Background: an optimization exercise with open tools, aiming at small area, a short achievable clock period and few clock cycles. Do not read the settings as production practice.
RTL that was checked went through simulation tests only; none was proved equivalent to the original.
Some runs may be left out. An edit can pass the tests and still lose a function that they never use.
The RTL of runs 2 and 3 was laid out without a check of its function.
Power and IR drop assume default switching activity.

==> design/flow/design.v <==
package kronos_types;
typedef logic [31:0] instr_t;
typedef struct packed {
    logic [31:0] pc;
    logic [31:0] ir;
} pipeIFID_t;
typedef struct packed {
    logic [31:0] pc;
    logic [31:0] ir;
    logic [31:0] op1;
    logic [31:0] op2;
    logic [31:0] addr;
    logic        basic;
    logic [3:0]  aluop;
    logic        regwr_alu;
    logic        jump;
    logic        branch;
    logic        load;
    logic        store;
    logic [3:0]  mask;
    logic        csr;
    logic        system;
    logic [1:0]  sysop;
    logic        illegal;
    logic        misaligned_jmp;
    logic        misaligned_ldst;
} pipeIDEX_t;
parameter logic [4:0] INSTR_LOAD  = 5'b00_000;
parameter logic [4:0] INSTR_STORE = 5'b01_000;
parameter logic [4:0] INSTR_BR    = 5'b11_000;
parameter logic [4:0] INSTR_JALR  = 5'b11_001;
parameter logic [4:0] INSTR_MISC  = 5'b00_011;
parameter logic [4:0] INSTR_JAL   = 5'b11_011;
parameter logic [4:0] INSTR_OPIMM = 5'b00_100;
parameter logic [4:0] INSTR_OP    = 5'b01_100;
parameter logic [4:0] INSTR_SYS   = 5'b11_100;
parameter logic [4:0] INSTR_AUIPC = 5'b00_101;
parameter logic [4:0] INSTR_LUI   = 5'b01_101;
parameter logic [3:0] ADD       = 4'b0000;
parameter logic [3:0] SUB       = 4'b1000;
parameter logic [3:0] SLT       = 4'b0010;
parameter logic [3:0] SLTU      = 4'b0011;
parameter logic [3:0] XOR       = 4'b0100;
parameter logic [3:0] OR        = 4'b0110;
parameter logic [3:0] AND       = 4'b0111;
parameter logic [3:0] SLL       = 4'b0001;
parameter logic [3:0] SRL       = 4'b0101;
parameter logic [3:0] SRA       = 4'b1101;
parameter logic [2:0] BEQ       = 3'b000;
parameter logic [2:0] BNE       = 3'b001;
parameter logic [2:0] BLT       = 3'b100;
parameter logic [2:0] BGE       = 3'b101;
parameter logic [2:0] BLTU      = 3'b110;
parameter logic [2:0] BGEU      = 3'b111;
parameter logic [1:0] EQ        = 2'b00;
parameter logic [1:0] LT        = 2'b01;
parameter logic [1:0] GT        = 2'b10;
parameter logic [1:0] BYTE      = 2'b00;
parameter logic [1:0] HALF      = 2'b01;
parameter logic [1:0] WORD      = 2'b10;
parameter logic [1:0] ECALL     = 2'b00;
parameter logic [1:0] EBREAK    = 2'b01;
parameter logic [1:0] MRET      = 2'b10;
parameter logic [1:0] WFI       = 2'b11;
parameter logic [31:0] ZERO   = 32'h0;
parameter logic [31:0] FOUR   = 32'h4;
parameter logic [3:0] SOFTWARE_INTERRUPT    = 4'd3;
parameter logic [3:0] TIMER_INTERRUPT       = 4'd7;
parameter logic [3:0] EXTERNAL_INTERRUPT    = 4'd11;
parameter logic [3:0] INSTR_ADDR_MISALIGNED = 4'd0;
parameter logic [3:0] ILLEGAL_INSTR         = 4'd2;
parameter logic [3:0] BREAKPOINT            = 4'd3;
parameter logic [3:0] LOAD_ADDR_MISALIGNED  = 4'd4;
parameter logic [3:0] STORE_ADDR_MISALIGNED = 4'd6;
parameter logic [3:0] ECALL_MACHINE         = 4'd11;
parameter logic [1:0]  CSR_RW       = 2'b01;
parameter logic [1:0]  CSR_RS       = 2'b10;
parameter logic [1:0]  CSR_RC       = 2'b11;
parameter logic [11:0] MSTATUS      = 12'h300;
parameter logic [11:0] MIE          = 12'h304;
parameter logic [11:0] MTVEC        = 12'h305;
parameter logic [11:0] MSCRATCH     = 12'h340;
parameter logic [11:0] MEPC         = 12'h341;
parameter logic [11:0] MCAUSE       = 12'h342;
parameter logic [11:0] MTVAL        = 12'h343;
parameter logic [11:0] MIP          = 12'h344;
parameter logic [11:0] MCYCLE       = 12'hB00;
parameter logic [11:0] MINSTRET     = 12'hB02;
parameter logic [11:0] MCYCLEH      = 12'hB80;
parameter logic [11:0] MINSTRETH    = 12'hB82;
parameter logic [1:0] PRIVILEGE_MACHINE = 2'b11;
parameter logic [1:0] DIRECT_MODE   = 2'b00;
endpackage
module kronos_counter64 #(
  parameter EN_COUNTERS = 1,
  parameter EN_COUNTERS64B = 1
)(
  input  logic        clk,
  input  logic        rstz,
  input  logic        incr,
  input  logic [31:0] load_data,
  input  logic        load_low,
  input  logic        load_high,
  output logic [63:0] count,
  output logic        count_vld
);
logic [31:0] count_low, count_high;
logic incr_high;
always_ff @(posedge clk) begin
  if (~rstz) begin
    count_low <= '0;
    count_high <= '0;
    incr_high <= 1'b0;
  end
  else begin
    incr_high <= 1'b0;
    if (load_low) count_low <= load_data;
    else if (load_high) count_high <= load_data;
    else begin
      if (incr) begin
        count_low <= count_low + 1'b1;
        incr_high <= count_low == '1;
      end
      if (incr_high) count_high <= count_high + 1'b1;
    end
  end
end
generate
  if (EN_COUNTERS) begin
    if (EN_COUNTERS64B) begin
      assign count = {count_high, count_low};
      assign count_vld = ~incr_high;
    end
    else begin
      assign count = {32'b0, count_low};
      assign count_vld = 1'b1;
    end
  end
  else begin
    assign count = '0;
    assign count_vld = 1'b1;
  end
endgenerate
endmodule
module kronos_alu
(
  input  logic [31:0] op1,
  input  logic [31:0] op2,
  input  logic [3:0]  aluop,
  output logic [31:0] result
);
function automatic logic [31:0] reverse_bits(input logic [31:0] value);
  logic [31:0] reversed_value;
  integer i;
  for (i = 0; i < 32; i = i + 1) begin
    reversed_value[i] = value[31 - i];
  end
  reverse_bits = reversed_value;
endfunction
logic cin, rev, uns;
logic [31:0] r_adder, r_and, r_or, r_xor, r_shift;
logic [31:0] adder_A, adder_B;
logic cout;
logic A_sign, B_sign, R_sign;
logic r_lt, r_ltu, r_comp;
logic [31:0] data;
logic [4:0] shamt;
logic shift_in;
logic [31:0] p0, p1, p2, p3, p4;
assign cin = aluop[3] || aluop[1];
assign rev = ~aluop[2];
assign uns = aluop[0];
always_comb begin
  adder_A = op1;
  adder_B = cin ? ~op2 : op2;
  /*verilator lint_off WIDTH*/
  {cout, r_adder} = {1'b0, adder_A} + {1'b0, adder_B} + cin;
  /*verilator lint_on WIDTH*/
end
always_comb begin
  r_and = op1 & op2;
  r_or  = op1 | op2;
  r_xor = op1 ^ op2;
end
always_comb begin
  A_sign = op1[31];
  B_sign = op2[31];
  R_sign = r_adder[31];
  case({A_sign, B_sign})
    2'b00: r_lt = R_sign;  
    2'b01: r_lt = 1'b0;    
    2'b10: r_lt = 1'b1;    
    2'b11: r_lt = R_sign;  
  endcase
  r_ltu = ~cout;
  r_comp = (uns) ? r_ltu : r_lt;
end
assign data = rev ? reverse_bits(op1) : op1;
assign shift_in = cin & op1[31];
assign shamt = op2[4:0];
assign p0 = shamt[0] ? {    shift_in  , data[31:1]} : data;
assign p1 = shamt[1] ? {{ 2{shift_in}}, p0[31:2]}   : p0;
assign p2 = shamt[2] ? {{ 4{shift_in}}, p1[31:4]}   : p1;
assign p3 = shamt[3] ? {{ 8{shift_in}}, p2[31:8]}   : p2;
assign p4 = shamt[4] ? {{16{shift_in}}, p3[31:16]}  : p3;
assign r_shift = rev ? reverse_bits(p4) : p4;
always_comb begin
  unique case(aluop)
    kronos_types::SLT,
    kronos_types::SLTU        : result = {31'b0, r_comp};
    kronos_types::XOR         : result = r_xor;
    kronos_types::OR          : result = r_or;
    kronos_types::AND         : result = r_and;
    kronos_types::SLL,
    kronos_types::SRL,
    kronos_types::SRA         : result = r_shift;
    default     : result = r_adder;  
  endcase
end
endmodule
module kronos_RF
(
  input  logic        clk,
  input  logic        rstz,
  input  logic [31:0] instr_data,
  input  logic        instr_vld,
  input  logic        fetch_rdy,
  output logic [31:0] immediate,
  output logic [31:0] regrd_rs1,
  output logic [31:0] regrd_rs2,
  output logic        regrd_rs1_en,
  output logic        regrd_rs2_en,
  input  logic [31:0] regwr_data,
  input  logic [4:0]  regwr_sel,
  input  logic        regwr_en
);
logic reg_vld, instr_rdy;
logic [4:0] reg_rs1, reg_rs2;
logic [31:0] IR;
logic [4:0] OP;
logic [4:0] rs1, rs2;
logic [2:0] funct3;
logic           ImmA;
logic [3:0]     ImmB;
logic [5:0]     ImmC;
logic           ImmD;
logic [7:0]     ImmE;
logic [11:0]    ImmF;
logic [31:0]    Imm;
logic sign;
logic format_I;
logic format_J;
logic format_S;
logic format_B;
logic format_U;
logic csr_regrd;
logic is_regrd_rs1_en;
logic is_regrd_rs2_en;
assign IR = instr_data;
assign OP = IR[6:2];
assign rs1 = IR[19:15];
assign rs2 = IR[24:20];
assign funct3 = IR[14:12];
assign sign = IR[31];
always_comb begin
  format_I = OP == kronos_types::INSTR_OPIMM || OP == kronos_types::INSTR_JALR || OP == kronos_types::INSTR_LOAD;
  format_J = OP == kronos_types::INSTR_JAL;
  format_S = OP == kronos_types::INSTR_STORE;
  format_B = OP == kronos_types::INSTR_BR;
  format_U = OP == kronos_types::INSTR_LUI || OP == kronos_types::INSTR_AUIPC;
  if (format_I) ImmA = IR[20];
  else if (format_S) ImmA = IR[7];
  else ImmA = 1'b0;  
  if (format_U) ImmB = 4'b0;
  else if (format_I || format_J) ImmB = IR[24:21];
  else ImmB = IR[11:8];  
  if (format_U) ImmC = 6'b0;
  else ImmC = IR[30:25];
  if (format_U) ImmD = 1'b0;
  else if (format_B) ImmD = IR[7];
  else if (format_J) ImmD = IR[20];
  else ImmD = sign;
  if (format_U || format_J) ImmE = IR[19:12];
  else ImmE = {8{sign}};
  if (format_U) ImmF = IR[31:20];
  else ImmF = {12{sign}};
end
assign Imm = {ImmF, ImmE, ImmD, ImmC, ImmB, ImmA};
assign csr_regrd = OP == kronos_types::INSTR_SYS && (funct3 == 3'b001
                                    || funct3 == 3'b010
                                    || funct3 == 3'b011);
assign is_regrd_rs1_en = OP == kronos_types::INSTR_OPIMM 
                || OP == kronos_types::INSTR_OP 
                || OP == kronos_types::INSTR_JALR 
                || OP == kronos_types::INSTR_BR
                || OP == kronos_types::INSTR_LOAD
                || OP == kronos_types::INSTR_STORE
                || csr_regrd;
assign is_regrd_rs2_en = OP == kronos_types::INSTR_OP 
                || OP == kronos_types::INSTR_BR
                || OP == kronos_types::INSTR_STORE;
logic [31:0] REG [32]  ;
always_ff @(posedge clk) begin
  if (~rstz) begin
    reg_vld <= 1'b0;
  end
  else begin
    if (instr_vld && instr_rdy) begin
      reg_vld <= 1'b1;
      immediate <= Imm;
      if (rs1 == 0) regrd_rs1 <= '0;
      else if (regwr_en && rs1 == regwr_sel) regrd_rs1 <= regwr_data;
      else regrd_rs1 <= REG[rs1];
      if (rs2 == 0) regrd_rs2 <= '0;
      else if (regwr_en && rs2 == regwr_sel) regrd_rs2 <= regwr_data;
      else regrd_rs2 <= REG[rs2];
      regrd_rs1_en <= is_regrd_rs1_en;
      regrd_rs2_en <= is_regrd_rs2_en;
      reg_rs1 <= rs1;
      reg_rs2 <= rs2;
    end
    else if (reg_vld && regwr_en) begin
      if (reg_rs1 == regwr_sel) regrd_rs1 <= regwr_data;
      if (reg_rs2 == regwr_sel) regrd_rs2 <= regwr_data;
    end
    else if (reg_vld && fetch_rdy) begin
      reg_vld <= 1'b0;
    end
  end
end
assign instr_rdy = ~reg_vld | fetch_rdy;
always_ff @(posedge clk) begin
  if (regwr_en) REG[regwr_sel] <= regwr_data;
end
logic _unused = &{1'b0
    , IR[1:0]
};
endmodule
module kronos_hcu 
(
  input  logic        clk,
  input  logic        rstz,
  input  logic        flush,
  input  logic [31:0] instr,
  input  logic        regrd_rs1_en,
  input  logic        regrd_rs2_en,
  input  logic        fetch_vld,
  input  logic        fetch_rdy,
  input  logic        decode_vld,
  input  logic        decode_rdy,
  input  logic [4:0]  regwr_sel,
  input  logic        regwr_en,
  input  logic        regwr_pending,
  output logic        stall
);
logic [4:0] OP;
logic [4:0] rs1, rs2, rd;
logic [2:0] funct3;
logic is_reg_write, csr_regwr;
logic rs1_hazard, rs2_hazard;
logic [4:0] rpend;
assign OP = instr[6:2];
assign rs1 = instr[19:15];
assign rs2 = instr[24:20];
assign rd  = instr[11: 7];
assign funct3 = instr[14:12];
assign is_reg_write = (rd != '0) &&  (OP == kronos_types::INSTR_LUI
                    || OP == kronos_types::INSTR_AUIPC
                    || OP == kronos_types::INSTR_JAL
                    || OP == kronos_types::INSTR_JALR
                    || OP == kronos_types::INSTR_OPIMM 
                    || OP == kronos_types::INSTR_OP
                    || OP == kronos_types::INSTR_LOAD
                    || csr_regwr);
assign csr_regwr = OP == kronos_types::INSTR_SYS && (funct3 == 3'b001
                    || funct3 == 3'b010
                    || funct3 == 3'b011
                    || funct3 == 3'b101
                    || funct3 == 3'b110
                    || funct3 == 3'b111);
assign rs1_hazard = regrd_rs1_en & regwr_pending & rpend == rs1;
assign rs2_hazard = regrd_rs2_en & regwr_pending & rpend == rs2;
assign stall = (rs1_hazard | rs2_hazard) & ~(regwr_en & ~(decode_vld && decode_rdy));
always_ff @(posedge clk) begin
    if(fetch_vld && fetch_rdy) begin
      rpend <= rd;
    end
end
logic _unused = &{1'b0
    , instr[1:0]
    , instr[31:25]
};
endmodule
module kronos_IF
#(
  parameter logic [31:0] BOOT_ADDR = 32'h0,
  parameter FAST_BRANCH = 0
)(
  input  logic        clk,
  input  logic        rstz,
  output logic [31:0] instr_addr,
  input  logic [31:0] instr_data,
  output logic        instr_req,
  input  logic        instr_ack,
  output kronos_types::pipeIFID_t   fetch,
  output logic [31:0] immediate,
  output logic [31:0] regrd_rs1,
  output logic [31:0] regrd_rs2,
  output logic        regrd_rs1_en,
  output logic        regrd_rs2_en,
  output logic        fetch_vld,
  input  logic        fetch_rdy,
  input logic [31:0]  branch_target,
  input logic         branch,
  input  logic [31:0] regwr_data,
  input  logic [4:0]  regwr_sel,
  input  logic        regwr_en
);
logic [31:0] pc, pc_last;
logic [31:0] skid_buffer;
logic pipe_rdy;
logic instr_vld;
logic [31:0] next_instr;
enum logic [1:0] {
  INIT,
  FETCH,
  MISS,
  STALL
} state, next_state;
always_ff @(posedge clk) begin
  if (~rstz) begin
    pc <= BOOT_ADDR;
    pc_last <= '0;
  end
  else if (branch) begin
    if (FAST_BRANCH) begin
      pc <= branch_target + 32'h4;
      pc_last <= branch_target;
    end
    else begin
      pc <= branch_target;
    end
  end
  else if (next_state == FETCH) begin
    pc <= pc + 32'h4;
    pc_last <= pc;
  end
end
always_ff @(posedge clk) begin
  if (~rstz) state <= INIT;
  else if (branch) state <= FAST_BRANCH ? FETCH : INIT;
  else state <= next_state;
end
always_comb begin
  next_state = state;
  /*verilator lint_off CASEINCOMPLETE*/
  unique case (state)
    INIT: next_state = FETCH;
    FETCH:
      if (instr_ack) begin
        if (pipe_rdy) next_state = FETCH;
        else next_state = STALL;
      end
      else next_state = MISS;
    MISS: if (instr_ack) begin
      if (pipe_rdy) next_state = FETCH;
      else next_state = STALL;
    end
    STALL: if (fetch_rdy) next_state = FETCH;
  endcase  
  /*verilator lint_on CASEINCOMPLETE*/
end
always_ff @(posedge clk) begin
  if (~rstz) begin
    fetch_vld <= '0;
  end
  else begin
    if (branch) begin
      fetch_vld <= 1'b0;
    end
    else if ((state == FETCH || state == MISS) && instr_ack) begin
      if (pipe_rdy) begin
        fetch.pc <= pc_last;
        fetch.ir <= instr_data;
        fetch_vld <= 1'b1;
      end
      else begin
        skid_buffer <= instr_data;
      end
    end
    else if (state == STALL && fetch_rdy) begin
      fetch.pc <= pc_last;
      fetch.ir <= skid_buffer;
      fetch_vld <= 1'b1;
    end
    else if (fetch_vld && fetch_rdy) begin
      fetch_vld <= 1'b0;
    end
  end
end
assign pipe_rdy = ~fetch_vld || fetch_rdy;
always_comb begin
  if (FAST_BRANCH & branch) instr_addr = branch_target;
  else instr_addr = ((state == FETCH || state == MISS) && ~instr_ack) ? pc_last : pc;
end
assign instr_req = 1'b1;
always_comb begin
  if ((state == FETCH || state == MISS) && instr_ack && pipe_rdy) begin
    instr_vld = 1'b1;
    next_instr = instr_data;
  end
  else if (state == STALL && fetch_rdy) begin
    instr_vld = 1'b1;
    next_instr = skid_buffer;
  end
  else begin
    instr_vld = 1'b0;
    next_instr = instr_data;
  end
end
kronos_RF u_rf (
  .clk         (clk         ),
  .rstz        (rstz        ),
  .instr_data  (next_instr  ),
  .instr_vld   (instr_vld   ),
  .fetch_rdy   (fetch_rdy   ),
  .immediate   (immediate   ),
  .regrd_rs1   (regrd_rs1   ),
  .regrd_rs2   (regrd_rs2   ),
  .regrd_rs1_en(regrd_rs1_en),
  .regrd_rs2_en(regrd_rs2_en),
  .regwr_data  (regwr_data  ),
  .regwr_sel   (regwr_sel   ),
  .regwr_en    (regwr_en    )
);
endmodule
module kronos_ID
#(
  parameter CATCH_ILLEGAL_INSTR = 1,
  parameter CATCH_MISALIGNED_JMP = 1,
  parameter CATCH_MISALIGNED_LDST = 1
)(
  input  logic        clk,
  input  logic        rstz,
  input  logic        flush,
  input  kronos_types::pipeIFID_t   fetch,
  input  logic [31:0] immediate,
  input  logic [31:0] regrd_rs1,
  input  logic [31:0] regrd_rs2,
  input  logic        regrd_rs1_en,
  input  logic        regrd_rs2_en,
  input  logic        fetch_vld,
  output logic        fetch_rdy,
  output kronos_types::pipeIDEX_t   decode,
  output logic        decode_vld,
  input  logic        decode_rdy,
  input  logic [31:0] regwr_data,
  input  logic [4:0]  regwr_sel,
  input  logic        regwr_en,
  input  logic        regwr_pending
);
logic [31:0] IR, PC;
logic [4:0] OP;
logic [6:0] opcode;
logic [4:0] rs1, rs2, rd;
logic [2:0] funct3;
logic [6:0] funct7;
logic [1:0] data_size;
logic [31:0] op1, op2;
logic [3:0] aluop;
logic regwr_alu;
logic branch;
logic csr;
logic [1:0] sysop;
logic is_fencei;
logic illegal;
logic instr_valid;
logic illegal_opcode;
logic [31:0] addr, base, offset;
logic misaligned_jmp;
logic misaligned_ldst;
logic [3:0] mask;
logic [1:0] byte_addr;
logic [3:0][7:0] sdata, store_data;
logic rs1_forward, rs2_forward;
logic [31:0] rs1_data, rs2_data;
logic stall;
assign IR = fetch.ir;
assign PC = fetch.pc;
assign opcode = IR[6:0];
assign OP = opcode[6:2];
assign rs1 = IR[19:15];
assign rs2 = IR[24:20];
assign rd  = IR[11: 7];
assign funct3 = IR[14:12];
assign funct7 = IR[31:25];
assign data_size = funct3[1:0];
assign illegal_opcode = opcode[1:0] != 2'b11;
assign regwr_alu = (rd != '0) && (OP == kronos_types::INSTR_LUI
                    || OP == kronos_types::INSTR_AUIPC
                    || OP == kronos_types::INSTR_JAL
                    || OP == kronos_types::INSTR_JALR
                    || OP == kronos_types::INSTR_OPIMM 
                    || OP == kronos_types::INSTR_OP);
assign rs1_forward = regwr_en & (regwr_sel == rs1);
assign rs2_forward = regwr_en & (regwr_sel == rs2);
assign rs1_data = rs1_forward ? regwr_data : regrd_rs1;
assign rs2_data = rs2_forward ? regwr_data : regrd_rs2;
always_comb begin
  instr_valid = 1'b0;
  is_fencei = 1'b0;
  sysop = 2'b0;
  csr = 1'b0;
  aluop = kronos_types::ADD;
  op1 = PC;
  op2 = kronos_types::FOUR;
  base = PC;
  offset = kronos_types::FOUR;
  byte_addr = addr[1:0];
  sdata = rs2_data;
  case(byte_addr)
    2'b00: store_data = sdata;
    2'b01: store_data = {sdata[2:0], sdata[3]};
    2'b10: store_data = {sdata[1:0], sdata[3:2]};
    2'b11: store_data = {sdata[0]  , sdata[3:1]};
  endcase
  if (OP == kronos_types::INSTR_STORE) begin
    if (data_size == kronos_types::BYTE) mask = 4'h1 << byte_addr;
    else if (data_size == kronos_types::HALF) mask = byte_addr[1] ? 4'hC : 4'h3;
    else mask = 4'hF;
  end
  else begin
    mask = 4'hF;
  end
  /*verilator lint_off CASEINCOMPLETE*/
  unique case(OP)
    kronos_types::INSTR_LUI: begin
      op1 = kronos_types::ZERO;
      op2 = immediate;
      instr_valid = 1'b1;
    end
    kronos_types::INSTR_AUIPC: begin
      op2 = immediate;
      instr_valid = 1'b1;
    end
    kronos_types::INSTR_JAL: begin
      op2 = kronos_types::FOUR;
      offset = immediate;
      instr_valid = 1'b1;
    end
    kronos_types::INSTR_JALR: begin
      op2 = kronos_types::FOUR;
      base = rs1_data;
      offset = immediate;
      instr_valid = funct3 == 3'b000;
    end
    kronos_types::INSTR_BR: begin
      offset = immediate;
      case(funct3)
        kronos_types::BEQ,
        kronos_types::BNE,
        kronos_types::BLT,
        kronos_types::BGE,
        kronos_types::BLTU,
        kronos_types::BGEU:
          instr_valid  = 1'b1;
      endcase  
    end
    kronos_types::INSTR_LOAD: begin
      base = rs1_data;
      offset = immediate;
      case(funct3)
        3'b000,  
        3'b001,  
        3'b010,  
        3'b100,  
        3'b101:  
          instr_valid = 1'b1;
      endcase  
    end
    kronos_types::INSTR_STORE: begin
      op2 = store_data;
      base = rs1_data;
      offset = immediate;
      case(funct3)
        3'b000,  
        3'b001,  
        3'b010:  
          instr_valid = 1'b1;
      endcase  
    end
    kronos_types::INSTR_OPIMM: begin
      if (funct3 == 3'b001 || funct3 == 3'b101) aluop = {funct7[5], funct3};
      else aluop = {1'b0, funct3};
      op1 = rs1_data;
      op2 = immediate;
      case(funct3)
        3'b000,  
        3'b010,  
        3'b011,  
        3'b100,  
        3'b110,  
        3'b111:  
          instr_valid = 1'b1;
        3'b001: begin  
          if (funct7 == 7'd0) instr_valid = 1'b1;
        end
        3'b101: begin  
          if (funct7 == 7'd0) instr_valid = 1'b1;
          else if (funct7 == 7'd32) instr_valid = 1'b1;
        end
      endcase  
    end
    kronos_types::INSTR_OP: begin
      aluop = {funct7[5], funct3};
      op1 = rs1_data;
      op2 = rs2_data;
      case(funct3)
        3'b000: begin  
          if (funct7 == 7'd0) instr_valid = 1'b1;
          else if (funct7 == 7'd32) instr_valid = 1'b1;
        end
        3'b001: begin  
          if (funct7 == 7'd0) instr_valid = 1'b1;
        end
        3'b010: begin  
          if (funct7 == 7'd0) instr_valid = 1'b1;
        end
        3'b011: begin  
          if (funct7 == 7'd0) instr_valid = 1'b1;
        end
        3'b100: begin  
          if (funct7 == 7'd0) instr_valid = 1'b1;
        end
        3'b101: begin  
          if (funct7 == 7'd0) instr_valid = 1'b1;
          else if (funct7 == 7'd32) instr_valid = 1'b1;
        end
        3'b110: begin  
          if (funct7 == 7'd0) instr_valid = 1'b1;
        end
        3'b111: begin  
          if (funct7 == 7'd0) instr_valid = 1'b1;
        end
      endcase  
    end
    kronos_types::INSTR_MISC: begin
      case(funct3)
        3'b000: begin  
          if (funct7[6:3] == '0 && rs1 == '0 && rd =='0) instr_valid = 1'b1;
        end
        3'b001: begin  
          if (IR[31:20] == 12'b0 && rs1 == '0 && rd =='0) begin
            is_fencei = 1'b1;
            instr_valid = 1'b1;
          end
        end
      endcase  
    end
    kronos_types::INSTR_SYS: begin
      unique case(funct3)
        3'b000: begin
          if (rs1 == '0 && rd =='0) begin
            if (IR[31:20] == 12'h000) begin  
              sysop = kronos_types::ECALL;
              instr_valid = 1'b1;
            end
            else if (IR[31:20] == 12'h001) begin  
              sysop = kronos_types::EBREAK;
              instr_valid = 1'b1;
            end
            else if (IR[31:20] == 12'h302) begin  
              sysop = kronos_types::MRET;
              instr_valid = 1'b1;
            end
            else if (IR[31:20] == 12'h105) begin  
              sysop = kronos_types::WFI;
              instr_valid = 1'b1;
            end
          end
        end
        3'b001,        
        3'b010,        
        3'b011: begin  
          op1 = rs1_data;
          csr = 1'b1;
          instr_valid = 1'b1;
        end
        3'b101,        
        3'b110,        
        3'b111: begin  
          csr = 1'b1;
          instr_valid = 1'b1;
        end
      endcase  
    end
    default: begin
    end
  endcase  
  /*verilator lint_on CASEINCOMPLETE*/
end
assign illegal = CATCH_ILLEGAL_INSTR ? (~instr_valid | illegal_opcode) : 1'b0;
kronos_agu #(
  .CATCH_MISALIGNED_JMP (CATCH_MISALIGNED_JMP),
  .CATCH_MISALIGNED_LDST(CATCH_MISALIGNED_LDST)
) u_agu (
  .instr          (IR             ),
  .base           (base           ),
  .offset         (offset         ),
  .addr           (addr           ),
  .misaligned_jmp (misaligned_jmp ),
  .misaligned_ldst(misaligned_ldst)
);
kronos_branch u_branch (
  .op    (funct3  ),
  .rs1   (rs1_data),
  .rs2   (rs2_data),
  .branch(branch  )
);
kronos_hcu u_hcu (
  .clk          (clk          ),
  .rstz         (rstz         ),
  .flush        (flush        ),
  .instr        (IR           ),
  .regrd_rs1_en (regrd_rs1_en ),
  .regrd_rs2_en (regrd_rs2_en ),
  .fetch_vld    (fetch_vld    ),
  .fetch_rdy    (fetch_rdy    ),
  .decode_vld   (decode_vld   ),
  .decode_rdy   (decode_rdy   ),
  .regwr_sel    (regwr_sel    ),
  .regwr_en     (regwr_en     ),
  .regwr_pending(regwr_pending),
  .stall        (stall        )
);
always_ff @(posedge clk) begin
  if (~rstz) begin
    decode_vld <= 1'b0;
  end
  else begin
    if (flush) begin
      decode_vld <= 1'b0;
    end
    else if(fetch_vld && fetch_rdy) begin
      decode_vld <= 1'b1;
      decode.pc <= PC;
      decode.ir <= IR;
      decode.basic <= OP == kronos_types::INSTR_LUI
                    || OP == kronos_types::INSTR_AUIPC
                    || OP == kronos_types::INSTR_OPIMM
                    || OP == kronos_types::INSTR_OP
                    || OP == kronos_types::INSTR_BR
                    || OP == kronos_types::INSTR_JAL
                    || OP == kronos_types::INSTR_JALR
                    || OP == kronos_types::INSTR_MISC;
      decode.aluop <= aluop;
      decode.regwr_alu <= regwr_alu;
      decode.op1 <= op1;
      decode.op2 <= op2;
      decode.addr <= addr;
      decode.jump <= OP == kronos_types::INSTR_JAL || OP == kronos_types::INSTR_JALR || is_fencei;
      decode.branch <= branch && OP == kronos_types::INSTR_BR;
      decode.load <= OP == kronos_types::INSTR_LOAD; 
      decode.store <= OP == kronos_types::INSTR_STORE;
      decode.mask  <= mask;
      decode.csr <= csr;
      decode.system <= OP == kronos_types::INSTR_SYS && ~csr;
      decode.sysop <= sysop;
      decode.illegal <= illegal;
      decode.misaligned_jmp <= misaligned_jmp;
      decode.misaligned_ldst <= misaligned_ldst;
    end
    else if (decode_vld && decode_rdy) begin
      decode_vld <= 1'b0;
    end
  end
end
assign fetch_rdy = (~decode_vld | decode_rdy) & ~stall;
endmodule
module kronos_csr
#(
  parameter logic [31:0]  BOOT_ADDR = 32'h0,
  parameter EN_COUNTERS = 1,
  parameter EN_COUNTERS64B = 1
)(
  input  logic        clk,
  input  logic        rstz,
  input  kronos_types::pipeIDEX_t   decode,
  input  logic        csr_vld,
  output logic        csr_rdy,
  output logic [31:0] csr_data,
  output logic        regwr_csr,
  input  logic        instret,
  input  logic        activate_trap,
  input  logic        return_trap,
  input  logic [31:0] trap_cause,
  input  logic [31:0] trap_value,
  output logic [31:0] trap_handle,
  output logic        trap_jump,
  input  logic        software_interrupt,
  input  logic        timer_interrupt,
  input  logic        external_interrupt,
  output logic        core_interrupt,
  output logic [3:0]  core_interrupt_cause
);
logic [2:0] funct3;
logic [11:0] addr;
logic [4:0] zimm, rd;
logic [31:0] wr_data;
logic [31:0] csr_rd_data, csr_wr_data;
logic csr_rd_vld, csr_wr_vld;
logic csr_rd_en, csr_wr_en;
struct packed {
  logic [1:0] mpp;
  logic mpie;
  logic mie;
} mstatus;
struct packed {
  logic meie;
  logic mtie;
  logic msie;
} mie;
struct packed {
  logic meip;
  logic mtip;
  logic msip;
} mip;
struct packed {
  logic [29:0] base;
  logic [1:0] mode;
} mtvec;
logic [31:0] mscratch, mepc, mcause, mtval;
logic mcycle_wrenl, mcycle_wrenh;
logic mcycle_rd_vld;
logic [63:0] mcycle;
logic minstret_wrenl, minstret_wrenh;
logic minstret_rd_vld;
logic [63:0] minstret;
enum logic [1:0] {
  IDLE,
  READ,
  WRITE
} state, next_state;
assign addr = decode.ir[31-:12];
assign funct3 = decode.ir[14:12];
assign rd = decode.ir[11:7];
assign zimm = decode.ir[19:15];
assign wr_data = funct3[2] ? {27'b0, zimm} : decode.op1;
assign csr_rdy = state == WRITE;
always_ff @(posedge clk) begin
  if (~rstz) state <= IDLE;
  else state <= next_state;
end
always_comb begin
  next_state = state;
  /*verilator lint_off CASEINCOMPLETE*/
  unique case (state)
    IDLE: if (csr_vld && decode.csr) next_state = READ;
    READ: if (csr_rd_vld) next_state = WRITE;
    WRITE: next_state = IDLE;
  endcase  
  /*verilator lint_on CASEINCOMPLETE*/
end
always_ff @(posedge clk) begin
  if (~rstz) begin
    csr_wr_vld <= 1'b0;
    regwr_csr <= 1'b0;
  end
  else if (state == IDLE && csr_vld && decode.csr) begin
    csr_wr_vld <= ~((funct3 == 3'b010 || funct3 == 3'b011) && zimm == '0);
    regwr_csr <= rd != '0;
  end
  else if (state == WRITE) begin
    regwr_csr <= 1'b0;
  end
end
assign csr_rd_vld = mcycle_rd_vld && minstret_rd_vld;
assign csr_rd_en = state == READ && csr_rd_vld;
assign csr_wr_en = state == WRITE && csr_wr_vld;
always_ff @(posedge clk) begin
  if (csr_rd_en) csr_data <= csr_rd_data;
end
always_ff @(posedge clk) begin
  if (~rstz) trap_jump <= 1'b0;
  else if (activate_trap) begin
    trap_jump <= 1'b1;
    trap_handle <= mtvec;  
  end
  else if (return_trap) begin
    trap_jump <= 1'b1;
    trap_handle <= mepc;
  end
  else trap_jump <= 1'b0;
end
always_comb begin
  csr_rd_data  = '0;
  /*verilator lint_off CASEINCOMPLETE*/
  case(addr)
    kronos_types::MSTATUS : begin
      csr_rd_data[3]    = mstatus.mie; 
      csr_rd_data[7]    = mstatus.mpie;
      csr_rd_data[12:11]= mstatus.mpp;
    end
    kronos_types::MIE : begin
      csr_rd_data[3]  = mie.msie; 
      csr_rd_data[7]  = mie.mtie;
      csr_rd_data[11] = mie.meie;
    end
    kronos_types::MTVEC     : csr_rd_data = mtvec;
    kronos_types::MSCRATCH  : csr_rd_data = mscratch;
    kronos_types::MEPC      : csr_rd_data = mepc;
    kronos_types::MCAUSE    : csr_rd_data = mcause;
    kronos_types::MTVAL     : csr_rd_data = mtval;
    kronos_types::MIP : begin
      csr_rd_data[3]  = mip.msip; 
      csr_rd_data[7]  = mip.mtip;
      csr_rd_data[11] = mip.meip;
    end
    kronos_types::MCYCLE    : csr_rd_data = mcycle[31:0];
    kronos_types::MINSTRET  : csr_rd_data = minstret[31:0];
    kronos_types::MCYCLEH   : csr_rd_data = mcycle[63:32];
    kronos_types::MINSTRETH : csr_rd_data = minstret[63:32];
  endcase  
  /*verilator lint_on CASEINCOMPLETE*/
end
always_comb begin
  case (funct3[1:0])
    kronos_types::CSR_RS: csr_wr_data = csr_data | wr_data;
    kronos_types::CSR_RC: csr_wr_data = csr_data & ~wr_data;
    default: csr_wr_data = wr_data;
  endcase
end
always_ff @(posedge clk) begin
  if (~rstz) begin
    mstatus.mie <= 1'b0;
    mstatus.mpie <= 1'b0;
    mstatus.mpp <= kronos_types::PRIVILEGE_MACHINE;  
    mip <= '0;
    mie <= '0;
    mtvec.base <= BOOT_ADDR[31:2];
    mtvec.mode <= kronos_types::DIRECT_MODE;  
  end
  else begin
    if (csr_wr_en) begin
      /*verilator lint_off CASEINCOMPLETE*/
      case (addr)
        kronos_types::MSTATUS: begin
          mstatus.mie <= csr_wr_data[3];
          mstatus.mpie <= csr_wr_data[7];
        end
        kronos_types::MIE: begin
          mie.msie <= csr_wr_data[3];
          mie.mtie <= csr_wr_data[7];
          mie.meie <= csr_wr_data[11];
        end
        kronos_types::MTVEC: begin
          mtvec.base <= csr_wr_data[31:2];
        end
        kronos_types::MSCRATCH: mscratch <= csr_wr_data;
        kronos_types::MEPC: mepc <= {csr_wr_data[31:2], 2'b00};
        kronos_types::MCAUSE: mcause <= csr_wr_data;
        kronos_types::MTVAL: mtval <= csr_wr_data;
      endcase  
      /*verilator lint_on CASEINCOMPLETE*/
    end
    else if (activate_trap) begin
      mstatus.mie <= 1'b0;
      mstatus.mpie <= mstatus.mie;
      mepc <= {decode.pc[31:2], 2'b00};
      mcause <= trap_cause;
      mtval <= trap_value;
    end
    else if (return_trap) begin
      mstatus.mie <= mstatus.mpie;
      mstatus.mpie <= 1'b1;
    end
    mip.msip <= software_interrupt & mstatus.mie & mie.msie;
    mip.mtip <= timer_interrupt    & mstatus.mie & mie.mtie;
    mip.meip <= external_interrupt & mstatus.mie & mie.meie;
  end
end
always_ff @(posedge clk) begin
  if (~rstz) begin
    core_interrupt <= 1'b0;
  end
  else begin
    core_interrupt <= |{mip};
    if (mip.meip)
      core_interrupt_cause <= kronos_types::EXTERNAL_INTERRUPT;
    else if (mip.msip) 
      core_interrupt_cause <= kronos_types::SOFTWARE_INTERRUPT;
    else if (mip.mtip) 
      core_interrupt_cause <= kronos_types::TIMER_INTERRUPT;
  end
end
assign mcycle_wrenl = csr_wr_en && addr == kronos_types::MCYCLE;
assign mcycle_wrenh = csr_wr_en && addr == kronos_types::MCYCLEH;
kronos_counter64 #(
  .EN_COUNTERS   (EN_COUNTERS),
  .EN_COUNTERS64B(EN_COUNTERS64B)
) u_hpmcounter0 (
  .clk      (clk          ),
  .rstz     (rstz         ),
  .incr     (1'b1         ),
  .load_data(csr_wr_data  ),
  .load_low (mcycle_wrenl ),
  .load_high(mcycle_wrenh ),
  .count    (mcycle       ),
  .count_vld(mcycle_rd_vld)
);
assign minstret_wrenl = csr_wr_en && addr == kronos_types::MINSTRET;
assign minstret_wrenh = csr_wr_en && addr == kronos_types::MINSTRETH;
kronos_counter64 #(
  .EN_COUNTERS   (EN_COUNTERS),
  .EN_COUNTERS64B(EN_COUNTERS64B)
) u_hpmcounter1 (
  .clk      (clk            ),
  .rstz     (rstz           ),
  .incr     (instret        ),
  .load_data(csr_wr_data    ),
  .load_low (minstret_wrenl ),
  .load_high(minstret_wrenh ),
  .count    (minstret       ),
  .count_vld(minstret_rd_vld)
);
logic _unused = &{1'b0
  , decode
};
endmodule
module kronos_lsu
(
  input  kronos_types::pipeIDEX_t   decode,
  input  logic        lsu_vld,
  output logic        lsu_rdy,
  output logic [31:0] load_data,
  output logic        regwr_lsu,
  output logic [31:0] data_addr,
  input  logic [31:0] data_rd_data,
  output logic [31:0] data_wr_data,
  output logic [3:0]  data_mask,
  output logic        data_wr_en,
  output logic        data_req,
  input  logic        data_ack
);
logic [4:0] rd;
logic [1:0] byte_addr;
logic [1:0] data_size;
logic load_uns;
logic [3:0][7:0] ldata;
logic [31:0] word_data, half_data, byte_data;
assign byte_addr = decode.addr[1:0];
assign data_size = decode.ir[13:12];
assign load_uns = decode.ir[14];
assign rd  = decode.ir[11:7];
assign data_addr = {decode.addr[31:2], 2'b0};
assign data_wr_data = decode.op2;
assign data_mask = decode.mask;
assign data_wr_en = lsu_vld && decode.store && ~data_ack;
assign data_req = lsu_vld && (decode.load | decode.store) && ~data_ack;
assign lsu_rdy = data_ack;
assign regwr_lsu = decode.load && rd != '0;
assign ldata = data_rd_data;
always_comb begin
  case(byte_addr)
    2'b00: word_data = ldata;
    2'b01: word_data = {ldata[0]  , ldata[3:1]};
    2'b10: word_data = {ldata[1:0], ldata[3:2]};
    2'b11: word_data = {ldata[2:0], ldata[3]};
  endcase
end
always_comb begin
  if (load_uns) byte_data = {24'b0, word_data[7:0]};
  else byte_data = {{24{word_data[7]}}, word_data[7:0]};
  if (load_uns) half_data = {16'b0, word_data[15:0]};
  else half_data = {{16{word_data[15]}}, word_data[15:0]};
end
always_comb begin
  if (data_size == kronos_types::BYTE) load_data = byte_data;
  else if (data_size == kronos_types::HALF) load_data = half_data;
  else load_data = word_data;
end
logic _unused = &{1'b0
  , decode
};
endmodule
module kronos_branch 
(
  input  logic [2:0]  op,
  input  logic [31:0] rs1,
  input  logic [31:0] rs2,
  output logic        branch
);
logic uns;
logic eq, lt;
assign uns = op[1];
assign eq = rs1 == rs2;
assign lt = uns ? (rs1 < rs2) : ($signed(rs1) < $signed(rs2));
always_comb begin
  unique case (op)
    kronos_types::BEQ: branch = eq;
    kronos_types::BNE: branch = ~eq;
    kronos_types::BGE,
    kronos_types::BGEU: branch = ~lt;
    default: branch = lt;  
  endcase  
end
endmodule
module kronos_agu
#(
  parameter CATCH_MISALIGNED_JMP = 1,
  parameter CATCH_MISALIGNED_LDST = 1
)(
  input  logic [31:0] instr,
  input  logic [31:0] base,
  input  logic [31:0] offset,
  output logic [31:0] addr,
  output logic        misaligned_jmp,
  output logic        misaligned_ldst
);
logic [4:0] OP;
logic [1:0] data_size;
logic align;
logic [31:0] addr_raw;
logic [1:0] byte_addr;
assign OP = instr[6:2];
assign data_size = instr[13:12];
assign align = OP == kronos_types::INSTR_JALR;
always_comb begin
  addr_raw = base + offset;
  addr[31:1] = addr_raw[31:1];
  addr[0] = ~align & addr_raw[0];
end
assign byte_addr = addr[1:0];
generate
  if (CATCH_MISALIGNED_JMP) begin
    assign misaligned_jmp = (OP == kronos_types::INSTR_JAL || OP == kronos_types::INSTR_JALR || OP == kronos_types::INSTR_BR)
                        && byte_addr != 2'b00;
  end
  else begin
    assign misaligned_jmp = 1'b0;
  end
endgenerate
generate
  if (CATCH_MISALIGNED_LDST) begin
    always_comb begin
      if (OP == kronos_types::INSTR_LOAD || OP == kronos_types::INSTR_STORE) begin
        if (data_size == kronos_types::WORD && byte_addr != 2'b00) misaligned_ldst = 1'b1;
        else if (data_size == kronos_types::HALF && byte_addr[0] != 1'b0) misaligned_ldst = 1'b1;
        else misaligned_ldst = 1'b0;
      end
      else misaligned_ldst = 1'b0;
    end
  end
  else begin
    assign misaligned_ldst = 1'b0;
  end
endgenerate
logic _unused = &{1'b0
  , instr[31:14]
  , instr[11:7]
  , instr[1:0]
};
endmodule
module kronos_EX
#(
  parameter logic [31:0]  BOOT_ADDR = 32'h0,
  parameter EN_COUNTERS = 1,
  parameter EN_COUNTERS64B = 1
)(
  input  logic        clk,
  input  logic        rstz,
  input  kronos_types::pipeIDEX_t   decode,
  input  logic        decode_vld,
  output logic        decode_rdy,
  output logic [31:0] regwr_data,
  output logic [4:0]  regwr_sel,
  output logic        regwr_en,
  output logic        regwr_pending,
  output logic [31:0] branch_target,
  output logic        branch,
  output logic [31:0] data_addr,
  input  logic [31:0] data_rd_data,
  output logic [31:0] data_wr_data,
  output logic [3:0]  data_mask,
  output logic        data_wr_en,
  output logic        data_req,
  input  logic        data_ack,
  input  logic        software_interrupt,
  input  logic        timer_interrupt,
  input  logic        external_interrupt
);
logic [31:0] result;
logic [4:0] rd;
logic instr_vld;
logic instr_jump;
logic basic_rdy;
logic lsu_vld, lsu_rdy;
logic [31:0] load_data;
logic regwr_lsu;
logic csr_vld,csr_rdy;
logic [31:0] csr_data;
logic regwr_csr;
logic instret;
logic core_interrupt;
logic [3:0] core_interrupt_cause;
logic exception;
logic activate_trap, return_trap;
logic [31:0] trap_cause, trap_handle, trap_value;
logic trap_jump;
logic regwr_pending_firstcycle, regwr_pending_later;
enum logic [2:0] {
  STEADY,
  LSU,
  CSR,
  TRAP,
  RETURN,
  WFINTR,
  JUMP
} state, next_state;
assign rd  = decode.ir[11:7];
always_ff @(posedge clk) begin
  if (~rstz) state <= STEADY;
  else state <= next_state;
end
always_comb begin
  next_state = state;
  /*verilator lint_off CASEINCOMPLETE*/
  unique case (state)
    STEADY: if (decode_vld) begin
      if (core_interrupt) next_state = TRAP;
      else if (exception) next_state = TRAP;
      else if (decode.system) begin
        unique case (decode.sysop)
          kronos_types::ECALL,
          kronos_types::EBREAK: next_state = TRAP;
          kronos_types::MRET  : next_state = RETURN;
          kronos_types::WFI   : next_state = WFINTR;
        endcase
      end
      else if (decode.load || decode.store) next_state = LSU;
      else if (decode.csr) next_state = CSR;
    end
    LSU: if (lsu_rdy) next_state = STEADY;
    CSR: if (csr_rdy) next_state = STEADY;
    WFINTR: if (core_interrupt) next_state = TRAP;
    TRAP: next_state = JUMP;
    RETURN: next_state = JUMP;
    JUMP: if (trap_jump) next_state = STEADY;
  endcase  
  /*verilator lint_on CASEINCOMPLETE*/
end
assign instr_vld = decode_vld && state == STEADY && ~exception && ~core_interrupt;
assign basic_rdy = instr_vld && decode.basic;
assign decode_rdy = |{basic_rdy, lsu_rdy, csr_rdy};
kronos_alu u_alu (
  .op1   (decode.op1  ),
  .op2   (decode.op2  ),
  .aluop (decode.aluop),
  .result(result      )
);
assign lsu_vld = instr_vld || state == LSU;
kronos_lsu u_lsu (
  .decode      (decode      ),
  .lsu_vld     (lsu_vld     ),
  .lsu_rdy     (lsu_rdy     ),
  .load_data   (load_data   ),
  .regwr_lsu   (regwr_lsu   ),
  .data_addr   (data_addr   ),
  .data_rd_data(data_rd_data),
  .data_wr_data(data_wr_data),
  .data_mask   (data_mask   ),
  .data_wr_en  (data_wr_en  ),
  .data_req    (data_req    ),
  .data_ack    (data_ack    )
);
assign regwr_pending_firstcycle = (decode_vld && decode_rdy) & (decode.regwr_alu | regwr_lsu | regwr_csr);
assign regwr_pending = regwr_pending_firstcycle | (~(decode_vld && decode_rdy) && regwr_pending_later);
always_ff @(posedge clk) begin
  if (~rstz) begin
    regwr_en <= 1'b0;
    regwr_pending_later <= 1'b0;
  end
  else begin
    regwr_sel <= rd;
    if (decode_vld && decode_rdy)
      regwr_pending_later <= (regwr_lsu && ~lsu_rdy) | (regwr_csr && ~csr_rdy);
    if (instr_vld && decode.regwr_alu) begin
      regwr_en <= 1'b1;
      regwr_data <= result;
    end
    else if (lsu_rdy && regwr_lsu) begin
      regwr_pending_later <= 1'b0;
      regwr_en <= 1'b1;
      regwr_data <= load_data;
    end
    else if (csr_rdy && regwr_csr) begin
      regwr_pending_later <= 1'b0;
      regwr_en <= 1'b1;
      regwr_data <= csr_data;
    end
    else begin
      regwr_en <= 1'b0;
    end
  end
end
assign branch_target = trap_jump ? trap_handle : decode.addr;
assign instr_jump =  decode.jump || decode.branch;
assign branch = (instr_vld && instr_jump) || trap_jump;
assign exception = decode.illegal || decode.misaligned_ldst || (instr_jump && decode.misaligned_jmp);
always_ff @(posedge clk) begin
  if (decode_vld && state == STEADY) begin
    if (core_interrupt) begin
      trap_cause <= {1'b1, 27'b0, core_interrupt_cause};
      trap_value <= '0;
    end
    else if (decode.illegal) begin
      trap_cause <= {28'b0, kronos_types::ILLEGAL_INSTR};
      trap_value <= decode.ir;
    end
    else if (decode.misaligned_jmp && instr_jump) begin
      trap_cause <= {28'b0, kronos_types::INSTR_ADDR_MISALIGNED};
      trap_value <= decode.addr;
    end
    else if (decode.misaligned_ldst && decode.load) begin
      trap_cause <= {28'b0, kronos_types::LOAD_ADDR_MISALIGNED};
      trap_value <= decode.addr;
    end
    else if (decode.misaligned_ldst && decode.store) begin
      trap_cause <= {28'b0, kronos_types::STORE_ADDR_MISALIGNED};
      trap_value <= decode.addr;
    end
    else if (decode.sysop == kronos_types::ECALL) begin
      trap_cause <= {28'b0, kronos_types::ECALL_MACHINE};
      trap_value <= '0;
    end
    else if (decode.sysop == kronos_types::EBREAK) begin
      trap_cause <= {28'b0, kronos_types::BREAKPOINT};
      trap_value <= decode.pc;
    end
  end
  else if (state == WFINTR) begin
    if (core_interrupt) begin
      trap_cause <= {1'b1, 27'b0, core_interrupt_cause};
      trap_value <= '0;
    end
  end
end
assign csr_vld = instr_vld || state == CSR;
kronos_csr #(
  .BOOT_ADDR     (BOOT_ADDR     ),
  .EN_COUNTERS   (EN_COUNTERS   ),
  .EN_COUNTERS64B(EN_COUNTERS64B)
) u_csr (
  .clk                 (clk                 ),
  .rstz                (rstz                ),
  .decode              (decode              ),
  .csr_vld             (csr_vld             ),
  .csr_rdy             (csr_rdy             ),
  .csr_data            (csr_data            ),
  .regwr_csr           (regwr_csr           ),
  .instret             (instret             ),
  .activate_trap       (activate_trap       ),
  .return_trap         (return_trap         ),
  .trap_cause          (trap_cause          ),
  .trap_value          (trap_value          ),
  .trap_handle         (trap_handle         ),
  .trap_jump           (trap_jump           ),
  .software_interrupt  (software_interrupt  ),
  .timer_interrupt     (timer_interrupt     ),
  .external_interrupt  (external_interrupt  ),
  .core_interrupt      (core_interrupt      ),
  .core_interrupt_cause(core_interrupt_cause)
);
assign activate_trap = state == TRAP;
assign return_trap = state == RETURN;
always_ff @(posedge clk) begin
  if (~rstz) instret <= 1'b0;
  else instret <= (decode_vld && decode_rdy)
              || (decode.system && trap_jump);
end
endmodule
module kronos_core 
#(
  parameter logic [31:0]  BOOT_ADDR = 32'h0,
  parameter FAST_BRANCH = 1,
  parameter EN_COUNTERS = 1,
  parameter EN_COUNTERS64B = 1,
  parameter CATCH_ILLEGAL_INSTR = 1,
  parameter CATCH_MISALIGNED_JMP = 1,
  parameter CATCH_MISALIGNED_LDST = 1
)(
  input  logic        clk,
  input  logic        rstz,
  output logic [31:0] instr_addr,
  input  logic [31:0] instr_data,
  output logic        instr_req,
  input  logic        instr_ack,
  output logic [31:0] data_addr,
  input  logic [31:0] data_rd_data,
  output logic [31:0] data_wr_data,
  output logic [3:0]  data_mask,
  output logic        data_wr_en,
  output logic        data_req,
  input  logic        data_ack,
  input  logic        software_interrupt,
  input  logic        timer_interrupt,
  input  logic        external_interrupt
);
logic [31:0] immediate;
logic [31:0] regrd_rs1;
logic [31:0] regrd_rs2;
logic regrd_rs1_en;
logic regrd_rs2_en;
logic [31:0] branch_target;
logic branch;
logic [31:0] regwr_data;
logic [4:0] regwr_sel;
logic regwr_en;
logic flush;
kronos_types::pipeIFID_t fetch;
kronos_types::pipeIDEX_t decode;
logic fetch_vld, fetch_rdy;
logic decode_vld, decode_rdy;
logic regwr_pending;
kronos_IF #(
  .BOOT_ADDR(BOOT_ADDR),
  .FAST_BRANCH(FAST_BRANCH)
) u_if (
  .clk          (clk          ),
  .rstz         (rstz         ),
  .instr_addr   (instr_addr   ),
  .instr_data   (instr_data   ),
  .instr_req    (instr_req    ),
  .instr_ack    (instr_ack    ),
  .fetch        (fetch        ),
  .immediate    (immediate    ),
  .regrd_rs1    (regrd_rs1    ),
  .regrd_rs2    (regrd_rs2    ),
  .regrd_rs1_en (regrd_rs1_en ),
  .regrd_rs2_en (regrd_rs2_en ),
  .fetch_vld    (fetch_vld    ),
  .fetch_rdy    (fetch_rdy    ),
  .branch_target(branch_target),
  .branch       (branch       ),
  .regwr_data   (regwr_data   ),
  .regwr_sel    (regwr_sel    ),
  .regwr_en     (regwr_en     )
);
kronos_ID #(
  .CATCH_ILLEGAL_INSTR(CATCH_ILLEGAL_INSTR),
  .CATCH_MISALIGNED_JMP(CATCH_MISALIGNED_JMP),
  .CATCH_MISALIGNED_LDST(CATCH_MISALIGNED_LDST)
) u_id (
  .clk           (clk          ),
  .rstz          (rstz         ),
  .flush         (flush        ),
  .fetch         (fetch        ),
  .immediate     (immediate    ),
  .regrd_rs1     (regrd_rs1    ),
  .regrd_rs2     (regrd_rs2    ),
  .regrd_rs1_en  (regrd_rs1_en ),
  .regrd_rs2_en  (regrd_rs2_en ),
  .fetch_vld     (fetch_vld    ),
  .fetch_rdy     (fetch_rdy    ),
  .decode        (decode       ),
  .decode_vld    (decode_vld   ),
  .decode_rdy    (decode_rdy   ),
  .regwr_data    (regwr_data   ),
  .regwr_sel     (regwr_sel    ),
  .regwr_en      (regwr_en     ),
  .regwr_pending (regwr_pending)
);
kronos_EX #(
  .BOOT_ADDR     (BOOT_ADDR),
  .EN_COUNTERS   (EN_COUNTERS),
  .EN_COUNTERS64B(EN_COUNTERS64B)
) u_ex (
  .clk               (clk               ),
  .rstz              (rstz              ),
  .decode            (decode            ),
  .decode_vld        (decode_vld        ),
  .decode_rdy        (decode_rdy        ),
  .regwr_data        (regwr_data        ),
  .regwr_sel         (regwr_sel         ),
  .regwr_en          (regwr_en          ),
  .regwr_pending     (regwr_pending     ),
  .branch_target     (branch_target     ),
  .branch            (branch            ),
  .data_addr         (data_addr         ),
  .data_rd_data      (data_rd_data      ),
  .data_wr_data      (data_wr_data      ),
  .data_mask         (data_mask         ),
  .data_wr_en        (data_wr_en        ),
  .data_req          (data_req          ),
  .data_ack          (data_ack          ),
  .software_interrupt(software_interrupt),
  .timer_interrupt   (timer_interrupt   ),
  .external_interrupt(external_interrupt)
);
assign flush = branch;
endmodule
module kronos_top (
  input  logic        clk,
  input  logic        rstz,
  output logic [31:0] instr_addr,
  input  logic [31:0] instr_data,
  output logic        instr_req,
  input  logic        instr_ack,
  output logic [31:0] data_addr,
  input  logic [31:0] data_rd_data,
  output logic [31:0] data_wr_data,
  output logic [3:0]  data_mask,
  output logic        data_wr_en,
  output logic        data_req,
  input  logic        data_ack
);
kronos_core #(
  .BOOT_ADDR            (32'h0),
  .FAST_BRANCH          (1),
  .EN_COUNTERS          (1),
  .EN_COUNTERS64B       (1),
  .CATCH_ILLEGAL_INSTR  (1),
  .CATCH_MISALIGNED_JMP (1),
  .CATCH_MISALIGNED_LDST(1)
) u_core (
  .clk               (clk         ),
  .rstz              (rstz        ),
  .instr_addr        (instr_addr  ),
  .instr_data        (instr_data  ),
  .instr_req         (instr_req   ),
  .instr_ack         (instr_ack   ),
  .data_addr         (data_addr   ),
  .data_rd_data      (data_rd_data),
  .data_wr_data      (data_wr_data),
  .data_mask         (data_mask   ),
  .data_wr_en        (data_wr_en  ),
  .data_req          (data_req    ),
  .data_ack          (data_ack    ),
  .software_interrupt(1'b0        ),
  .timer_interrupt   (1'b0        ),
  .external_interrupt(1'b0        )
);
endmodule
==> design/flow/run.sh <==
#!/bin/bash
# synth_recipe.tcl (not shown) runs the flow's synth.tcl, then flattens the netlist and writes it again
# the make line also repeats each setting of config.mk as NAME=value (left out here)
make -C /OpenROAD-flow-scripts/flow DESIGN_CONFIG=/design/flow/config.mk WORK_HOME=/design/flow/orfs CLKGATE_MAP_FILE= SYNTH_SCRIPT=/design/flow/synth_recipe.tcl finish
==> design/flow/config.mk <==
export PLATFORM = sky130hd
export DESIGN_NAME = kronos_top
export DESIGN_NICKNAME = kronos_top
export VERILOG_FILES = /design/flow/design.v
export SDC_FILE = /design/flow/constraint.sdc
export NUM_CORES = 4
export LEC_CHECK = 0
export CAP_MARGIN = 20
export CORE_MARGIN = 2
export CORE_UTILIZATION = 45
export PLACE_DENSITY = 0.6
export SLEW_MARGIN = 20
==> design/flow/constraint.sdc <==
create_clock -name core_clock -period 10.0 [get_ports {clk}]
set_input_delay 2.0000 -clock core_clock [delete_from_list [all_inputs] [get_ports {clk}]]
set_output_delay 2.0000 -clock core_clock [all_outputs]
set_load 0.01 [all_outputs]
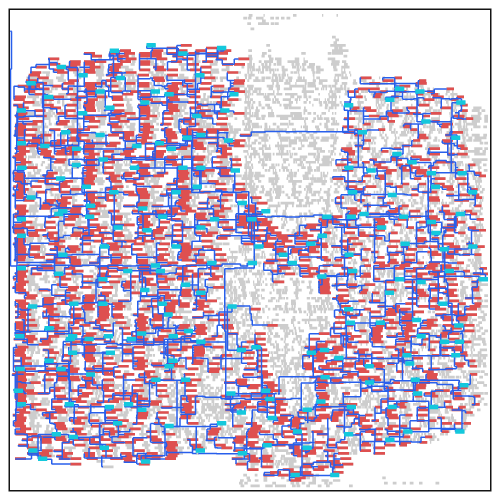
Fig. 1. Routed clock nets over the placement (run 1).
(1 px per µm)
[flip-flops] red | count: 1920
[clock wires] blue | length: 23.8 mm
[clock drivers] cyan | count: 201
flops lie: spread over the die
routed clock nets: 202
part of the power in the clock network: 39.7%
clock latency on the worst-skew pair: 0.91 ns

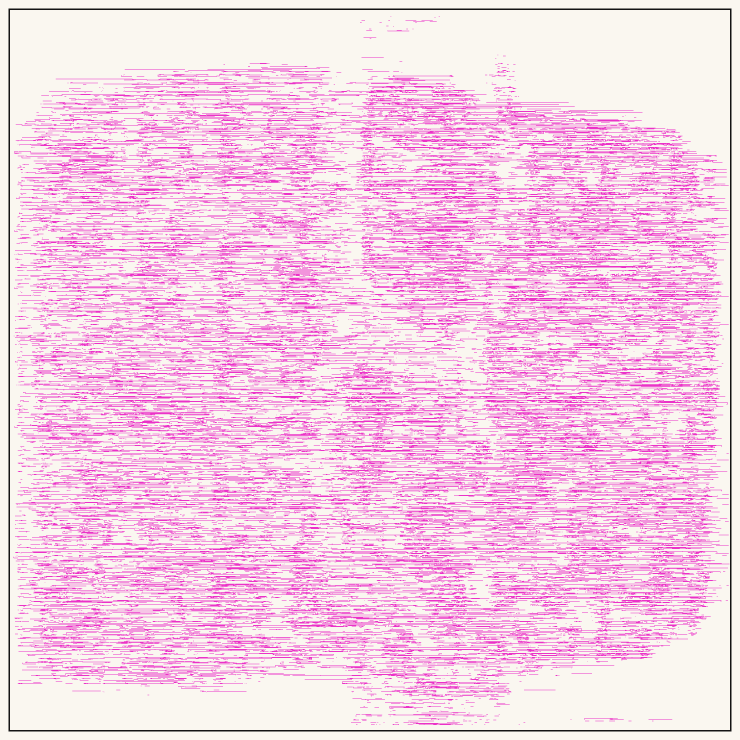
Fig. 2. The metal 1 layer (run 1).
(1.5 px per µm)
share of all routed wire: 36%
wire length on this layer: 141 mm
longest straight run: 124 µm
main direction: horizontal
total number of vias: 78600
final WL: 390000 µm
met1 usage: 41.1%

==> impl_results.md, run 1 <==
* Critical Path AT at 4.95 ns
* Hold Path Stages at 0
* Crit path capture: instr_addr[4]
* Sequential share of cell area at 48.6%
* Vias per cell at 6.73
* Synth-to-Final Area Change at 11.4%
* Critical Path, Cell by Cell: clkdlybuf4s50_1, nand2b_2, nand2_1, a21oi_1, a21oi_1, o21ai_0, clkdlybuf4s50_1
* Post-DP HPWL at 251000 µm
* Chip Width at 480 µm
* Crit path largest cell delay at 0.72 ns
* NonClk Buf Share at 3.18%
* DRT antenna net count at 0
* Grt ovf at 0
* Busiest layer in global routing: met2
* FF-to-FF path depth at 17
* Worst hold path type: reg -> reg
* Setup WS post-layout at 3.05 ns
* Number of buffers created by CTS at 201
* Maximum root-to-sink buffer count at 3
* Clock-pin slew on the worst setup and hold paths at 0.06 ns
* Pin slew with the least headroom to its limit at 1.34 ns
* Sequential share of the synthesized area at 54.1%
* Post-synth top cells: 1675 x edfxtp_1, 802 x nand2_1, 597 x nor2_1, 445 x clkbuf_1, 438 x a21oi_1
* Fraction of layout cells with a size suffix above 1 at 13.5%
* Die height at 480 µm
* Power per cell area at 170 mW/mm²
* DRC viols at 0
* Main synth FF type: edfxtp_1
* P_comb at 2.43 mW
* Tapcells at 2992
* Most frequent cell after synthesis: edfxtp_1
* Status: finished clean
* Yosys warning count at 11
* Synthesized cell area at 0.102 mm²
* Placer congestion estimate at 0.993
* Clock buffers at 260
* # Post-CTS Setup Buffers at 0
* Synth Register Bits at 1920
* Power Total at 19.3 mW
* Hold path endpoint: u_core.u_id.decode[144]$_DFFE_PP_
* Met3 GRT Util at 7.06%
* Post-CTS Hold Buffers at 0
* Worst path depth at 7
* Starting DRT DRC Count at 11700
* Resize count post-CTS at 0
* Global-route wire length before repair at 545000 µm
* Final Cell Area at 0.114 mm²
* Ant diodes at 8
* Number of global-route vias before repair at 74300
* Top delay family on crit path: buffers and inverters
* Switch share at 26.8%
* Top layer in use: met5
* Leak pwr at 38.2 nW
* FF-to-FF setup slack at 3.71 ns
* Slew headroom at 7.98%
* Clk_skew at 0.0825 ns
* Critical path startpoint category: primary input
* Syn Area/Cell at 11.8 µm²
* Max Fclk at 144 MHz
* Sequential group share of total power at 47.7%
* Top-area cell type share of the netlist area at 49.3%
* Met1 WL at 141000 µm
* Worst setup path class: in -> out
* Final period util at 69.5%
* Largest power group: sequential cells
* Worst vdd ir at 0.181 mV
Testbench counts for the RTL of run 1, summed over its fixed seeds: cycles 119,675.
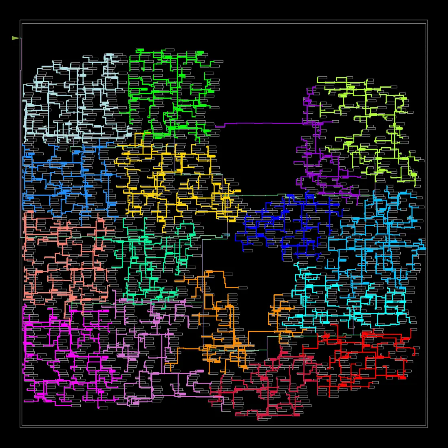
Fig. 3. The clock tree on the layout (run 1).
CTS sink cnt: 1920
Seq Cell Count: 1920
clock root buffer: clkbuf_16
htree depth: 4

--- run 2 (changed files replaced; the others as in run 1) ---
==> design/flow/design.v <==
package kronos_types;
typedef logic [31:0] instr_t;
typedef struct packed {
    logic [31:0] pc;
    logic [31:0] ir;
} pipeIFID_t;
typedef struct packed {
    logic [31:0] pc;
    logic [31:0] ir;
    logic [31:0] op1;
    logic [31:0] op2;
    logic [31:0] addr;
    logic        basic;
    logic [3:0]  aluop;
    logic        regwr_alu;
    logic        jump;
    logic        branch;
    logic        load;
    logic        store;
    logic [3:0]  mask;
    logic        csr;
    logic        system;
    logic [1:0]  sysop;
    logic        illegal;
    logic        misaligned_jmp;
    logic        misaligned_ldst;
} pipeIDEX_t;
parameter logic [4:0] INSTR_LOAD  = 5'b00_000;
parameter logic [4:0] INSTR_STORE = 5'b01_000;
parameter logic [4:0] INSTR_BR    = 5'b11_000;
parameter logic [4:0] INSTR_JALR  = 5'b11_001;
parameter logic [4:0] INSTR_MISC  = 5'b00_011;
parameter logic [4:0] INSTR_JAL   = 5'b11_011;
parameter logic [4:0] INSTR_OPIMM = 5'b00_100;
parameter logic [4:0] INSTR_OP    = 5'b01_100;
parameter logic [4:0] INSTR_SYS   = 5'b11_100;
parameter logic [4:0] INSTR_AUIPC = 5'b00_101;
parameter logic [4:0] INSTR_LUI   = 5'b01_101;
parameter logic [3:0] ADD       = 4'b0000;
parameter logic [3:0] SUB       = 4'b1000;
parameter logic [3:0] SLT       = 4'b0010;
parameter logic [3:0] SLTU      = 4'b0011;
parameter logic [3:0] XOR       = 4'b0100;
parameter logic [3:0] OR        = 4'b0110;
parameter logic [3:0] AND       = 4'b0111;
parameter logic [3:0] SLL       = 4'b0001;
parameter logic [3:0] SRL       = 4'b0101;
parameter logic [3:0] SRA       = 4'b1101;
parameter logic [2:0] BEQ       = 3'b000;
parameter logic [2:0] BNE       = 3'b001;
parameter logic [2:0] BLT       = 3'b100;
parameter logic [2:0] BGE       = 3'b101;
parameter logic [2:0] BLTU      = 3'b110;
parameter logic [2:0] BGEU      = 3'b111;
parameter logic [1:0] EQ        = 2'b00;
parameter logic [1:0] LT        = 2'b01;
parameter logic [1:0] GT        = 2'b10;
parameter logic [1:0] BYTE      = 2'b00;
parameter logic [1:0] HALF      = 2'b01;
parameter logic [1:0] WORD      = 2'b10;
parameter logic [1:0] ECALL     = 2'b00;
parameter logic [1:0] EBREAK    = 2'b01;
parameter logic [1:0] MRET      = 2'b10;
parameter logic [1:0] WFI       = 2'b11;
parameter logic [31:0] ZERO   = 32'h0;
parameter logic [31:0] FOUR   = 32'h4;
parameter logic [3:0] SOFTWARE_INTERRUPT    = 4'd3;
parameter logic [3:0] TIMER_INTERRUPT       = 4'd7;
parameter logic [3:0] EXTERNAL_INTERRUPT    = 4'd11;
parameter logic [3:0] INSTR_ADDR_MISALIGNED = 4'd0;
parameter logic [3:0] ILLEGAL_INSTR         = 4'd2;
parameter logic [3:0] BREAKPOINT            = 4'd3;
parameter logic [3:0] LOAD_ADDR_MISALIGNED  = 4'd4;
parameter logic [3:0] STORE_ADDR_MISALIGNED = 4'd6;
parameter logic [3:0] ECALL_MACHINE         = 4'd11;
parameter logic [1:0]  CSR_RW       = 2'b01;
parameter logic [1:0]  CSR_RS       = 2'b10;
parameter logic [1:0]  CSR_RC       = 2'b11;
parameter logic [11:0] MSTATUS      = 12'h300;
parameter logic [11:0] MIE          = 12'h304;
parameter logic [11:0] MTVEC        = 12'h305;
parameter logic [11:0] MSCRATCH     = 12'h340;
parameter logic [11:0] MEPC         = 12'h341;
parameter logic [11:0] MCAUSE       = 12'h342;
parameter logic [11:0] MTVAL        = 12'h343;
parameter logic [11:0] MIP          = 12'h344;
parameter logic [11:0] MCYCLE       = 12'hB00;
parameter logic [11:0] MINSTRET     = 12'hB02;
parameter logic [11:0] MCYCLEH      = 12'hB80;
parameter logic [11:0] MINSTRETH    = 12'hB82;
parameter logic [1:0] PRIVILEGE_MACHINE = 2'b11;
parameter logic [1:0] DIRECT_MODE   = 2'b00;
endpackage
module kronos_top (
  input  logic        clk,
  input  logic        rstz,
  output logic [31:0] instr_addr,
  input  logic [31:0] instr_data,
  output logic        instr_req,
  input  logic        instr_ack,
  output logic [31:0] data_addr,
  input  logic [31:0] data_rd_data,
  output logic [31:0] data_wr_data,
  output logic [3:0]  data_mask,
  output logic        data_wr_en,
  output logic        data_req,
  input  logic        data_ack
);
logic [31:2] f_addr;      
logic [31:2] d_pc;        
logic [31:2] d_pc4;       
logic        d_valid;     
logic        f_same;      
logic        e_valid;
logic [31:2] e_pc;
logic [31:0] e_a, e_b, e_c;
logic [4:0]  e_rd;
logic        e_rdw;            
logic [2:0]  e_f3;
logic        e_sub, e_shl, e_sra;
logic [2:0]  e_rsel;           
logic        e_jal, e_jalr, e_br, e_load, e_store, e_csr, e_csr_we;
logic        e_fencei, e_ecall, e_ebreak, e_mret, e_wfi, e_illegal, e_syscnt;
logic        e_misjmp;         
logic        m_valid;
logic [31:2] m_addr;
logic [31:0] m_wdata;
logic [3:0]  m_mask;
logic        m_we;
logic        m_rdw;            
logic [4:0]  m_rd;
logic [1:0]  m_ba;
logic [2:0]  m_f3;
logic        lb_valid;
logic [4:0]  lb_rd;
logic [31:0] lb_data;
logic [31:1][31:0] rf;
logic        mst_mie, mst_mpie;
logic        mie_msie, mie_mtie, mie_meie;
logic [31:2] mtvec;
logic [31:0] mscratch, mcause, mtval;
logic [31:2] mepc;
logic [63:0] mcycle, minstret;
logic [32:0] sum;
logic [31:0] alu_res, shin, shr, shout;
logic        lt, ltu, eq, br_taken;
assign sum = {1'b0, e_a} + {1'b0, (e_sub ? ~e_b : e_b)} + {32'b0, e_sub};
assign ltu = ~sum[32];
assign lt  = (e_a[31] ^ e_b[31]) ? e_a[31] : sum[31];
assign eq  = e_a == e_b;
always_comb begin
  for (int i = 0; i < 32; i++) shin[i] = e_shl ? e_a[31-i] : e_a[i];
end
assign shr = 32'($signed({e_sra & e_a[31], shin}) >>> e_b[4:0]);
always_comb begin
  for (int i = 0; i < 32; i++) shout[i] = e_shl ? shr[31-i] : shr[i];
end
always_comb begin
  case (e_rsel)
    3'b000: alu_res = sum[31:0];
    3'b001: alu_res = shout;
    3'b010: alu_res = {31'b0, lt};
    3'b011: alu_res = {31'b0, ltu};
    3'b100: alu_res = e_a ^ e_b;
    3'b101: alu_res = shout;
    3'b110: alu_res = e_a | e_b;
    default: alu_res = e_a & e_b;
  endcase
end
always_comb begin
  case (e_f3)
    3'b000:  br_taken = eq;
    3'b001:  br_taken = ~eq;
    3'b100:  br_taken = lt;
    3'b101:  br_taken = ~lt;
    3'b110:  br_taken = ltu;
    default: br_taken = ~ltu;
  endcase
end
logic jump_taken, mis_jmp, mis_ldst, trap, mret_go, redirect, e_done, e_free;
logic retire, m_free, m_take;
logic [31:0] trap_cause, trap_value;
logic [31:2] target;
assign jump_taken = e_jal | e_jalr | (e_br & br_taken);
assign mis_jmp  = jump_taken & (e_jalr ? sum[1] : e_misjmp);
assign mis_ldst = (e_load | e_store) &
                  ((e_f3[1:0] == 2'b10 && sum[1:0] != 2'b00) || (e_f3[1:0] == 2'b01 && sum[0]));
assign trap     = e_valid & (e_illegal | mis_jmp | mis_ldst | e_ecall | e_ebreak);
assign mret_go  = e_valid & e_mret;
always_comb begin
  if (e_illegal) begin
    trap_cause = 32'd2;
    trap_value = e_c;
  end
  else if (mis_jmp) begin
    trap_cause = 32'd0;
    trap_value = e_jalr ? {sum[31:1], 1'b0} : e_c;
  end
  else if (mis_ldst) begin
    trap_cause = e_load ? 32'd4 : 32'd6;
    trap_value = sum[31:0];
  end
  else if (e_ecall) begin
    trap_cause = 32'd11;
    trap_value = 32'd0;
  end
  else begin
    trap_cause = 32'd3;
    trap_value = {e_pc, 2'b00};
  end
end
logic e_wb_en;
assign m_free = ~m_valid | data_ack;
always_comb begin
  if (!e_valid)                    e_done = 1'b0;
  else if (trap)                   e_done = 1'b1;
  else if (e_store)                e_done = m_free;
  else if (e_load)                 e_done = m_free;
  else if (e_wfi)                  e_done = 1'b0;
  else                             e_done = 1'b1;
end
assign e_free = ~e_valid | e_done;
assign m_take = e_valid & (e_load | e_store) & ~trap & e_done;
assign redirect = trap | mret_go | (e_valid & (e_fencei | jump_taken));
always_comb begin
  if (trap)         target = mtvec;
  else if (e_mret)  target = mepc;
  else if (e_jalr)  target = sum[31:2];
  else              target = e_c[31:2];
end
assign retire = e_valid & (trap ? e_syscnt : e_done);
logic [31:0] st_data;
logic [3:0]  st_mask;
logic [1:0]  ba;
assign ba = sum[1:0];
always_comb begin
  case (ba)
    2'b00: st_data = e_c;
    2'b01: st_data = {e_c[23:0], e_c[31:24]};
    2'b10: st_data = {e_c[15:0], e_c[31:16]};
    default: st_data = {e_c[7:0], e_c[31:8]};
  endcase
  if (e_f3[1:0] == 2'b00)      st_mask = 4'b0001 << ba;
  else if (e_f3[1:0] == 2'b01) st_mask = ba[1] ? 4'b1100 : 4'b0011;
  else                         st_mask = 4'b1111;
end
always_ff @(posedge clk) begin
  if (m_take) m_rdw <= e_load & e_rdw;
  else if (e_wb_en && e_rd == m_rd) m_rdw <= 1'b0;
end
always_ff @(posedge clk) begin
  if (~rstz) m_valid <= 1'b0;
  else if (m_take) m_valid <= 1'b1;
  else if (data_ack) m_valid <= 1'b0;
end
always_ff @(posedge clk) begin
  if (m_free) begin
    m_addr  <= sum[31:2];
    m_wdata <= st_data;
    m_mask  <= st_mask;
    m_we    <= e_store;
    m_rd    <= e_rd;
    m_ba    <= ba;
    m_f3    <= e_f3;
  end
end
assign data_req     = m_valid;
assign data_addr    = {m_addr, 2'b00};
assign data_wr_en   = m_we;
assign data_wr_data = m_wdata;
assign data_mask    = m_mask;
logic [31:0] ld_word, ld_data;
logic        ld_wr;       
always_comb begin
  case (m_ba)
    2'b00: ld_word = data_rd_data;
    2'b01: ld_word = {data_rd_data[7:0], data_rd_data[31:8]};
    2'b10: ld_word = {data_rd_data[15:0], data_rd_data[31:16]};
    default: ld_word = {data_rd_data[23:0], data_rd_data[31:24]};
  endcase
  if (m_f3[1:0] == 2'b00)      ld_data = {{24{~m_f3[2] & ld_word[7]}}, ld_word[7:0]};
  else if (m_f3[1:0] == 2'b01) ld_data = {{16{~m_f3[2] & ld_word[15]}}, ld_word[15:0]};
  else                         ld_data = ld_word;
end
assign ld_wr = m_valid & m_rdw & data_ack;
logic [11:0] csr_addr;
logic [31:0] csr_rdata, csr_wdata;
logic        csr_wen;
assign csr_addr = e_b[11:0];
always_comb begin
  csr_rdata = 32'b0;
  case (csr_addr)
    12'h300: begin csr_rdata[3] = mst_mie; csr_rdata[7] = mst_mpie; csr_rdata[12:11] = 2'b11; end
    12'h304: begin csr_rdata[3] = mie_msie; csr_rdata[7] = mie_mtie; csr_rdata[11] = mie_meie; end
    12'h305: csr_rdata = {mtvec, 2'b00};
    12'h340: csr_rdata = mscratch;
    12'h341: csr_rdata = {mepc, 2'b00};
    12'h342: csr_rdata = mcause;
    12'h343: csr_rdata = mtval;
    12'hB00: csr_rdata = mcycle[31:0];
    12'hB02: csr_rdata = minstret[31:0];
    12'hB80: csr_rdata = mcycle[63:32];
    12'hB82: csr_rdata = minstret[63:32];
    default: csr_rdata = 32'b0;
  endcase
end
always_comb begin
  case (e_f3[1:0])
    2'b10:   csr_wdata = csr_rdata | e_a;
    2'b11:   csr_wdata = csr_rdata & ~e_a;
    default: csr_wdata = e_a;
  endcase
end
assign csr_wen = e_valid & e_csr & e_csr_we;
logic [31:0] e_wb_data;
assign e_wb_en = e_valid & e_rdw & ~e_load & ~trap;
always_comb begin
  if (e_csr)       e_wb_data = csr_rdata;
  else if (e_jalr) e_wb_data = e_c;
  else             e_wb_data = alu_res;
end
logic        rf_we;
logic [4:0]  rf_wa;
logic [31:0] rf_wd;
always_comb begin
  if (e_wb_en) begin
    rf_we = 1'b1; rf_wa = e_rd; rf_wd = e_wb_data;
  end
  else if (ld_wr) begin
    rf_we = 1'b1; rf_wa = m_rd; rf_wd = ld_data;
  end
  else begin
    rf_we = lb_valid; rf_wa = lb_rd; rf_wd = lb_data;
  end
end
always_ff @(posedge clk) begin
  for (int i = 1; i < 32; i++)
    if (rf_we && rf_wa == 5'(i)) rf[i] <= rf_wd;
end
always_ff @(posedge clk) begin
  if (~rstz) lb_valid <= 1'b0;
  else if (ld_wr && e_wb_en) lb_valid <= e_rd != m_rd;
  else if (e_wb_en) lb_valid <= lb_valid & (e_rd != lb_rd);
  else lb_valid <= 1'b0;
end
always_ff @(posedge clk) begin
  if (ld_wr) begin
    lb_rd <= m_rd;
    lb_data <= ld_data;
  end
end
logic [31:0] ir;
logic [4:0]  OP, rs1, rs2, rd;
logic [2:0]  f3;
logic [6:0]  f7;
assign ir  = instr_data;
assign OP  = ir[6:2];
assign rs1 = ir[19:15];
assign rs2 = ir[24:20];
assign rd  = ir[11:7];
assign f3  = ir[14:12];
assign f7  = ir[31:25];
logic is_lui, is_auipc, is_jal, is_jalr, is_br, is_load, is_store, is_opimm, is_op, is_misc, is_sys;
assign is_lui   = OP == 5'b01101;
assign is_auipc = OP == 5'b00101;
assign is_jal   = OP == 5'b11011;
assign is_jalr  = OP == 5'b11001;
assign is_br    = OP == 5'b11000;
assign is_load  = OP == 5'b00000;
assign is_store = OP == 5'b01000;
assign is_opimm = OP == 5'b00100;
assign is_op    = OP == 5'b01100;
assign is_misc  = OP == 5'b00011;
assign is_sys   = OP == 5'b11100;
logic sys0, d_ecall, d_ebreak, d_mret, d_wfi, d_fence, d_fencei, d_csr;
assign sys0     = is_sys && f3 == 3'b000 && rs1 == 5'd0 && rd == 5'd0;
assign d_ecall  = sys0 && ir[31:20] == 12'h000;
assign d_ebreak = sys0 && ir[31:20] == 12'h001;
assign d_mret   = sys0 && ir[31:20] == 12'h302;
assign d_wfi    = sys0 && ir[31:20] == 12'h105;
assign d_csr    = is_sys && f3[1:0] != 2'b00;
assign d_fence  = is_misc && f3 == 3'b000 && ir[31:28] == 4'd0 && rs1 == 5'd0 && rd == 5'd0;
assign d_fencei = is_misc && f3 == 3'b001 && ir[31:20] == 12'd0 && rs1 == 5'd0 && rd == 5'd0;
logic valid, d_illegal;
always_comb begin
  valid = 1'b0;
  if (is_lui || is_auipc || is_jal) valid = 1'b1;
  if (is_jalr)  valid = f3 == 3'b000;
  if (is_br)    valid = f3[2:1] != 2'b01;
  if (is_load)  valid = f3 == 3'b000 || f3 == 3'b001 || f3 == 3'b010 || f3 == 3'b100 || f3 == 3'b101;
  if (is_store) valid = f3 == 3'b000 || f3 == 3'b001 || f3 == 3'b010;
  if (is_opimm) valid = (f3 == 3'b001) ? (f7 == 7'd0) :
                        (f3 == 3'b101) ? (f7 == 7'd0 || f7 == 7'd32) : 1'b1;
  if (is_op)    valid = f7 == 7'd0 || (f7 == 7'd32 && (f3 == 3'b000 || f3 == 3'b101));
  if (is_misc)  valid = d_fence | d_fencei;
  if (is_sys)   valid = d_csr | d_ecall | d_ebreak | d_mret | d_wfi;
end
assign d_illegal = ~valid | (ir[1:0] != 2'b11);
logic [31:0] imm_i, imm_s, imm_b, imm_u, imm_j;
assign imm_i = {{20{ir[31]}}, ir[31:20]};
assign imm_s = {{20{ir[31]}}, ir[31:25], ir[11:7]};
assign imm_b = {{19{ir[31]}}, ir[31], ir[7], ir[30:25], ir[11:8], 1'b0};
assign imm_u = {ir[31:12], 12'b0};
assign imm_j = {{11{ir[31]}}, ir[31], ir[19:12], ir[20], ir[30:21], 1'b0};
logic [31:0] pc_imm;
assign pc_imm = {d_pc, 2'b00} + (is_jal ? imm_j : imm_b);
logic [31:0][31:0] rfa;
logic [31:0] rv1, rv2, rs1_old, rs2_old;
assign rfa = {rf, 32'b0};
always_comb begin
  if (ld_wr && m_rd == rs1)         rs1_old = ld_data;
  else if (lb_valid && lb_rd == rs1) rs1_old = lb_data;
  else                              rs1_old = rfa[rs1];
  if (ld_wr && m_rd == rs2)         rs2_old = ld_data;
  else if (lb_valid && lb_rd == rs2) rs2_old = lb_data;
  else                              rs2_old = rfa[rs2];
end
assign rv1 = (e_wb_en && e_rd == rs1) ? e_wb_data : rs1_old;
assign rv2 = (e_wb_en && e_rd == rs2) ? e_wb_data : rs2_old;
logic uses_rs1, uses_rs2, hazard;
assign uses_rs1 = is_op | is_opimm | is_jalr | is_br | is_load | is_store | (is_sys & ~f3[2]);
assign uses_rs2 = is_op | is_br | is_store;
assign hazard = (e_valid & e_load & e_rdw &
                  ((uses_rs1 & e_rd == rs1) | (uses_rs2 & e_rd == rs2))) |
                (m_valid & m_rdw & ~data_ack &
                  ((uses_rs1 & m_rd == rs1) | (uses_rs2 & m_rd == rs2)));
logic [31:0] d_a, d_b, d_c;
always_comb begin
  if (is_lui)                    d_a = 32'b0;
  else if (is_auipc || is_jal)   d_a = {d_pc, 2'b00};
  else if (is_sys && f3[2])      d_a = {27'b0, rs1};
  else                           d_a = rv1;
  if (is_op || is_br)            d_b = rv2;
  else if (is_store)             d_b = imm_s;
  else if (is_lui || is_auipc)   d_b = imm_u;
  else if (is_jal)               d_b = 32'd4;
  else if (is_sys)               d_b = {20'b0, ir[31:20]};
  else                           d_b = imm_i;
  if (d_illegal)                 d_c = ir;
  else if (is_store)             d_c = rv2;
  else if (is_br || is_jal)      d_c = pc_imm;
  else                           d_c = {d_pc4, 2'b00};
end
logic d_ok, adv, busy_next;
logic [31:2] need_pc, need_pc4;
logic        nd_valid, nf_same;
assign instr_req  = 1'b1;
assign instr_addr = {f_addr, 2'b00};
assign d_ok = d_valid & instr_ack;
assign adv  = d_ok & e_free & ~redirect & ~hazard;
assign busy_next = adv & (is_load | is_store) & m_take;
always_comb begin
  if (redirect) begin
    need_pc  = target;
    need_pc4 = target + 30'd1;
  end
  else if (adv) begin
    need_pc  = d_pc4;
    need_pc4 = d_pc4 + 30'd1;
  end
  else begin
    need_pc  = d_pc;
    need_pc4 = d_pc4;
  end
  nd_valid = ~redirect & (adv ? ~f_same : f_same);
  nf_same = ~nd_valid | busy_next;
end
always_ff @(posedge clk) begin
  if (~rstz) begin
    d_pc    <= 30'b0;
    d_pc4   <= 30'b1;
    d_valid <= 1'b0;
    f_same  <= 1'b1;
    f_addr  <= 30'b0;
  end
  else begin
    d_pc    <= need_pc;
    d_pc4   <= need_pc4;
    d_valid <= nd_valid;
    f_same  <= nf_same;
    f_addr  <= nf_same ? need_pc : need_pc4;
  end
end
always_ff @(posedge clk) begin
  if (~rstz) e_valid <= 1'b0;
  else if (adv) e_valid <= 1'b1;
  else if (e_done) e_valid <= 1'b0;
end
logic e_en;
assign e_en = ~e_valid | ~(e_wfi | ((e_load | e_store) & ~m_free));
always_ff @(posedge clk) begin
  if (e_en) begin
    e_pc  <= d_pc;
    e_a   <= d_a;
    e_b   <= d_b;
    e_c   <= d_c;
    e_rd  <= rd;
    e_f3  <= f3;
    e_illegal <= d_illegal;
    e_rdw <= ~d_illegal && rd != 5'd0 &&
             (is_lui || is_auipc || is_jal || is_jalr || is_opimm || is_op || is_load || d_csr);
    e_sub <= (is_op & f7[5] & (f3 == 3'b000)) | ((is_op | is_opimm) & (f3[2:1] == 2'b01)) | is_br;
    e_shl <= (is_op | is_opimm) & (f3 == 3'b001);
    e_sra <= (is_op | is_opimm) & f7[5];
    e_rsel <= (is_op | is_opimm) ? f3 : 3'b000;
    e_jal    <= ~d_illegal & is_jal;
    e_jalr   <= ~d_illegal & is_jalr;
    e_br     <= ~d_illegal & is_br;
    e_load   <= ~d_illegal & is_load;
    e_store  <= ~d_illegal & is_store;
    e_csr    <= ~d_illegal & d_csr;
    e_csr_we <= ~(~f3[2] && f3[1] && rs1 == 5'd0);
    e_fencei <= ~d_illegal & d_fencei;
    e_ecall  <= ~d_illegal & d_ecall;
    e_ebreak <= ~d_illegal & d_ebreak;
    e_mret   <= ~d_illegal & d_mret;
    e_wfi    <= ~d_illegal & d_wfi;
    e_syscnt <= is_sys & (f3[1:0] == 2'b00);
    e_misjmp <= is_jal ? ir[21] : ir[8];
  end
end
logic wr_mcycle_l, wr_mcycle_h, wr_minstret_l, wr_minstret_h;
assign wr_mcycle_l   = csr_wen && csr_addr == 12'hB00;
assign wr_mcycle_h   = csr_wen && csr_addr == 12'hB80;
assign wr_minstret_l = csr_wen && csr_addr == 12'hB02;
assign wr_minstret_h = csr_wen && csr_addr == 12'hB82;
logic [63:0] minstret_base, minstret_inc;
always_comb begin
  minstret_base = minstret;
  if (wr_minstret_l) minstret_base[31:0] = csr_wdata;
  if (wr_minstret_h) minstret_base[63:32] = csr_wdata;
end
assign minstret_inc = minstret_base + 64'd1;
always_ff @(posedge clk) begin
  if (~rstz) begin
    mst_mie <= 1'b0;
    mst_mpie <= 1'b0;
    mie_msie <= 1'b0;
    mie_mtie <= 1'b0;
    mie_meie <= 1'b0;
    mtvec <= 30'b0;
    mcycle <= 64'b0;
    minstret <= 64'b0;
  end
  else begin
    if (wr_mcycle_l)      mcycle[31:0] <= csr_wdata;
    else if (wr_mcycle_h) mcycle[63:32] <= csr_wdata;
    else                  mcycle <= mcycle + 64'd1;
    minstret <= retire ? minstret_inc : minstret_base;
    if (csr_wen && csr_addr == 12'h300) begin
      mst_mie <= csr_wdata[3];
      mst_mpie <= csr_wdata[7];
    end
    else if (trap) begin
      mst_mie <= 1'b0;
      mst_mpie <= mst_mie;
    end
    else if (mret_go) begin
      mst_mie <= mst_mpie;
      mst_mpie <= 1'b1;
    end
    if (csr_wen && csr_addr == 12'h304) begin
      mie_msie <= csr_wdata[3];
      mie_mtie <= csr_wdata[7];
      mie_meie <= csr_wdata[11];
    end
    if (csr_wen && csr_addr == 12'h305) mtvec <= csr_wdata[31:2];
  end
end
always_ff @(posedge clk) begin
  if (csr_wen && csr_addr == 12'h340) mscratch <= csr_wdata;
  if (csr_wen && csr_addr == 12'h341) mepc <= csr_wdata[31:2];
  else if (trap) mepc <= e_pc;
  if (csr_wen && csr_addr == 12'h342) mcause <= csr_wdata;
  else if (trap) mcause <= trap_cause;
  if (csr_wen && csr_addr == 12'h343) mtval <= csr_wdata;
  else if (trap) mtval <= trap_value;
end
endmodule
==> design/flow/config.mk <==
export PLATFORM = sky130hd
export DESIGN_NAME = kronos_top
export DESIGN_NICKNAME = kronos_top
export VERILOG_FILES = /design/flow/design.v
export SDC_FILE = /design/flow/constraint.sdc
export NUM_CORES = 4
export LEC_CHECK = 0
export ABC_CLOCK_PERIOD_IN_PS = 4500
export CAP_MARGIN = 20
export CORE_MARGIN = 2
export CORE_UTILIZATION = 45
export PLACE_DENSITY = 0.6
export SETUP_SLACK_MARGIN = 5
export SLEW_MARGIN = 20
==> run 2 against run 1 <==
  * Maximum frequency rose by 29%
  * Sequential share of layout area fell by 9.3 points
  * Area after synthesis fell by 8.1%
  * Global-route usage rose by 8.3 points
  * Non-clock buffer count rose by 586
  * Routed wire length rose by 21%
  * Via count rose by 3.1%
  * Synthesized cell count fell by 8.6%
  * Worst setup slack improved by 1.6 ns
  * Critical endpoint is now rf[188]$_DFFE_PP_
==> impl_results.md, run 2 <==
* Status: finished clean (unchanged)
* Comb power frac at 21.9% (was 12.6%)
* Final period util at 53.6% (was 69.5%)
* Dominant cells by area after synthesis: edfxtp_1 43%, mux4_2 14%, dfxtp_1 6.3%, mux2i_1 4.1%, nand2_1 2.9% (was edfxtp_1 49%, mux4_2 6.8%, dfxtp_1 4.8%, mux2i_1 3.6%, a211oi_1 3.1%)
* Top-area cell type share of the netlist area at 43.3% (was 49.3%)
* Largest net degree at the start of global routing at 100 (was 161)
* Multi-input combinational area share at 41.0% (was 38.3%)
* Starting DRT DRC Count at 13200 (was 11700)
* RR Startpoint: e_a[27]$_SDFFCE_PP0P_ (was u_core.u_ex.regwr_sel[4]$_DFFE_PP_)
* FF-to-FF path depth at 20 (was 17)
* Max reg flops at 992 (was 1024)
* Fraction of layout cells with a size suffix above 1 at 28.5% (was 13.5%)
* DIE AREA at 0.212 mm² (was 0.230 mm²)
* Top delay family on crit path: simple AND/OR/NAND/NOR gates (was buffers and inverters)
* Total number of vias at 81000 (was 78600)
* CTS sink cnt at 1647 (was 1920)
* CP required at 10.56 ns (was 8.00 ns)
* WHS at 0.493 ns (was 0.444 ns)
* Setup violations, final at 0 (unchanged)
* Fraction of registers with async set/reset at 0% (unchanged)
* Setup crit end kind: flop (was primary output)
* Sequential group share of total power at 41.1% (was 47.7%)
* Post-DP HPWL at 291000 µm (was 251000 µm)
* Commonest non-fill, non-tap cell in the layout: edfxtp_1 (unchanged)
* FF-to-FF setup slack at 4.64 ns (was 3.71 ns)
* Placer congestion estimate at 1.08 (was 0.993)
* Sequential share of the synthesized area at 49.6% (was 54.1%)
* Met1 WL at 156000 µm (was 141000 µm)
* Dominant cell type by area after synthesis: edfxtp_1 (unchanged)
* Power per cell area at 160 mW/mm² (was 170 mW/mm²)
* Leak pwr at 42.9 nW (was 38.2 nW)
* Power Total at 19.0 mW (was 19.3 mW)
* Most frequent cell after synthesis: edfxtp_1 (unchanged)
* Max FO, Critical Path at 11 (was 28)
* Max Fclk at 186 MHz (was 144 MHz)
* P_comb at 4.16 mW (was 2.43 mW)
* Busiest layer in global routing: met2 (unchanged)
* Switch share at 31.4% (was 26.8%)
* CP bufs+invs at 6 (was 2)
* Maximum root-to-sink buffer count at 3 (unchanged)
* DRT antenna net count at 0 (unchanged)
* Layout Nets at 8655 (was 8748)
* Synth-to-Final Area Change at 26.3% (was 11.4%)
* Ant diodes at 18 (was 8)
* Main synth FF type: edfxtp_1 (unchanged)
* Synthesized cell area at 0.0937 mm² (was 0.102 mm²)
* Chip Width at 460 µm (was 480 µm)
* Final core utilization at 57.2% (was 50.5%)
* Met3 GRT Util at 10.9% (was 7.06%)
* Setup_tns at 0 ns (unchanged)
* Critical Path, Cell by Cell: buf_4, inv_1, ha_1, nor4_4, nand4_1, or4_4, o21ai_2, or2_4, o21ai_1, a41o_4, or3_4, buf_12, and3_4, or3_4, o31ai_4, buf_6, nand2_8, nor2_4, buf_8, buf_12 (was clkdlybuf4s50_1, nand2b_2, nand2_1, a21oi_1, a21oi_1, o21ai_0, clkdlybuf4s50_1)
* Simple-Gate Fraction of Synth Area at 10.4% (was 10.8%)
* Crit path largest cell delay at 0.55 ns (was 0.72 ns)
* Part of the power in the clock network at 37.0% (was 39.7%)
* Crit path capture: rf[188]$_DFFE_PP_ (was instr_addr[4])
* Post-CTS Hold Buffers at 0 (unchanged)
* Number of fillers in the final layout at 16500 (was 19500)
* Worst setup path startpoint: e_a[27]$_SDFFCE_PP0P_ (was instr_ack)
* Post-synth EDFFs at 1352 (was 1675)
* Vias per cell at 7.10 (was 6.73)
* Mapped Cells at 7875 (was 8613)
* Syn Area/Cell at 11.9 µm² (was 11.8 µm²)
* Largest family of logic cells by synthesized area: multiplexers (was compound AO/OA/AOI/OAI gates)
* Int Power at 13.0 mW (was 14.2 mW)
* Clock root buffer: clkbuf_16 (unchanged)
* Clk_skew at 0.0907 ns (was 0.0825 ns)
* Net Sw Power at 5.95 mW (was 5.19 mW)
* Critical Path AT at 5.92 ns (was 4.95 ns)
* Slew headroom at 18.9% (was 7.98%)
* Most frequent cells in the layout: 1352 x edfxtp_1, 672 x nand2_1, 597 x mux4_2 (was 1675 x edfxtp_1, 791 x nand2_1, 545 x nor2_1)
* Post-Synth Adder-Cell Area at 1.78% (was 2.15%)
* Global-route wire length before repair at 607000 µm (was 545000 µm)
* Post-synthesis mux area share at 20.0% (was 12.3%)
* Final Cell Area at 0.118 mm² (was 0.114 mm²)
* Sequential Power at 7.79 mW (was 9.23 mW)
* Final hold vios at 0 (unchanged)
* Grt ovf at 0 (unchanged)
* Compound-Gate Fraction of Synth Area at 12.9% (was 15.1%)
* Hold Path Stages at 2 (was 0)
* Post-synth top cells: 1352 x edfxtp_1, 718 x nand2_1, 597 x mux4_2, 591 x nor2_1, 535 x a21oi_1 (was 1675 x edfxtp_1, 802 x nand2_1, 597 x nor2_1, 445 x clkbuf_1, 438 x a21oi_1)
* Drt first pass iters at 8 (was 9)
* DRC viols at 0 (unchanged)
* Clock buffers at 224 (was 260)
* Hold_sp: lb_data[17]$_DFF_P_ (was u_core.u_if.fetch[27]$_DFFE_PP_)
* Worst vdd ir at 0.202 mV (was 0.181 mV)
* Clock latency on the worst-skew pair at 0.90 ns (was 0.91 ns)
* Area of the multi-input gates at 0.0485 mm² (was 0.0435 mm²)
* FF-to-FF End: rf[188]$_DFFE_PP_ (was u_core.u_id.decode[52]$_DFFE_PP_)
* Htree depth at 4 (unchanged)
* Synth Register Bits at 1647 (was 1920)
* # Post-CTS Setup Buffers at 254 (was 0)
* #MultiIn Comb at 5475 (was 5790)
* Drt wl/cell at 41.5 µm (was 33.4 µm)
* Sequential share of cell area at 39.3% (was 48.6%)
* Initial antenna violation count at 18 (was 23)
* Worst hold path type: reg -> reg (unchanged)
* Fin crit period at 5.36 ns (was 6.95 ns)
* Resize count post-CTS at 693 (was 0)
* Setup WS post-layout at 4.64 ns (was 3.05 ns)
* Met2 Wirelength at 204000 µm (was 178000 µm)
* Hold path endpoint: lb_data[17]$_DFF_P_ (was u_core.u_id.decode[144]$_DFFE_PP_)
* Number of buffers created by CTS at 183 (was 201)
* Seq Cell Count at 1647 (was 1920)
* Placed cell area at 0.0997 mm² (was 0.107 mm²)
* Inverter count at 170 (was 201)
* Number of global-route vias before repair at 73900 (was 74300)
* Initial Util at 45.3% (about the same)
* Die height at 460 µm (was 480 µm)
* Distinct cell type count after synthesis at 102 (was 101)
* Tapcells at 2788 (was 2992)
* Std cell rows at 167 (was 174)
* NonClk Buf Share at 11.0% (was 3.18%)
* P_clk at 7.02 mW (was 7.69 mW)
* Clock-pin slew on the worst setup and hold paths at 0.06 ns (about the same)
* Setup slack at placement at 2.63 ns (about the same)
* Worst path depth at 20 (was 7)
* Slowest-stage cell, CP: or4_4 (was nand2b_2)
* Layout Cells excl Fill at 11400 (was 11700)
* Clock-cell share at 5.16% (was 5.93%)
* Post-Synth XOR/XNOR Area at 2.03% (was 1.53%)
* Placed cell count at 10500 (was 11300)
* Yosys warning count at 1 (was 11)
* M2 GR Usage at 61.7% (was 51.7%)
* Pin slew with the least headroom to its limit at 1.22 ns (was 1.34 ns)
* Worst setup path class: reg -> reg (was in -> out)
* Leading cell kind: multi-input gates (was sequential cells)
* RSZ-0062 raised after global routing: yes (was no)
* Critical path startpoint category: flop (was primary input)
* Top layer in use: met5 (unchanged)
* Largest power group: sequential cells (unchanged)
* Reg area at 0.0465 mm² (was 0.0552 mm²)
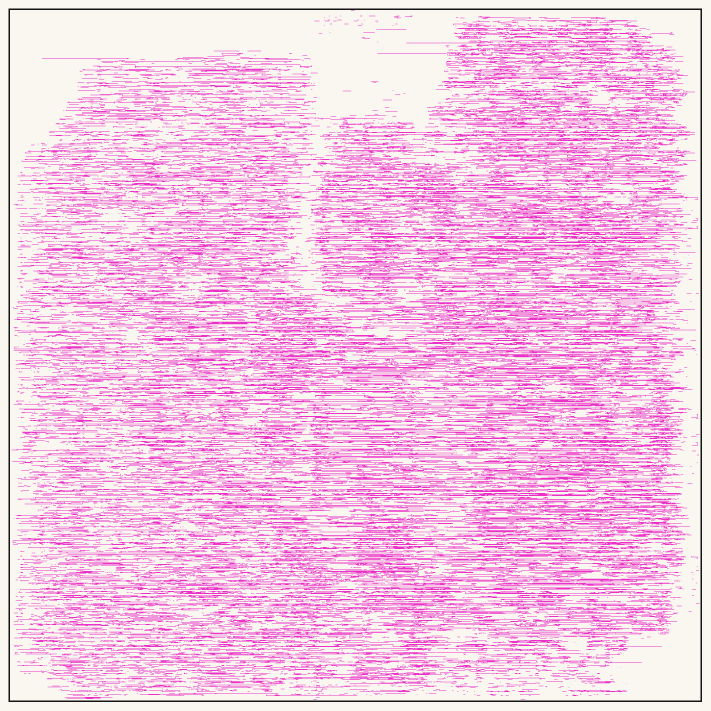
Fig. 4. The metal 1 layer (run 2).
(1.5 px per µm)
longest straight run: 123 µm
nets with wire on the layer: 8260
main direction: horizontal
met1 usage: 50.5%
final WL: 473000 µm

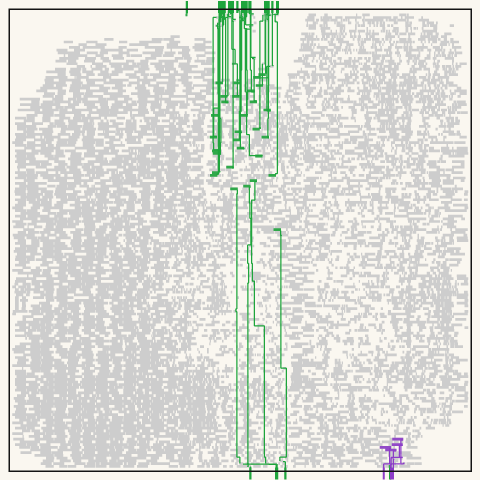
Fig. 5. Wires at chosen ports, followed through buffers (run 2).
(1 px per µm)
[`instr_addr`] green | bits: 32 | direction: output | end cells: 32 | buffers: 30 | wire: 4270 µm
[`data_mask`] purple | bits: 4 | direction: output | end cells: 4 | buffers: 4 | wire: 142 µm
Ports: 171
Buffers on Ports: 165

## Run 3: what changed since run 2
--- a/design/flow/design.v
+++ b/design/flow/design.v
@@ -110,7 +110,13 @@
 logic [31:2] d_pc;        
 logic [31:2] d_pc4;       
 logic        d_valid;     
+logic [31:2] d_nxt;       
+logic        d_pt;        
 logic        f_same;      
+logic        d_fresh;     
+logic [7:0]      bt_v;
+logic [7:0][2:0] bt_tag;
+logic [7:0][7:0] bt_tgt;
 logic        e_valid;
 logic [31:2] e_pc;
 logic [31:0] e_a, e_b, e_c;
@@ -122,6 +128,8 @@
 logic        e_jal, e_jalr, e_br, e_load, e_store, e_csr, e_csr_we;
 logic        e_fencei, e_ecall, e_ebreak, e_mret, e_wfi, e_illegal, e_syscnt;
 logic        e_misjmp;         
+logic        e_pt;             
+logic        e_st2, e_tq;      
 logic        m_valid;
 logic [31:2] m_addr;
 logic [31:0] m_wdata;
@@ -181,8 +189,10 @@
 logic retire, m_free, m_take;
 logic [31:0] trap_cause, trap_value;
 logic [31:2] target;
+logic brwait;
+assign brwait   = e_valid & e_br & e_misjmp & ~e_st2;
 assign jump_taken = e_jal | e_jalr | (e_br & br_taken);
-assign mis_jmp  = jump_taken & (e_jalr ? sum[1] : e_misjmp);
+assign mis_jmp  = (e_jal & e_misjmp) | (e_jalr & sum[1]) | (e_br & e_misjmp & e_st2 & e_tq);
 assign mis_ldst = (e_load | e_store) &
                   ((e_f3[1:0] == 2'b10 && sum[1:0] != 2'b00) || (e_f3[1:0] == 2'b01 && sum[0]));
 assign trap     = e_valid & (e_illegal | mis_jmp | mis_ldst | e_ecall | e_ebreak);
@@ -216,17 +226,37 @@
   else if (trap)                   e_done = 1'b1;
   else if (e_store)                e_done = m_free;
   else if (e_load)                 e_done = m_free;
-  else if (e_wfi)                  e_done = 1'b0;
+  else if (e_wfi | brwait)         e_done = 1'b0;
   else                             e_done = 1'b1;
 end
 assign e_free = ~e_valid | e_done;
 assign m_take = e_valid & (e_load | e_store) & ~trap & e_done;
-assign redirect = trap | mret_go | (e_valid & (e_fencei | jump_taken));
-always_comb begin
-  if (trap)         target = mtvec;
-  else if (e_mret)  target = mepc;
-  else if (e_jalr)  target = sum[31:2];
-  else              target = e_c[31:2];
+logic ctl_taken, tgt_ok;
+logic [31:2] e_pc1;
+assign ctl_taken = e_jal | (e_br & ~e_misjmp & br_taken);
+assign tgt_ok    = e_c[31:2] == d_pc;
+assign e_pc1     = e_pc + 30'd1;
+assign redirect = trap | mret_go |
+                  (e_valid & ~brwait & (e_fencei | e_jalr | (e_pt ? ~(ctl_taken & tgt_ok) : ctl_taken)));
+always_comb begin
+  if (trap)                        target = mtvec;
+  else if (e_mret)                 target = mepc;
+  else if (e_jalr)                 target = sum[31:2];
+  else if (ctl_taken | e_fencei)   target = e_c[31:2];
+  else                             target = e_pc1;
+end
+logic [2:0] e_idx;
+assign e_idx = e_pc[4:2];
+always_ff @(posedge clk) begin
+  if (~rstz) bt_v <= 8'b0;
+  else if (e_valid & ~trap & ctl_taken) bt_v[e_idx] <= 1'b1;
+  else if (e_valid & e_pt) bt_v[e_idx] <= 1'b0;
+end
+always_ff @(posedge clk) begin
+  if (e_valid & ctl_taken) begin
+    bt_tag[e_idx] <= e_pc[7:5];
+    bt_tgt[e_idx] <= e_c[9:2];
+  end
 end
 assign retire = e_valid & (trap ? e_syscnt : e_done);
 logic [31:0] st_data;
@@ -298,9 +328,9 @@
     12'h342: csr_rdata = mcause;
     12'h343: csr_rdata = mtval;
     12'hB00: csr_rdata = mcycle[31:0];
-    12'hB02: csr_rdata = minstret[31:0];
+    12'hB02: csr_rdata = minstret_now[31:0];
     12'hB80: csr_rdata = mcycle[63:32];
-    12'hB82: csr_rdata = minstret[63:32];
+    12'hB82: csr_rdata = minstret_now[63:32];
     default: csr_rdata = 32'b0;
   endcase
 end
@@ -313,7 +343,7 @@
 end
 assign csr_wen = e_valid & e_csr & e_csr_we;
 logic [31:0] e_wb_data;
-assign e_wb_en = e_valid & e_rdw & ~e_load & ~trap;
+assign e_wb_en = e_valid & e_rdw & ~e_load & ~(e_jalr & sum[1]);
 always_comb begin
   if (e_csr)       e_wb_data = csr_rdata;
   else if (e_jalr) e_wb_data = e_c;
@@ -442,25 +472,37 @@
   else                           d_c = {d_pc4, 2'b00};
 end
 logic d_ok, adv, busy_next;
-logic [31:2] need_pc, need_pc4;
-logic        nd_valid, nf_same;
+logic [31:2] need_pc, need_pc4, need_nxt, dn4;
+logic        need_pt, nd_valid, nf_same, bt_hit;
+logic [2:0]  bt_i;
 assign instr_req  = 1'b1;
 assign instr_addr = {f_addr, 2'b00};
 assign d_ok = d_valid & instr_ack;
 assign adv  = d_ok & e_free & ~redirect & ~hazard;
 assign busy_next = adv & (is_load | is_store) & m_take;
+logic [31:2] nk;
+assign nk     = d_fresh ? d_pc : d_nxt;
+assign bt_i   = nk[4:2];
+assign bt_hit = bt_v[bt_i] && bt_tag[bt_i] == nk[7:5];
+assign dn4    = nk + 30'd1;
 always_comb begin
   if (redirect) begin
     need_pc  = target;
-    need_pc4 = target + 30'd1;
+    need_pc4 = d_pc4;
+    need_nxt = d_nxt;
+    need_pt  = 1'b0;
   end
-  else if (adv) begin
-    need_pc  = d_pc4;
-    need_pc4 = d_pc4 + 30'd1;
+  else if (adv | d_fresh) begin
+    need_pc  = nk;
+    need_pc4 = dn4;
+    need_nxt = bt_hit ? {nk[31:10], bt_tgt[bt_i]} : dn4;
+    need_pt  = bt_hit;
   end
   else begin
     need_pc  = d_pc;
     need_pc4 = d_pc4;
+    need_nxt = d_nxt;
+    need_pt  = d_pt;
   end
   nd_valid = ~redirect & (adv ? ~f_same : f_same);
   nf_same = ~nd_valid | busy_next;
@@ -469,6 +511,9 @@
   if (~rstz) begin
     d_pc    <= 30'b0;
     d_pc4   <= 30'b1;
+    d_nxt   <= 30'b1;
+    d_pt    <= 1'b0;
+    d_fresh <= 1'b0;
     d_valid <= 1'b0;
     f_same  <= 1'b1;
     f_addr  <= 30'b0;
@@ -476,9 +521,12 @@
   else begin
     d_pc    <= need_pc;
     d_pc4   <= need_pc4;
+    d_nxt   <= need_nxt;
+    d_pt    <= need_pt;
+    d_fresh <= redirect;
     d_valid <= nd_valid;
     f_same  <= nf_same;
-    f_addr  <= nf_same ? need_pc : need_pc4;
+    f_addr  <= nf_same ? need_pc : need_nxt;
   end
 end
 always_ff @(posedge clk) begin
@@ -487,7 +535,15 @@
   else if (e_done) e_valid <= 1'b0;
 end
 logic e_en;
-assign e_en = ~e_valid | ~(e_wfi | ((e_load | e_store) & ~m_free));
+assign e_en = ~e_valid | ~(e_wfi | brwait | ((e_load | e_store) & ~m_free));
+always_ff @(posedge clk) begin
+  if (~rstz) e_st2 <= 1'b0;
+  else if (brwait) e_st2 <= 1'b1;
+  else if (e_en) e_st2 <= 1'b0;
+end
+always_ff @(posedge clk) begin
+  if (brwait) e_tq <= br_taken;
+end
 always_ff @(posedge clk) begin
   if (e_en) begin
     e_pc  <= d_pc;
@@ -497,7 +553,7 @@
     e_rd  <= rd;
     e_f3  <= f3;
     e_illegal <= d_illegal;
-    e_rdw <= ~d_illegal && rd != 5'd0 &&
+    e_rdw <= ~d_illegal && rd != 5'd0 && ~(is_jal && ir[21]) &&
              (is_lui || is_auipc || is_jal || is_jalr || is_opimm || is_op || is_load || d_csr);
     e_sub <= (is_op & f7[5] & (f3 == 3'b000)) | ((is_op | is_opimm) & (f3[2:1] == 2'b01)) | is_br;
     e_shl <= (is_op | is_opimm) & (f3 == 3'b001);
@@ -517,6 +573,7 @@
     e_wfi    <= ~d_illegal & d_wfi;
     e_syscnt <= is_sys & (f3[1:0] == 2'b00);
     e_misjmp <= is_jal ? ir[21] : ir[8];
+    e_pt     <= d_pt;
   end
 end
 logic wr_mcycle_l, wr_mcycle_h, wr_minstret_l, wr_minstret_h;
@@ -524,13 +581,14 @@
 assign wr_mcycle_h   = csr_wen && csr_addr == 12'hB80;
 assign wr_minstret_l = csr_wen && csr_addr == 12'hB02;
 assign wr_minstret_h = csr_wen && csr_addr == 12'hB82;
-logic [63:0] minstret_base, minstret_inc;
-always_comb begin
-  minstret_base = minstret;
-  if (wr_minstret_l) minstret_base[31:0] = csr_wdata;
-  if (wr_minstret_h) minstret_base[63:32] = csr_wdata;
+logic        retire_q;
+logic [63:0] minstret_now, minstret_wr;
+assign minstret_now = retire_q ? minstret + 64'd1 : minstret;
+always_comb begin
+  minstret_wr = minstret_now;
+  if (wr_minstret_l) minstret_wr[31:0] = csr_wdata;
+  if (wr_minstret_h) minstret_wr[63:32] = csr_wdata;
 end
-assign minstret_inc = minstret_base + 64'd1;
 always_ff @(posedge clk) begin
   if (~rstz) begin
     mst_mie <= 1'b0;
@@ -541,12 +599,14 @@
     mtvec <= 30'b0;
     mcycle <= 64'b0;
     minstret <= 64'b0;
+    retire_q <= 1'b0;
   end
   else begin
     if (wr_mcycle_l)      mcycle[31:0] <= csr_wdata;
     else if (wr_mcycle_h) mcycle[63:32] <= csr_wdata;
     else                  mcycle <= mcycle + 64'd1;
-    minstret <= retire ? minstret_inc : minstret_base;
+    minstret <= (wr_minstret_l | wr_minstret_h) ? minstret_wr : minstret_now;
+    retire_q <= retire;
     if (csr_wen && csr_addr == 12'h300) begin
       mst_mie <= csr_wdata[3];
       mst_mpie <= csr_wdata[7];
==> run 3 against run 2 <==
  * Register-to-register slack improved by 0.21 ns
  * Clock power is 8.1% higher
  * Critical path depth shrank 4
  * Clock skew shrank 0.020 ns
  * Via count is 0.50% lower
  * Power grew 1.5%
  * Sequential power rose by 5.9%
==> impl_results.md, run 3 <==
* Simple-Gate Fraction of Synth Area at 10.1% (was 10.4%)
* Slowest-stage cell, CP: xor2_1 (was or4_4)
* Placed cell area at 0.105 mm² (was 0.0997 mm²)
* Post-synth top cells: 1442 x edfxtp_1, 848 x nand2_1, 598 x mux4_2, 595 x nor2_1, 525 x a21oi_1 (was 1352 x edfxtp_1, 718 x nand2_1, 597 x mux4_2, 591 x nor2_1, 535 x a21oi_1)
* Syn Area/Cell at 11.9 µm² (about the same)
* Final WL at 452000 µm (was 473000 µm)
* Fin crit period at 5.15 ns (was 5.36 ns)
* Slew headroom at 15.5% (was 18.9%)
* Final hold vios at 0 (unchanged)
* Switch share at 29.7% (was 31.4%)
* Initial Util at 45.2% (was 45.3%)
* M2 GR Usage at 60.3% (was 61.7%)
* Sequential share of the synthesized area at 50.4% (was 49.6%)
* Chip Width at 474 µm (was 460 µm)
* DRC viols at 0 (unchanged)
* Most frequent cell after synthesis: edfxtp_1 (unchanged)
* Max reg flops at 992 (unchanged)
* Maximum root-to-sink buffer count at 3 (unchanged)
* Post-CTS Hold Buffers at 0 (unchanged)
* CP required at 10.65 ns (was 10.56 ns)
* Post-synth EDFFs at 1442 (was 1352)
* Met1 WL at 159000 µm (was 156000 µm)
* Worst setup path startpoint: e_sub$_DFFE_PP_ (was e_a[27]$_SDFFCE_PP0P_)
* Compound-Gate Fraction of Synth Area at 13.5% (was 12.9%)
* Critical Path AT at 5.80 ns (was 5.92 ns)
* DRT antenna net count at 0 (unchanged)
* Final core utilization at 52.2% (was 57.2%)
* Seq Cell Count at 1779 (was 1647)
* Tapcells at 2871 (was 2788)
* Met3 GRT Util at 8.71% (was 10.9%)
* Crit path largest cell delay at 0.87 ns (was 0.55 ns)
* Yosys warning count at 1 (unchanged)
* Most frequent cells in the layout: 1442 x edfxtp_1, 833 x nand2_1, 598 x mux4_2 (was 1352 x edfxtp_1, 672 x nand2_1, 597 x mux4_2)
* Met2 Wirelength at 202000 µm (was 204000 µm)
* WHS at 0.447 ns (was 0.493 ns)
* Fraction of layout cells with a size suffix above 1 at 21.5% (was 28.5%)
* Status: finished clean (unchanged)
* Worst hold path type: reg -> reg (unchanged)
* Dominant cell type by area after synthesis: edfxtp_1 (unchanged)
* Area of the multi-input gates at 0.0479 mm² (was 0.0485 mm²)
* Initial antenna violation count at 38 (was 18)
* Setup slack at placement at 2.81 ns (was 2.63 ns)
* Main synth FF type: edfxtp_1 (unchanged)
* Hold path endpoint: e_pt$_DFFE_PP_ (was lb_data[17]$_DFF_P_)
* Critical Path, Cell by Cell: buf_8, mux2_2, fa_2, a211oi_2, o21ai_2, o21ai_2, a21o_1, buf_4, xor2_1, o211ai_1, nand3_1, o211ai_1, nand2_1, o21ai_0, buf_4, a221o_1 (was buf_4, inv_1, ha_1, nor4_4, nand4_1, or4_4, o21ai_2, or2_4, o21ai_1, a41o_4, or3_4, buf_12, and3_4, or3_4, o31ai_4, buf_6, nand2_8, nor2_4, buf_8, buf_12)
* Ports at 171 (unchanged)
* Dominant cells by area after synthesis: edfxtp_1 44%, mux4_2 14%, dfxtp_1 6.8%, nand2_1 3.2%, mux2i_1 3.2% (was edfxtp_1 43%, mux4_2 14%, dfxtp_1 6.3%, mux2i_1 4.1%, nand2_1 2.9%)
* Leading cell kind: sequential cells (was multi-input gates)
* P_comb at 3.41 mW (was 4.16 mW)
* Crit path capture: e_b[16]$_DFFE_PP_ (was rf[188]$_DFFE_PP_)
* Power per cell area at 168 mW/mm² (was 160 mW/mm²)
* #MultiIn Comb at 5735 (was 5475)
* CP bufs+invs at 3 (was 6)
* Synthesized cell area at 0.0992 mm² (was 0.0937 mm²)
* Vias per cell at 6.97 (was 7.10)
* Distinct cell type count after synthesis at 108 (was 102)
* Setup crit end kind: flop (unchanged)
* CTS sink cnt at 1779 (was 1647)
* Clock root buffer: clkbuf_16 (unchanged)
* Net Sw Power at 5.72 mW (was 5.95 mW)
* Fraction of registers with async set/reset at 0% (unchanged)
* Clock-cell share at 5.83% (was 5.16%)
* NonClk Buf Share at 4.91% (was 11.0%)
* Sequential share of cell area at 43.7% (was 39.3%)
* Sequential group share of total power at 42.9% (was 41.1%)
* Hold Path Stages at 0 (was 2)
* Comb power frac at 17.7% (was 21.9%)
* Mapped Cells at 8313 (was 7875)
* Grt ovf at 0 (unchanged)
* Largest power group: sequential cells (unchanged)
* Resize count post-CTS at 196 (was 693)
* Post-DP HPWL at 308000 µm (was 291000 µm)
* Post-Synth XOR/XNOR Area at 2.74% (was 2.03%)
* Setup_tns at 0 ns (unchanged)
* Starting DRT DRC Count at 12600 (was 13200)
* Synth-to-Final Area Change at 15.6% (was 26.3%)
* Number of fillers in the final layout at 18800 (was 16500)
* Global-route wire length before repair at 616000 µm (was 607000 µm)
* Number of global-route vias before repair at 75900 (was 73900)
* Setup WS post-layout at 4.85 ns (was 4.64 ns)
* Die height at 474 µm (was 460 µm)
* Drt first pass iters at 9 (was 8)
* Ant diodes at 34 (was 18)
* Largest family of logic cells by synthesized area: multiplexers (unchanged)
* Leak pwr at 41.5 nW (was 42.9 nW)
* Pin slew with the least headroom to its limit at 1.27 ns (was 1.22 ns)
* Max Fclk at 194 MHz (was 186 MHz)
* # Post-CTS Setup Buffers at 60 (was 254)
* Setup violations, final at 0 (unchanged)
* Worst vdd ir at 0.176 mV (was 0.202 mV)
* Int Power at 13.5 mW (was 13.0 mW)
* Number of buffers created by CTS at 193 (was 183)
* FF-to-FF End: e_b[16]$_DFFE_PP_ (was rf[188]$_DFFE_PP_)
* Power Total at 19.2 mW (was 19.0 mW)
* Max FO, Critical Path at 26 (was 11)
* Layout Cells excl Fill at 11600 (was 11400)
* Worst path depth at 16 (was 20)
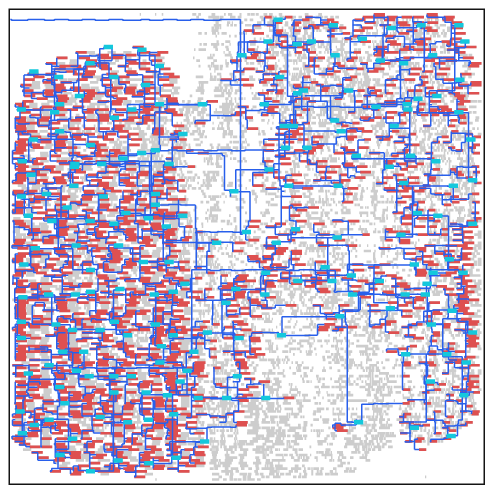
Fig. 6. Routed clock nets over the placement (run 3).
(1 px per µm)
[flip-flops] red | count: 1779
[clock wires] blue | length: 23.7 mm
[clock drivers] cyan | count: 193
flops lie: spread over the die
routed clock nets: 194
clk_skew: 0.0703 ns
P_clk: 7.59 mW
part of the power in the clock network: 39.4%
clock latency on the worst-skew pair: 0.90 ns

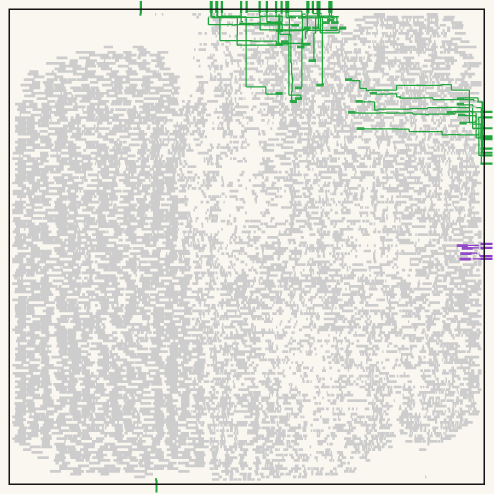
Fig. 7. Wires at chosen ports, followed through buffers (run 3).
(1 px per µm)
[`data_mask`] purple | bits: 4 | direction: output | end cells: 4 | buffers: 4 | wire: 44.8 µm
[`instr_addr`] green | bits: 32 | direction: output | end cells: 32 | buffers: 30 | wire: 2640 µm

-- what the ideal ports hide --
No port has a modelled driver above. Below, the same layouts with a new extraction and two added sets of constraints. Step 1 sets driving cells, clkbuf_16 on the clock port and buf_2 on the other inputs (assumed; they add their load-dependent delay and slew). Step 2 moves the port delays by t, midway between the first and last clock arrival at a register: inputs arrive t later, outputs are due t later. That takes back most of the time a late clock gives input paths. a / b / c = ideal ports / drivers / drivers and shift; a / b = the first two.
run	t (ns)	setup slack, ns	clock arrival spread, ns
run 1	0.957	3.054 / 3.032 / 2.347	0.085 / 0.085
run 2	0.943	4.636 / 4.636 / 3.928	0.091 / 0.091
run 3	0.960	4.847 / 4.847 / 4.124	0.073 / 0.073
After both steps setup and hold are still met in every run listed. For run 3, which loses most, drivers alone change the setup slack by 0.000 ns; drivers and shift together by -0.723 ns.
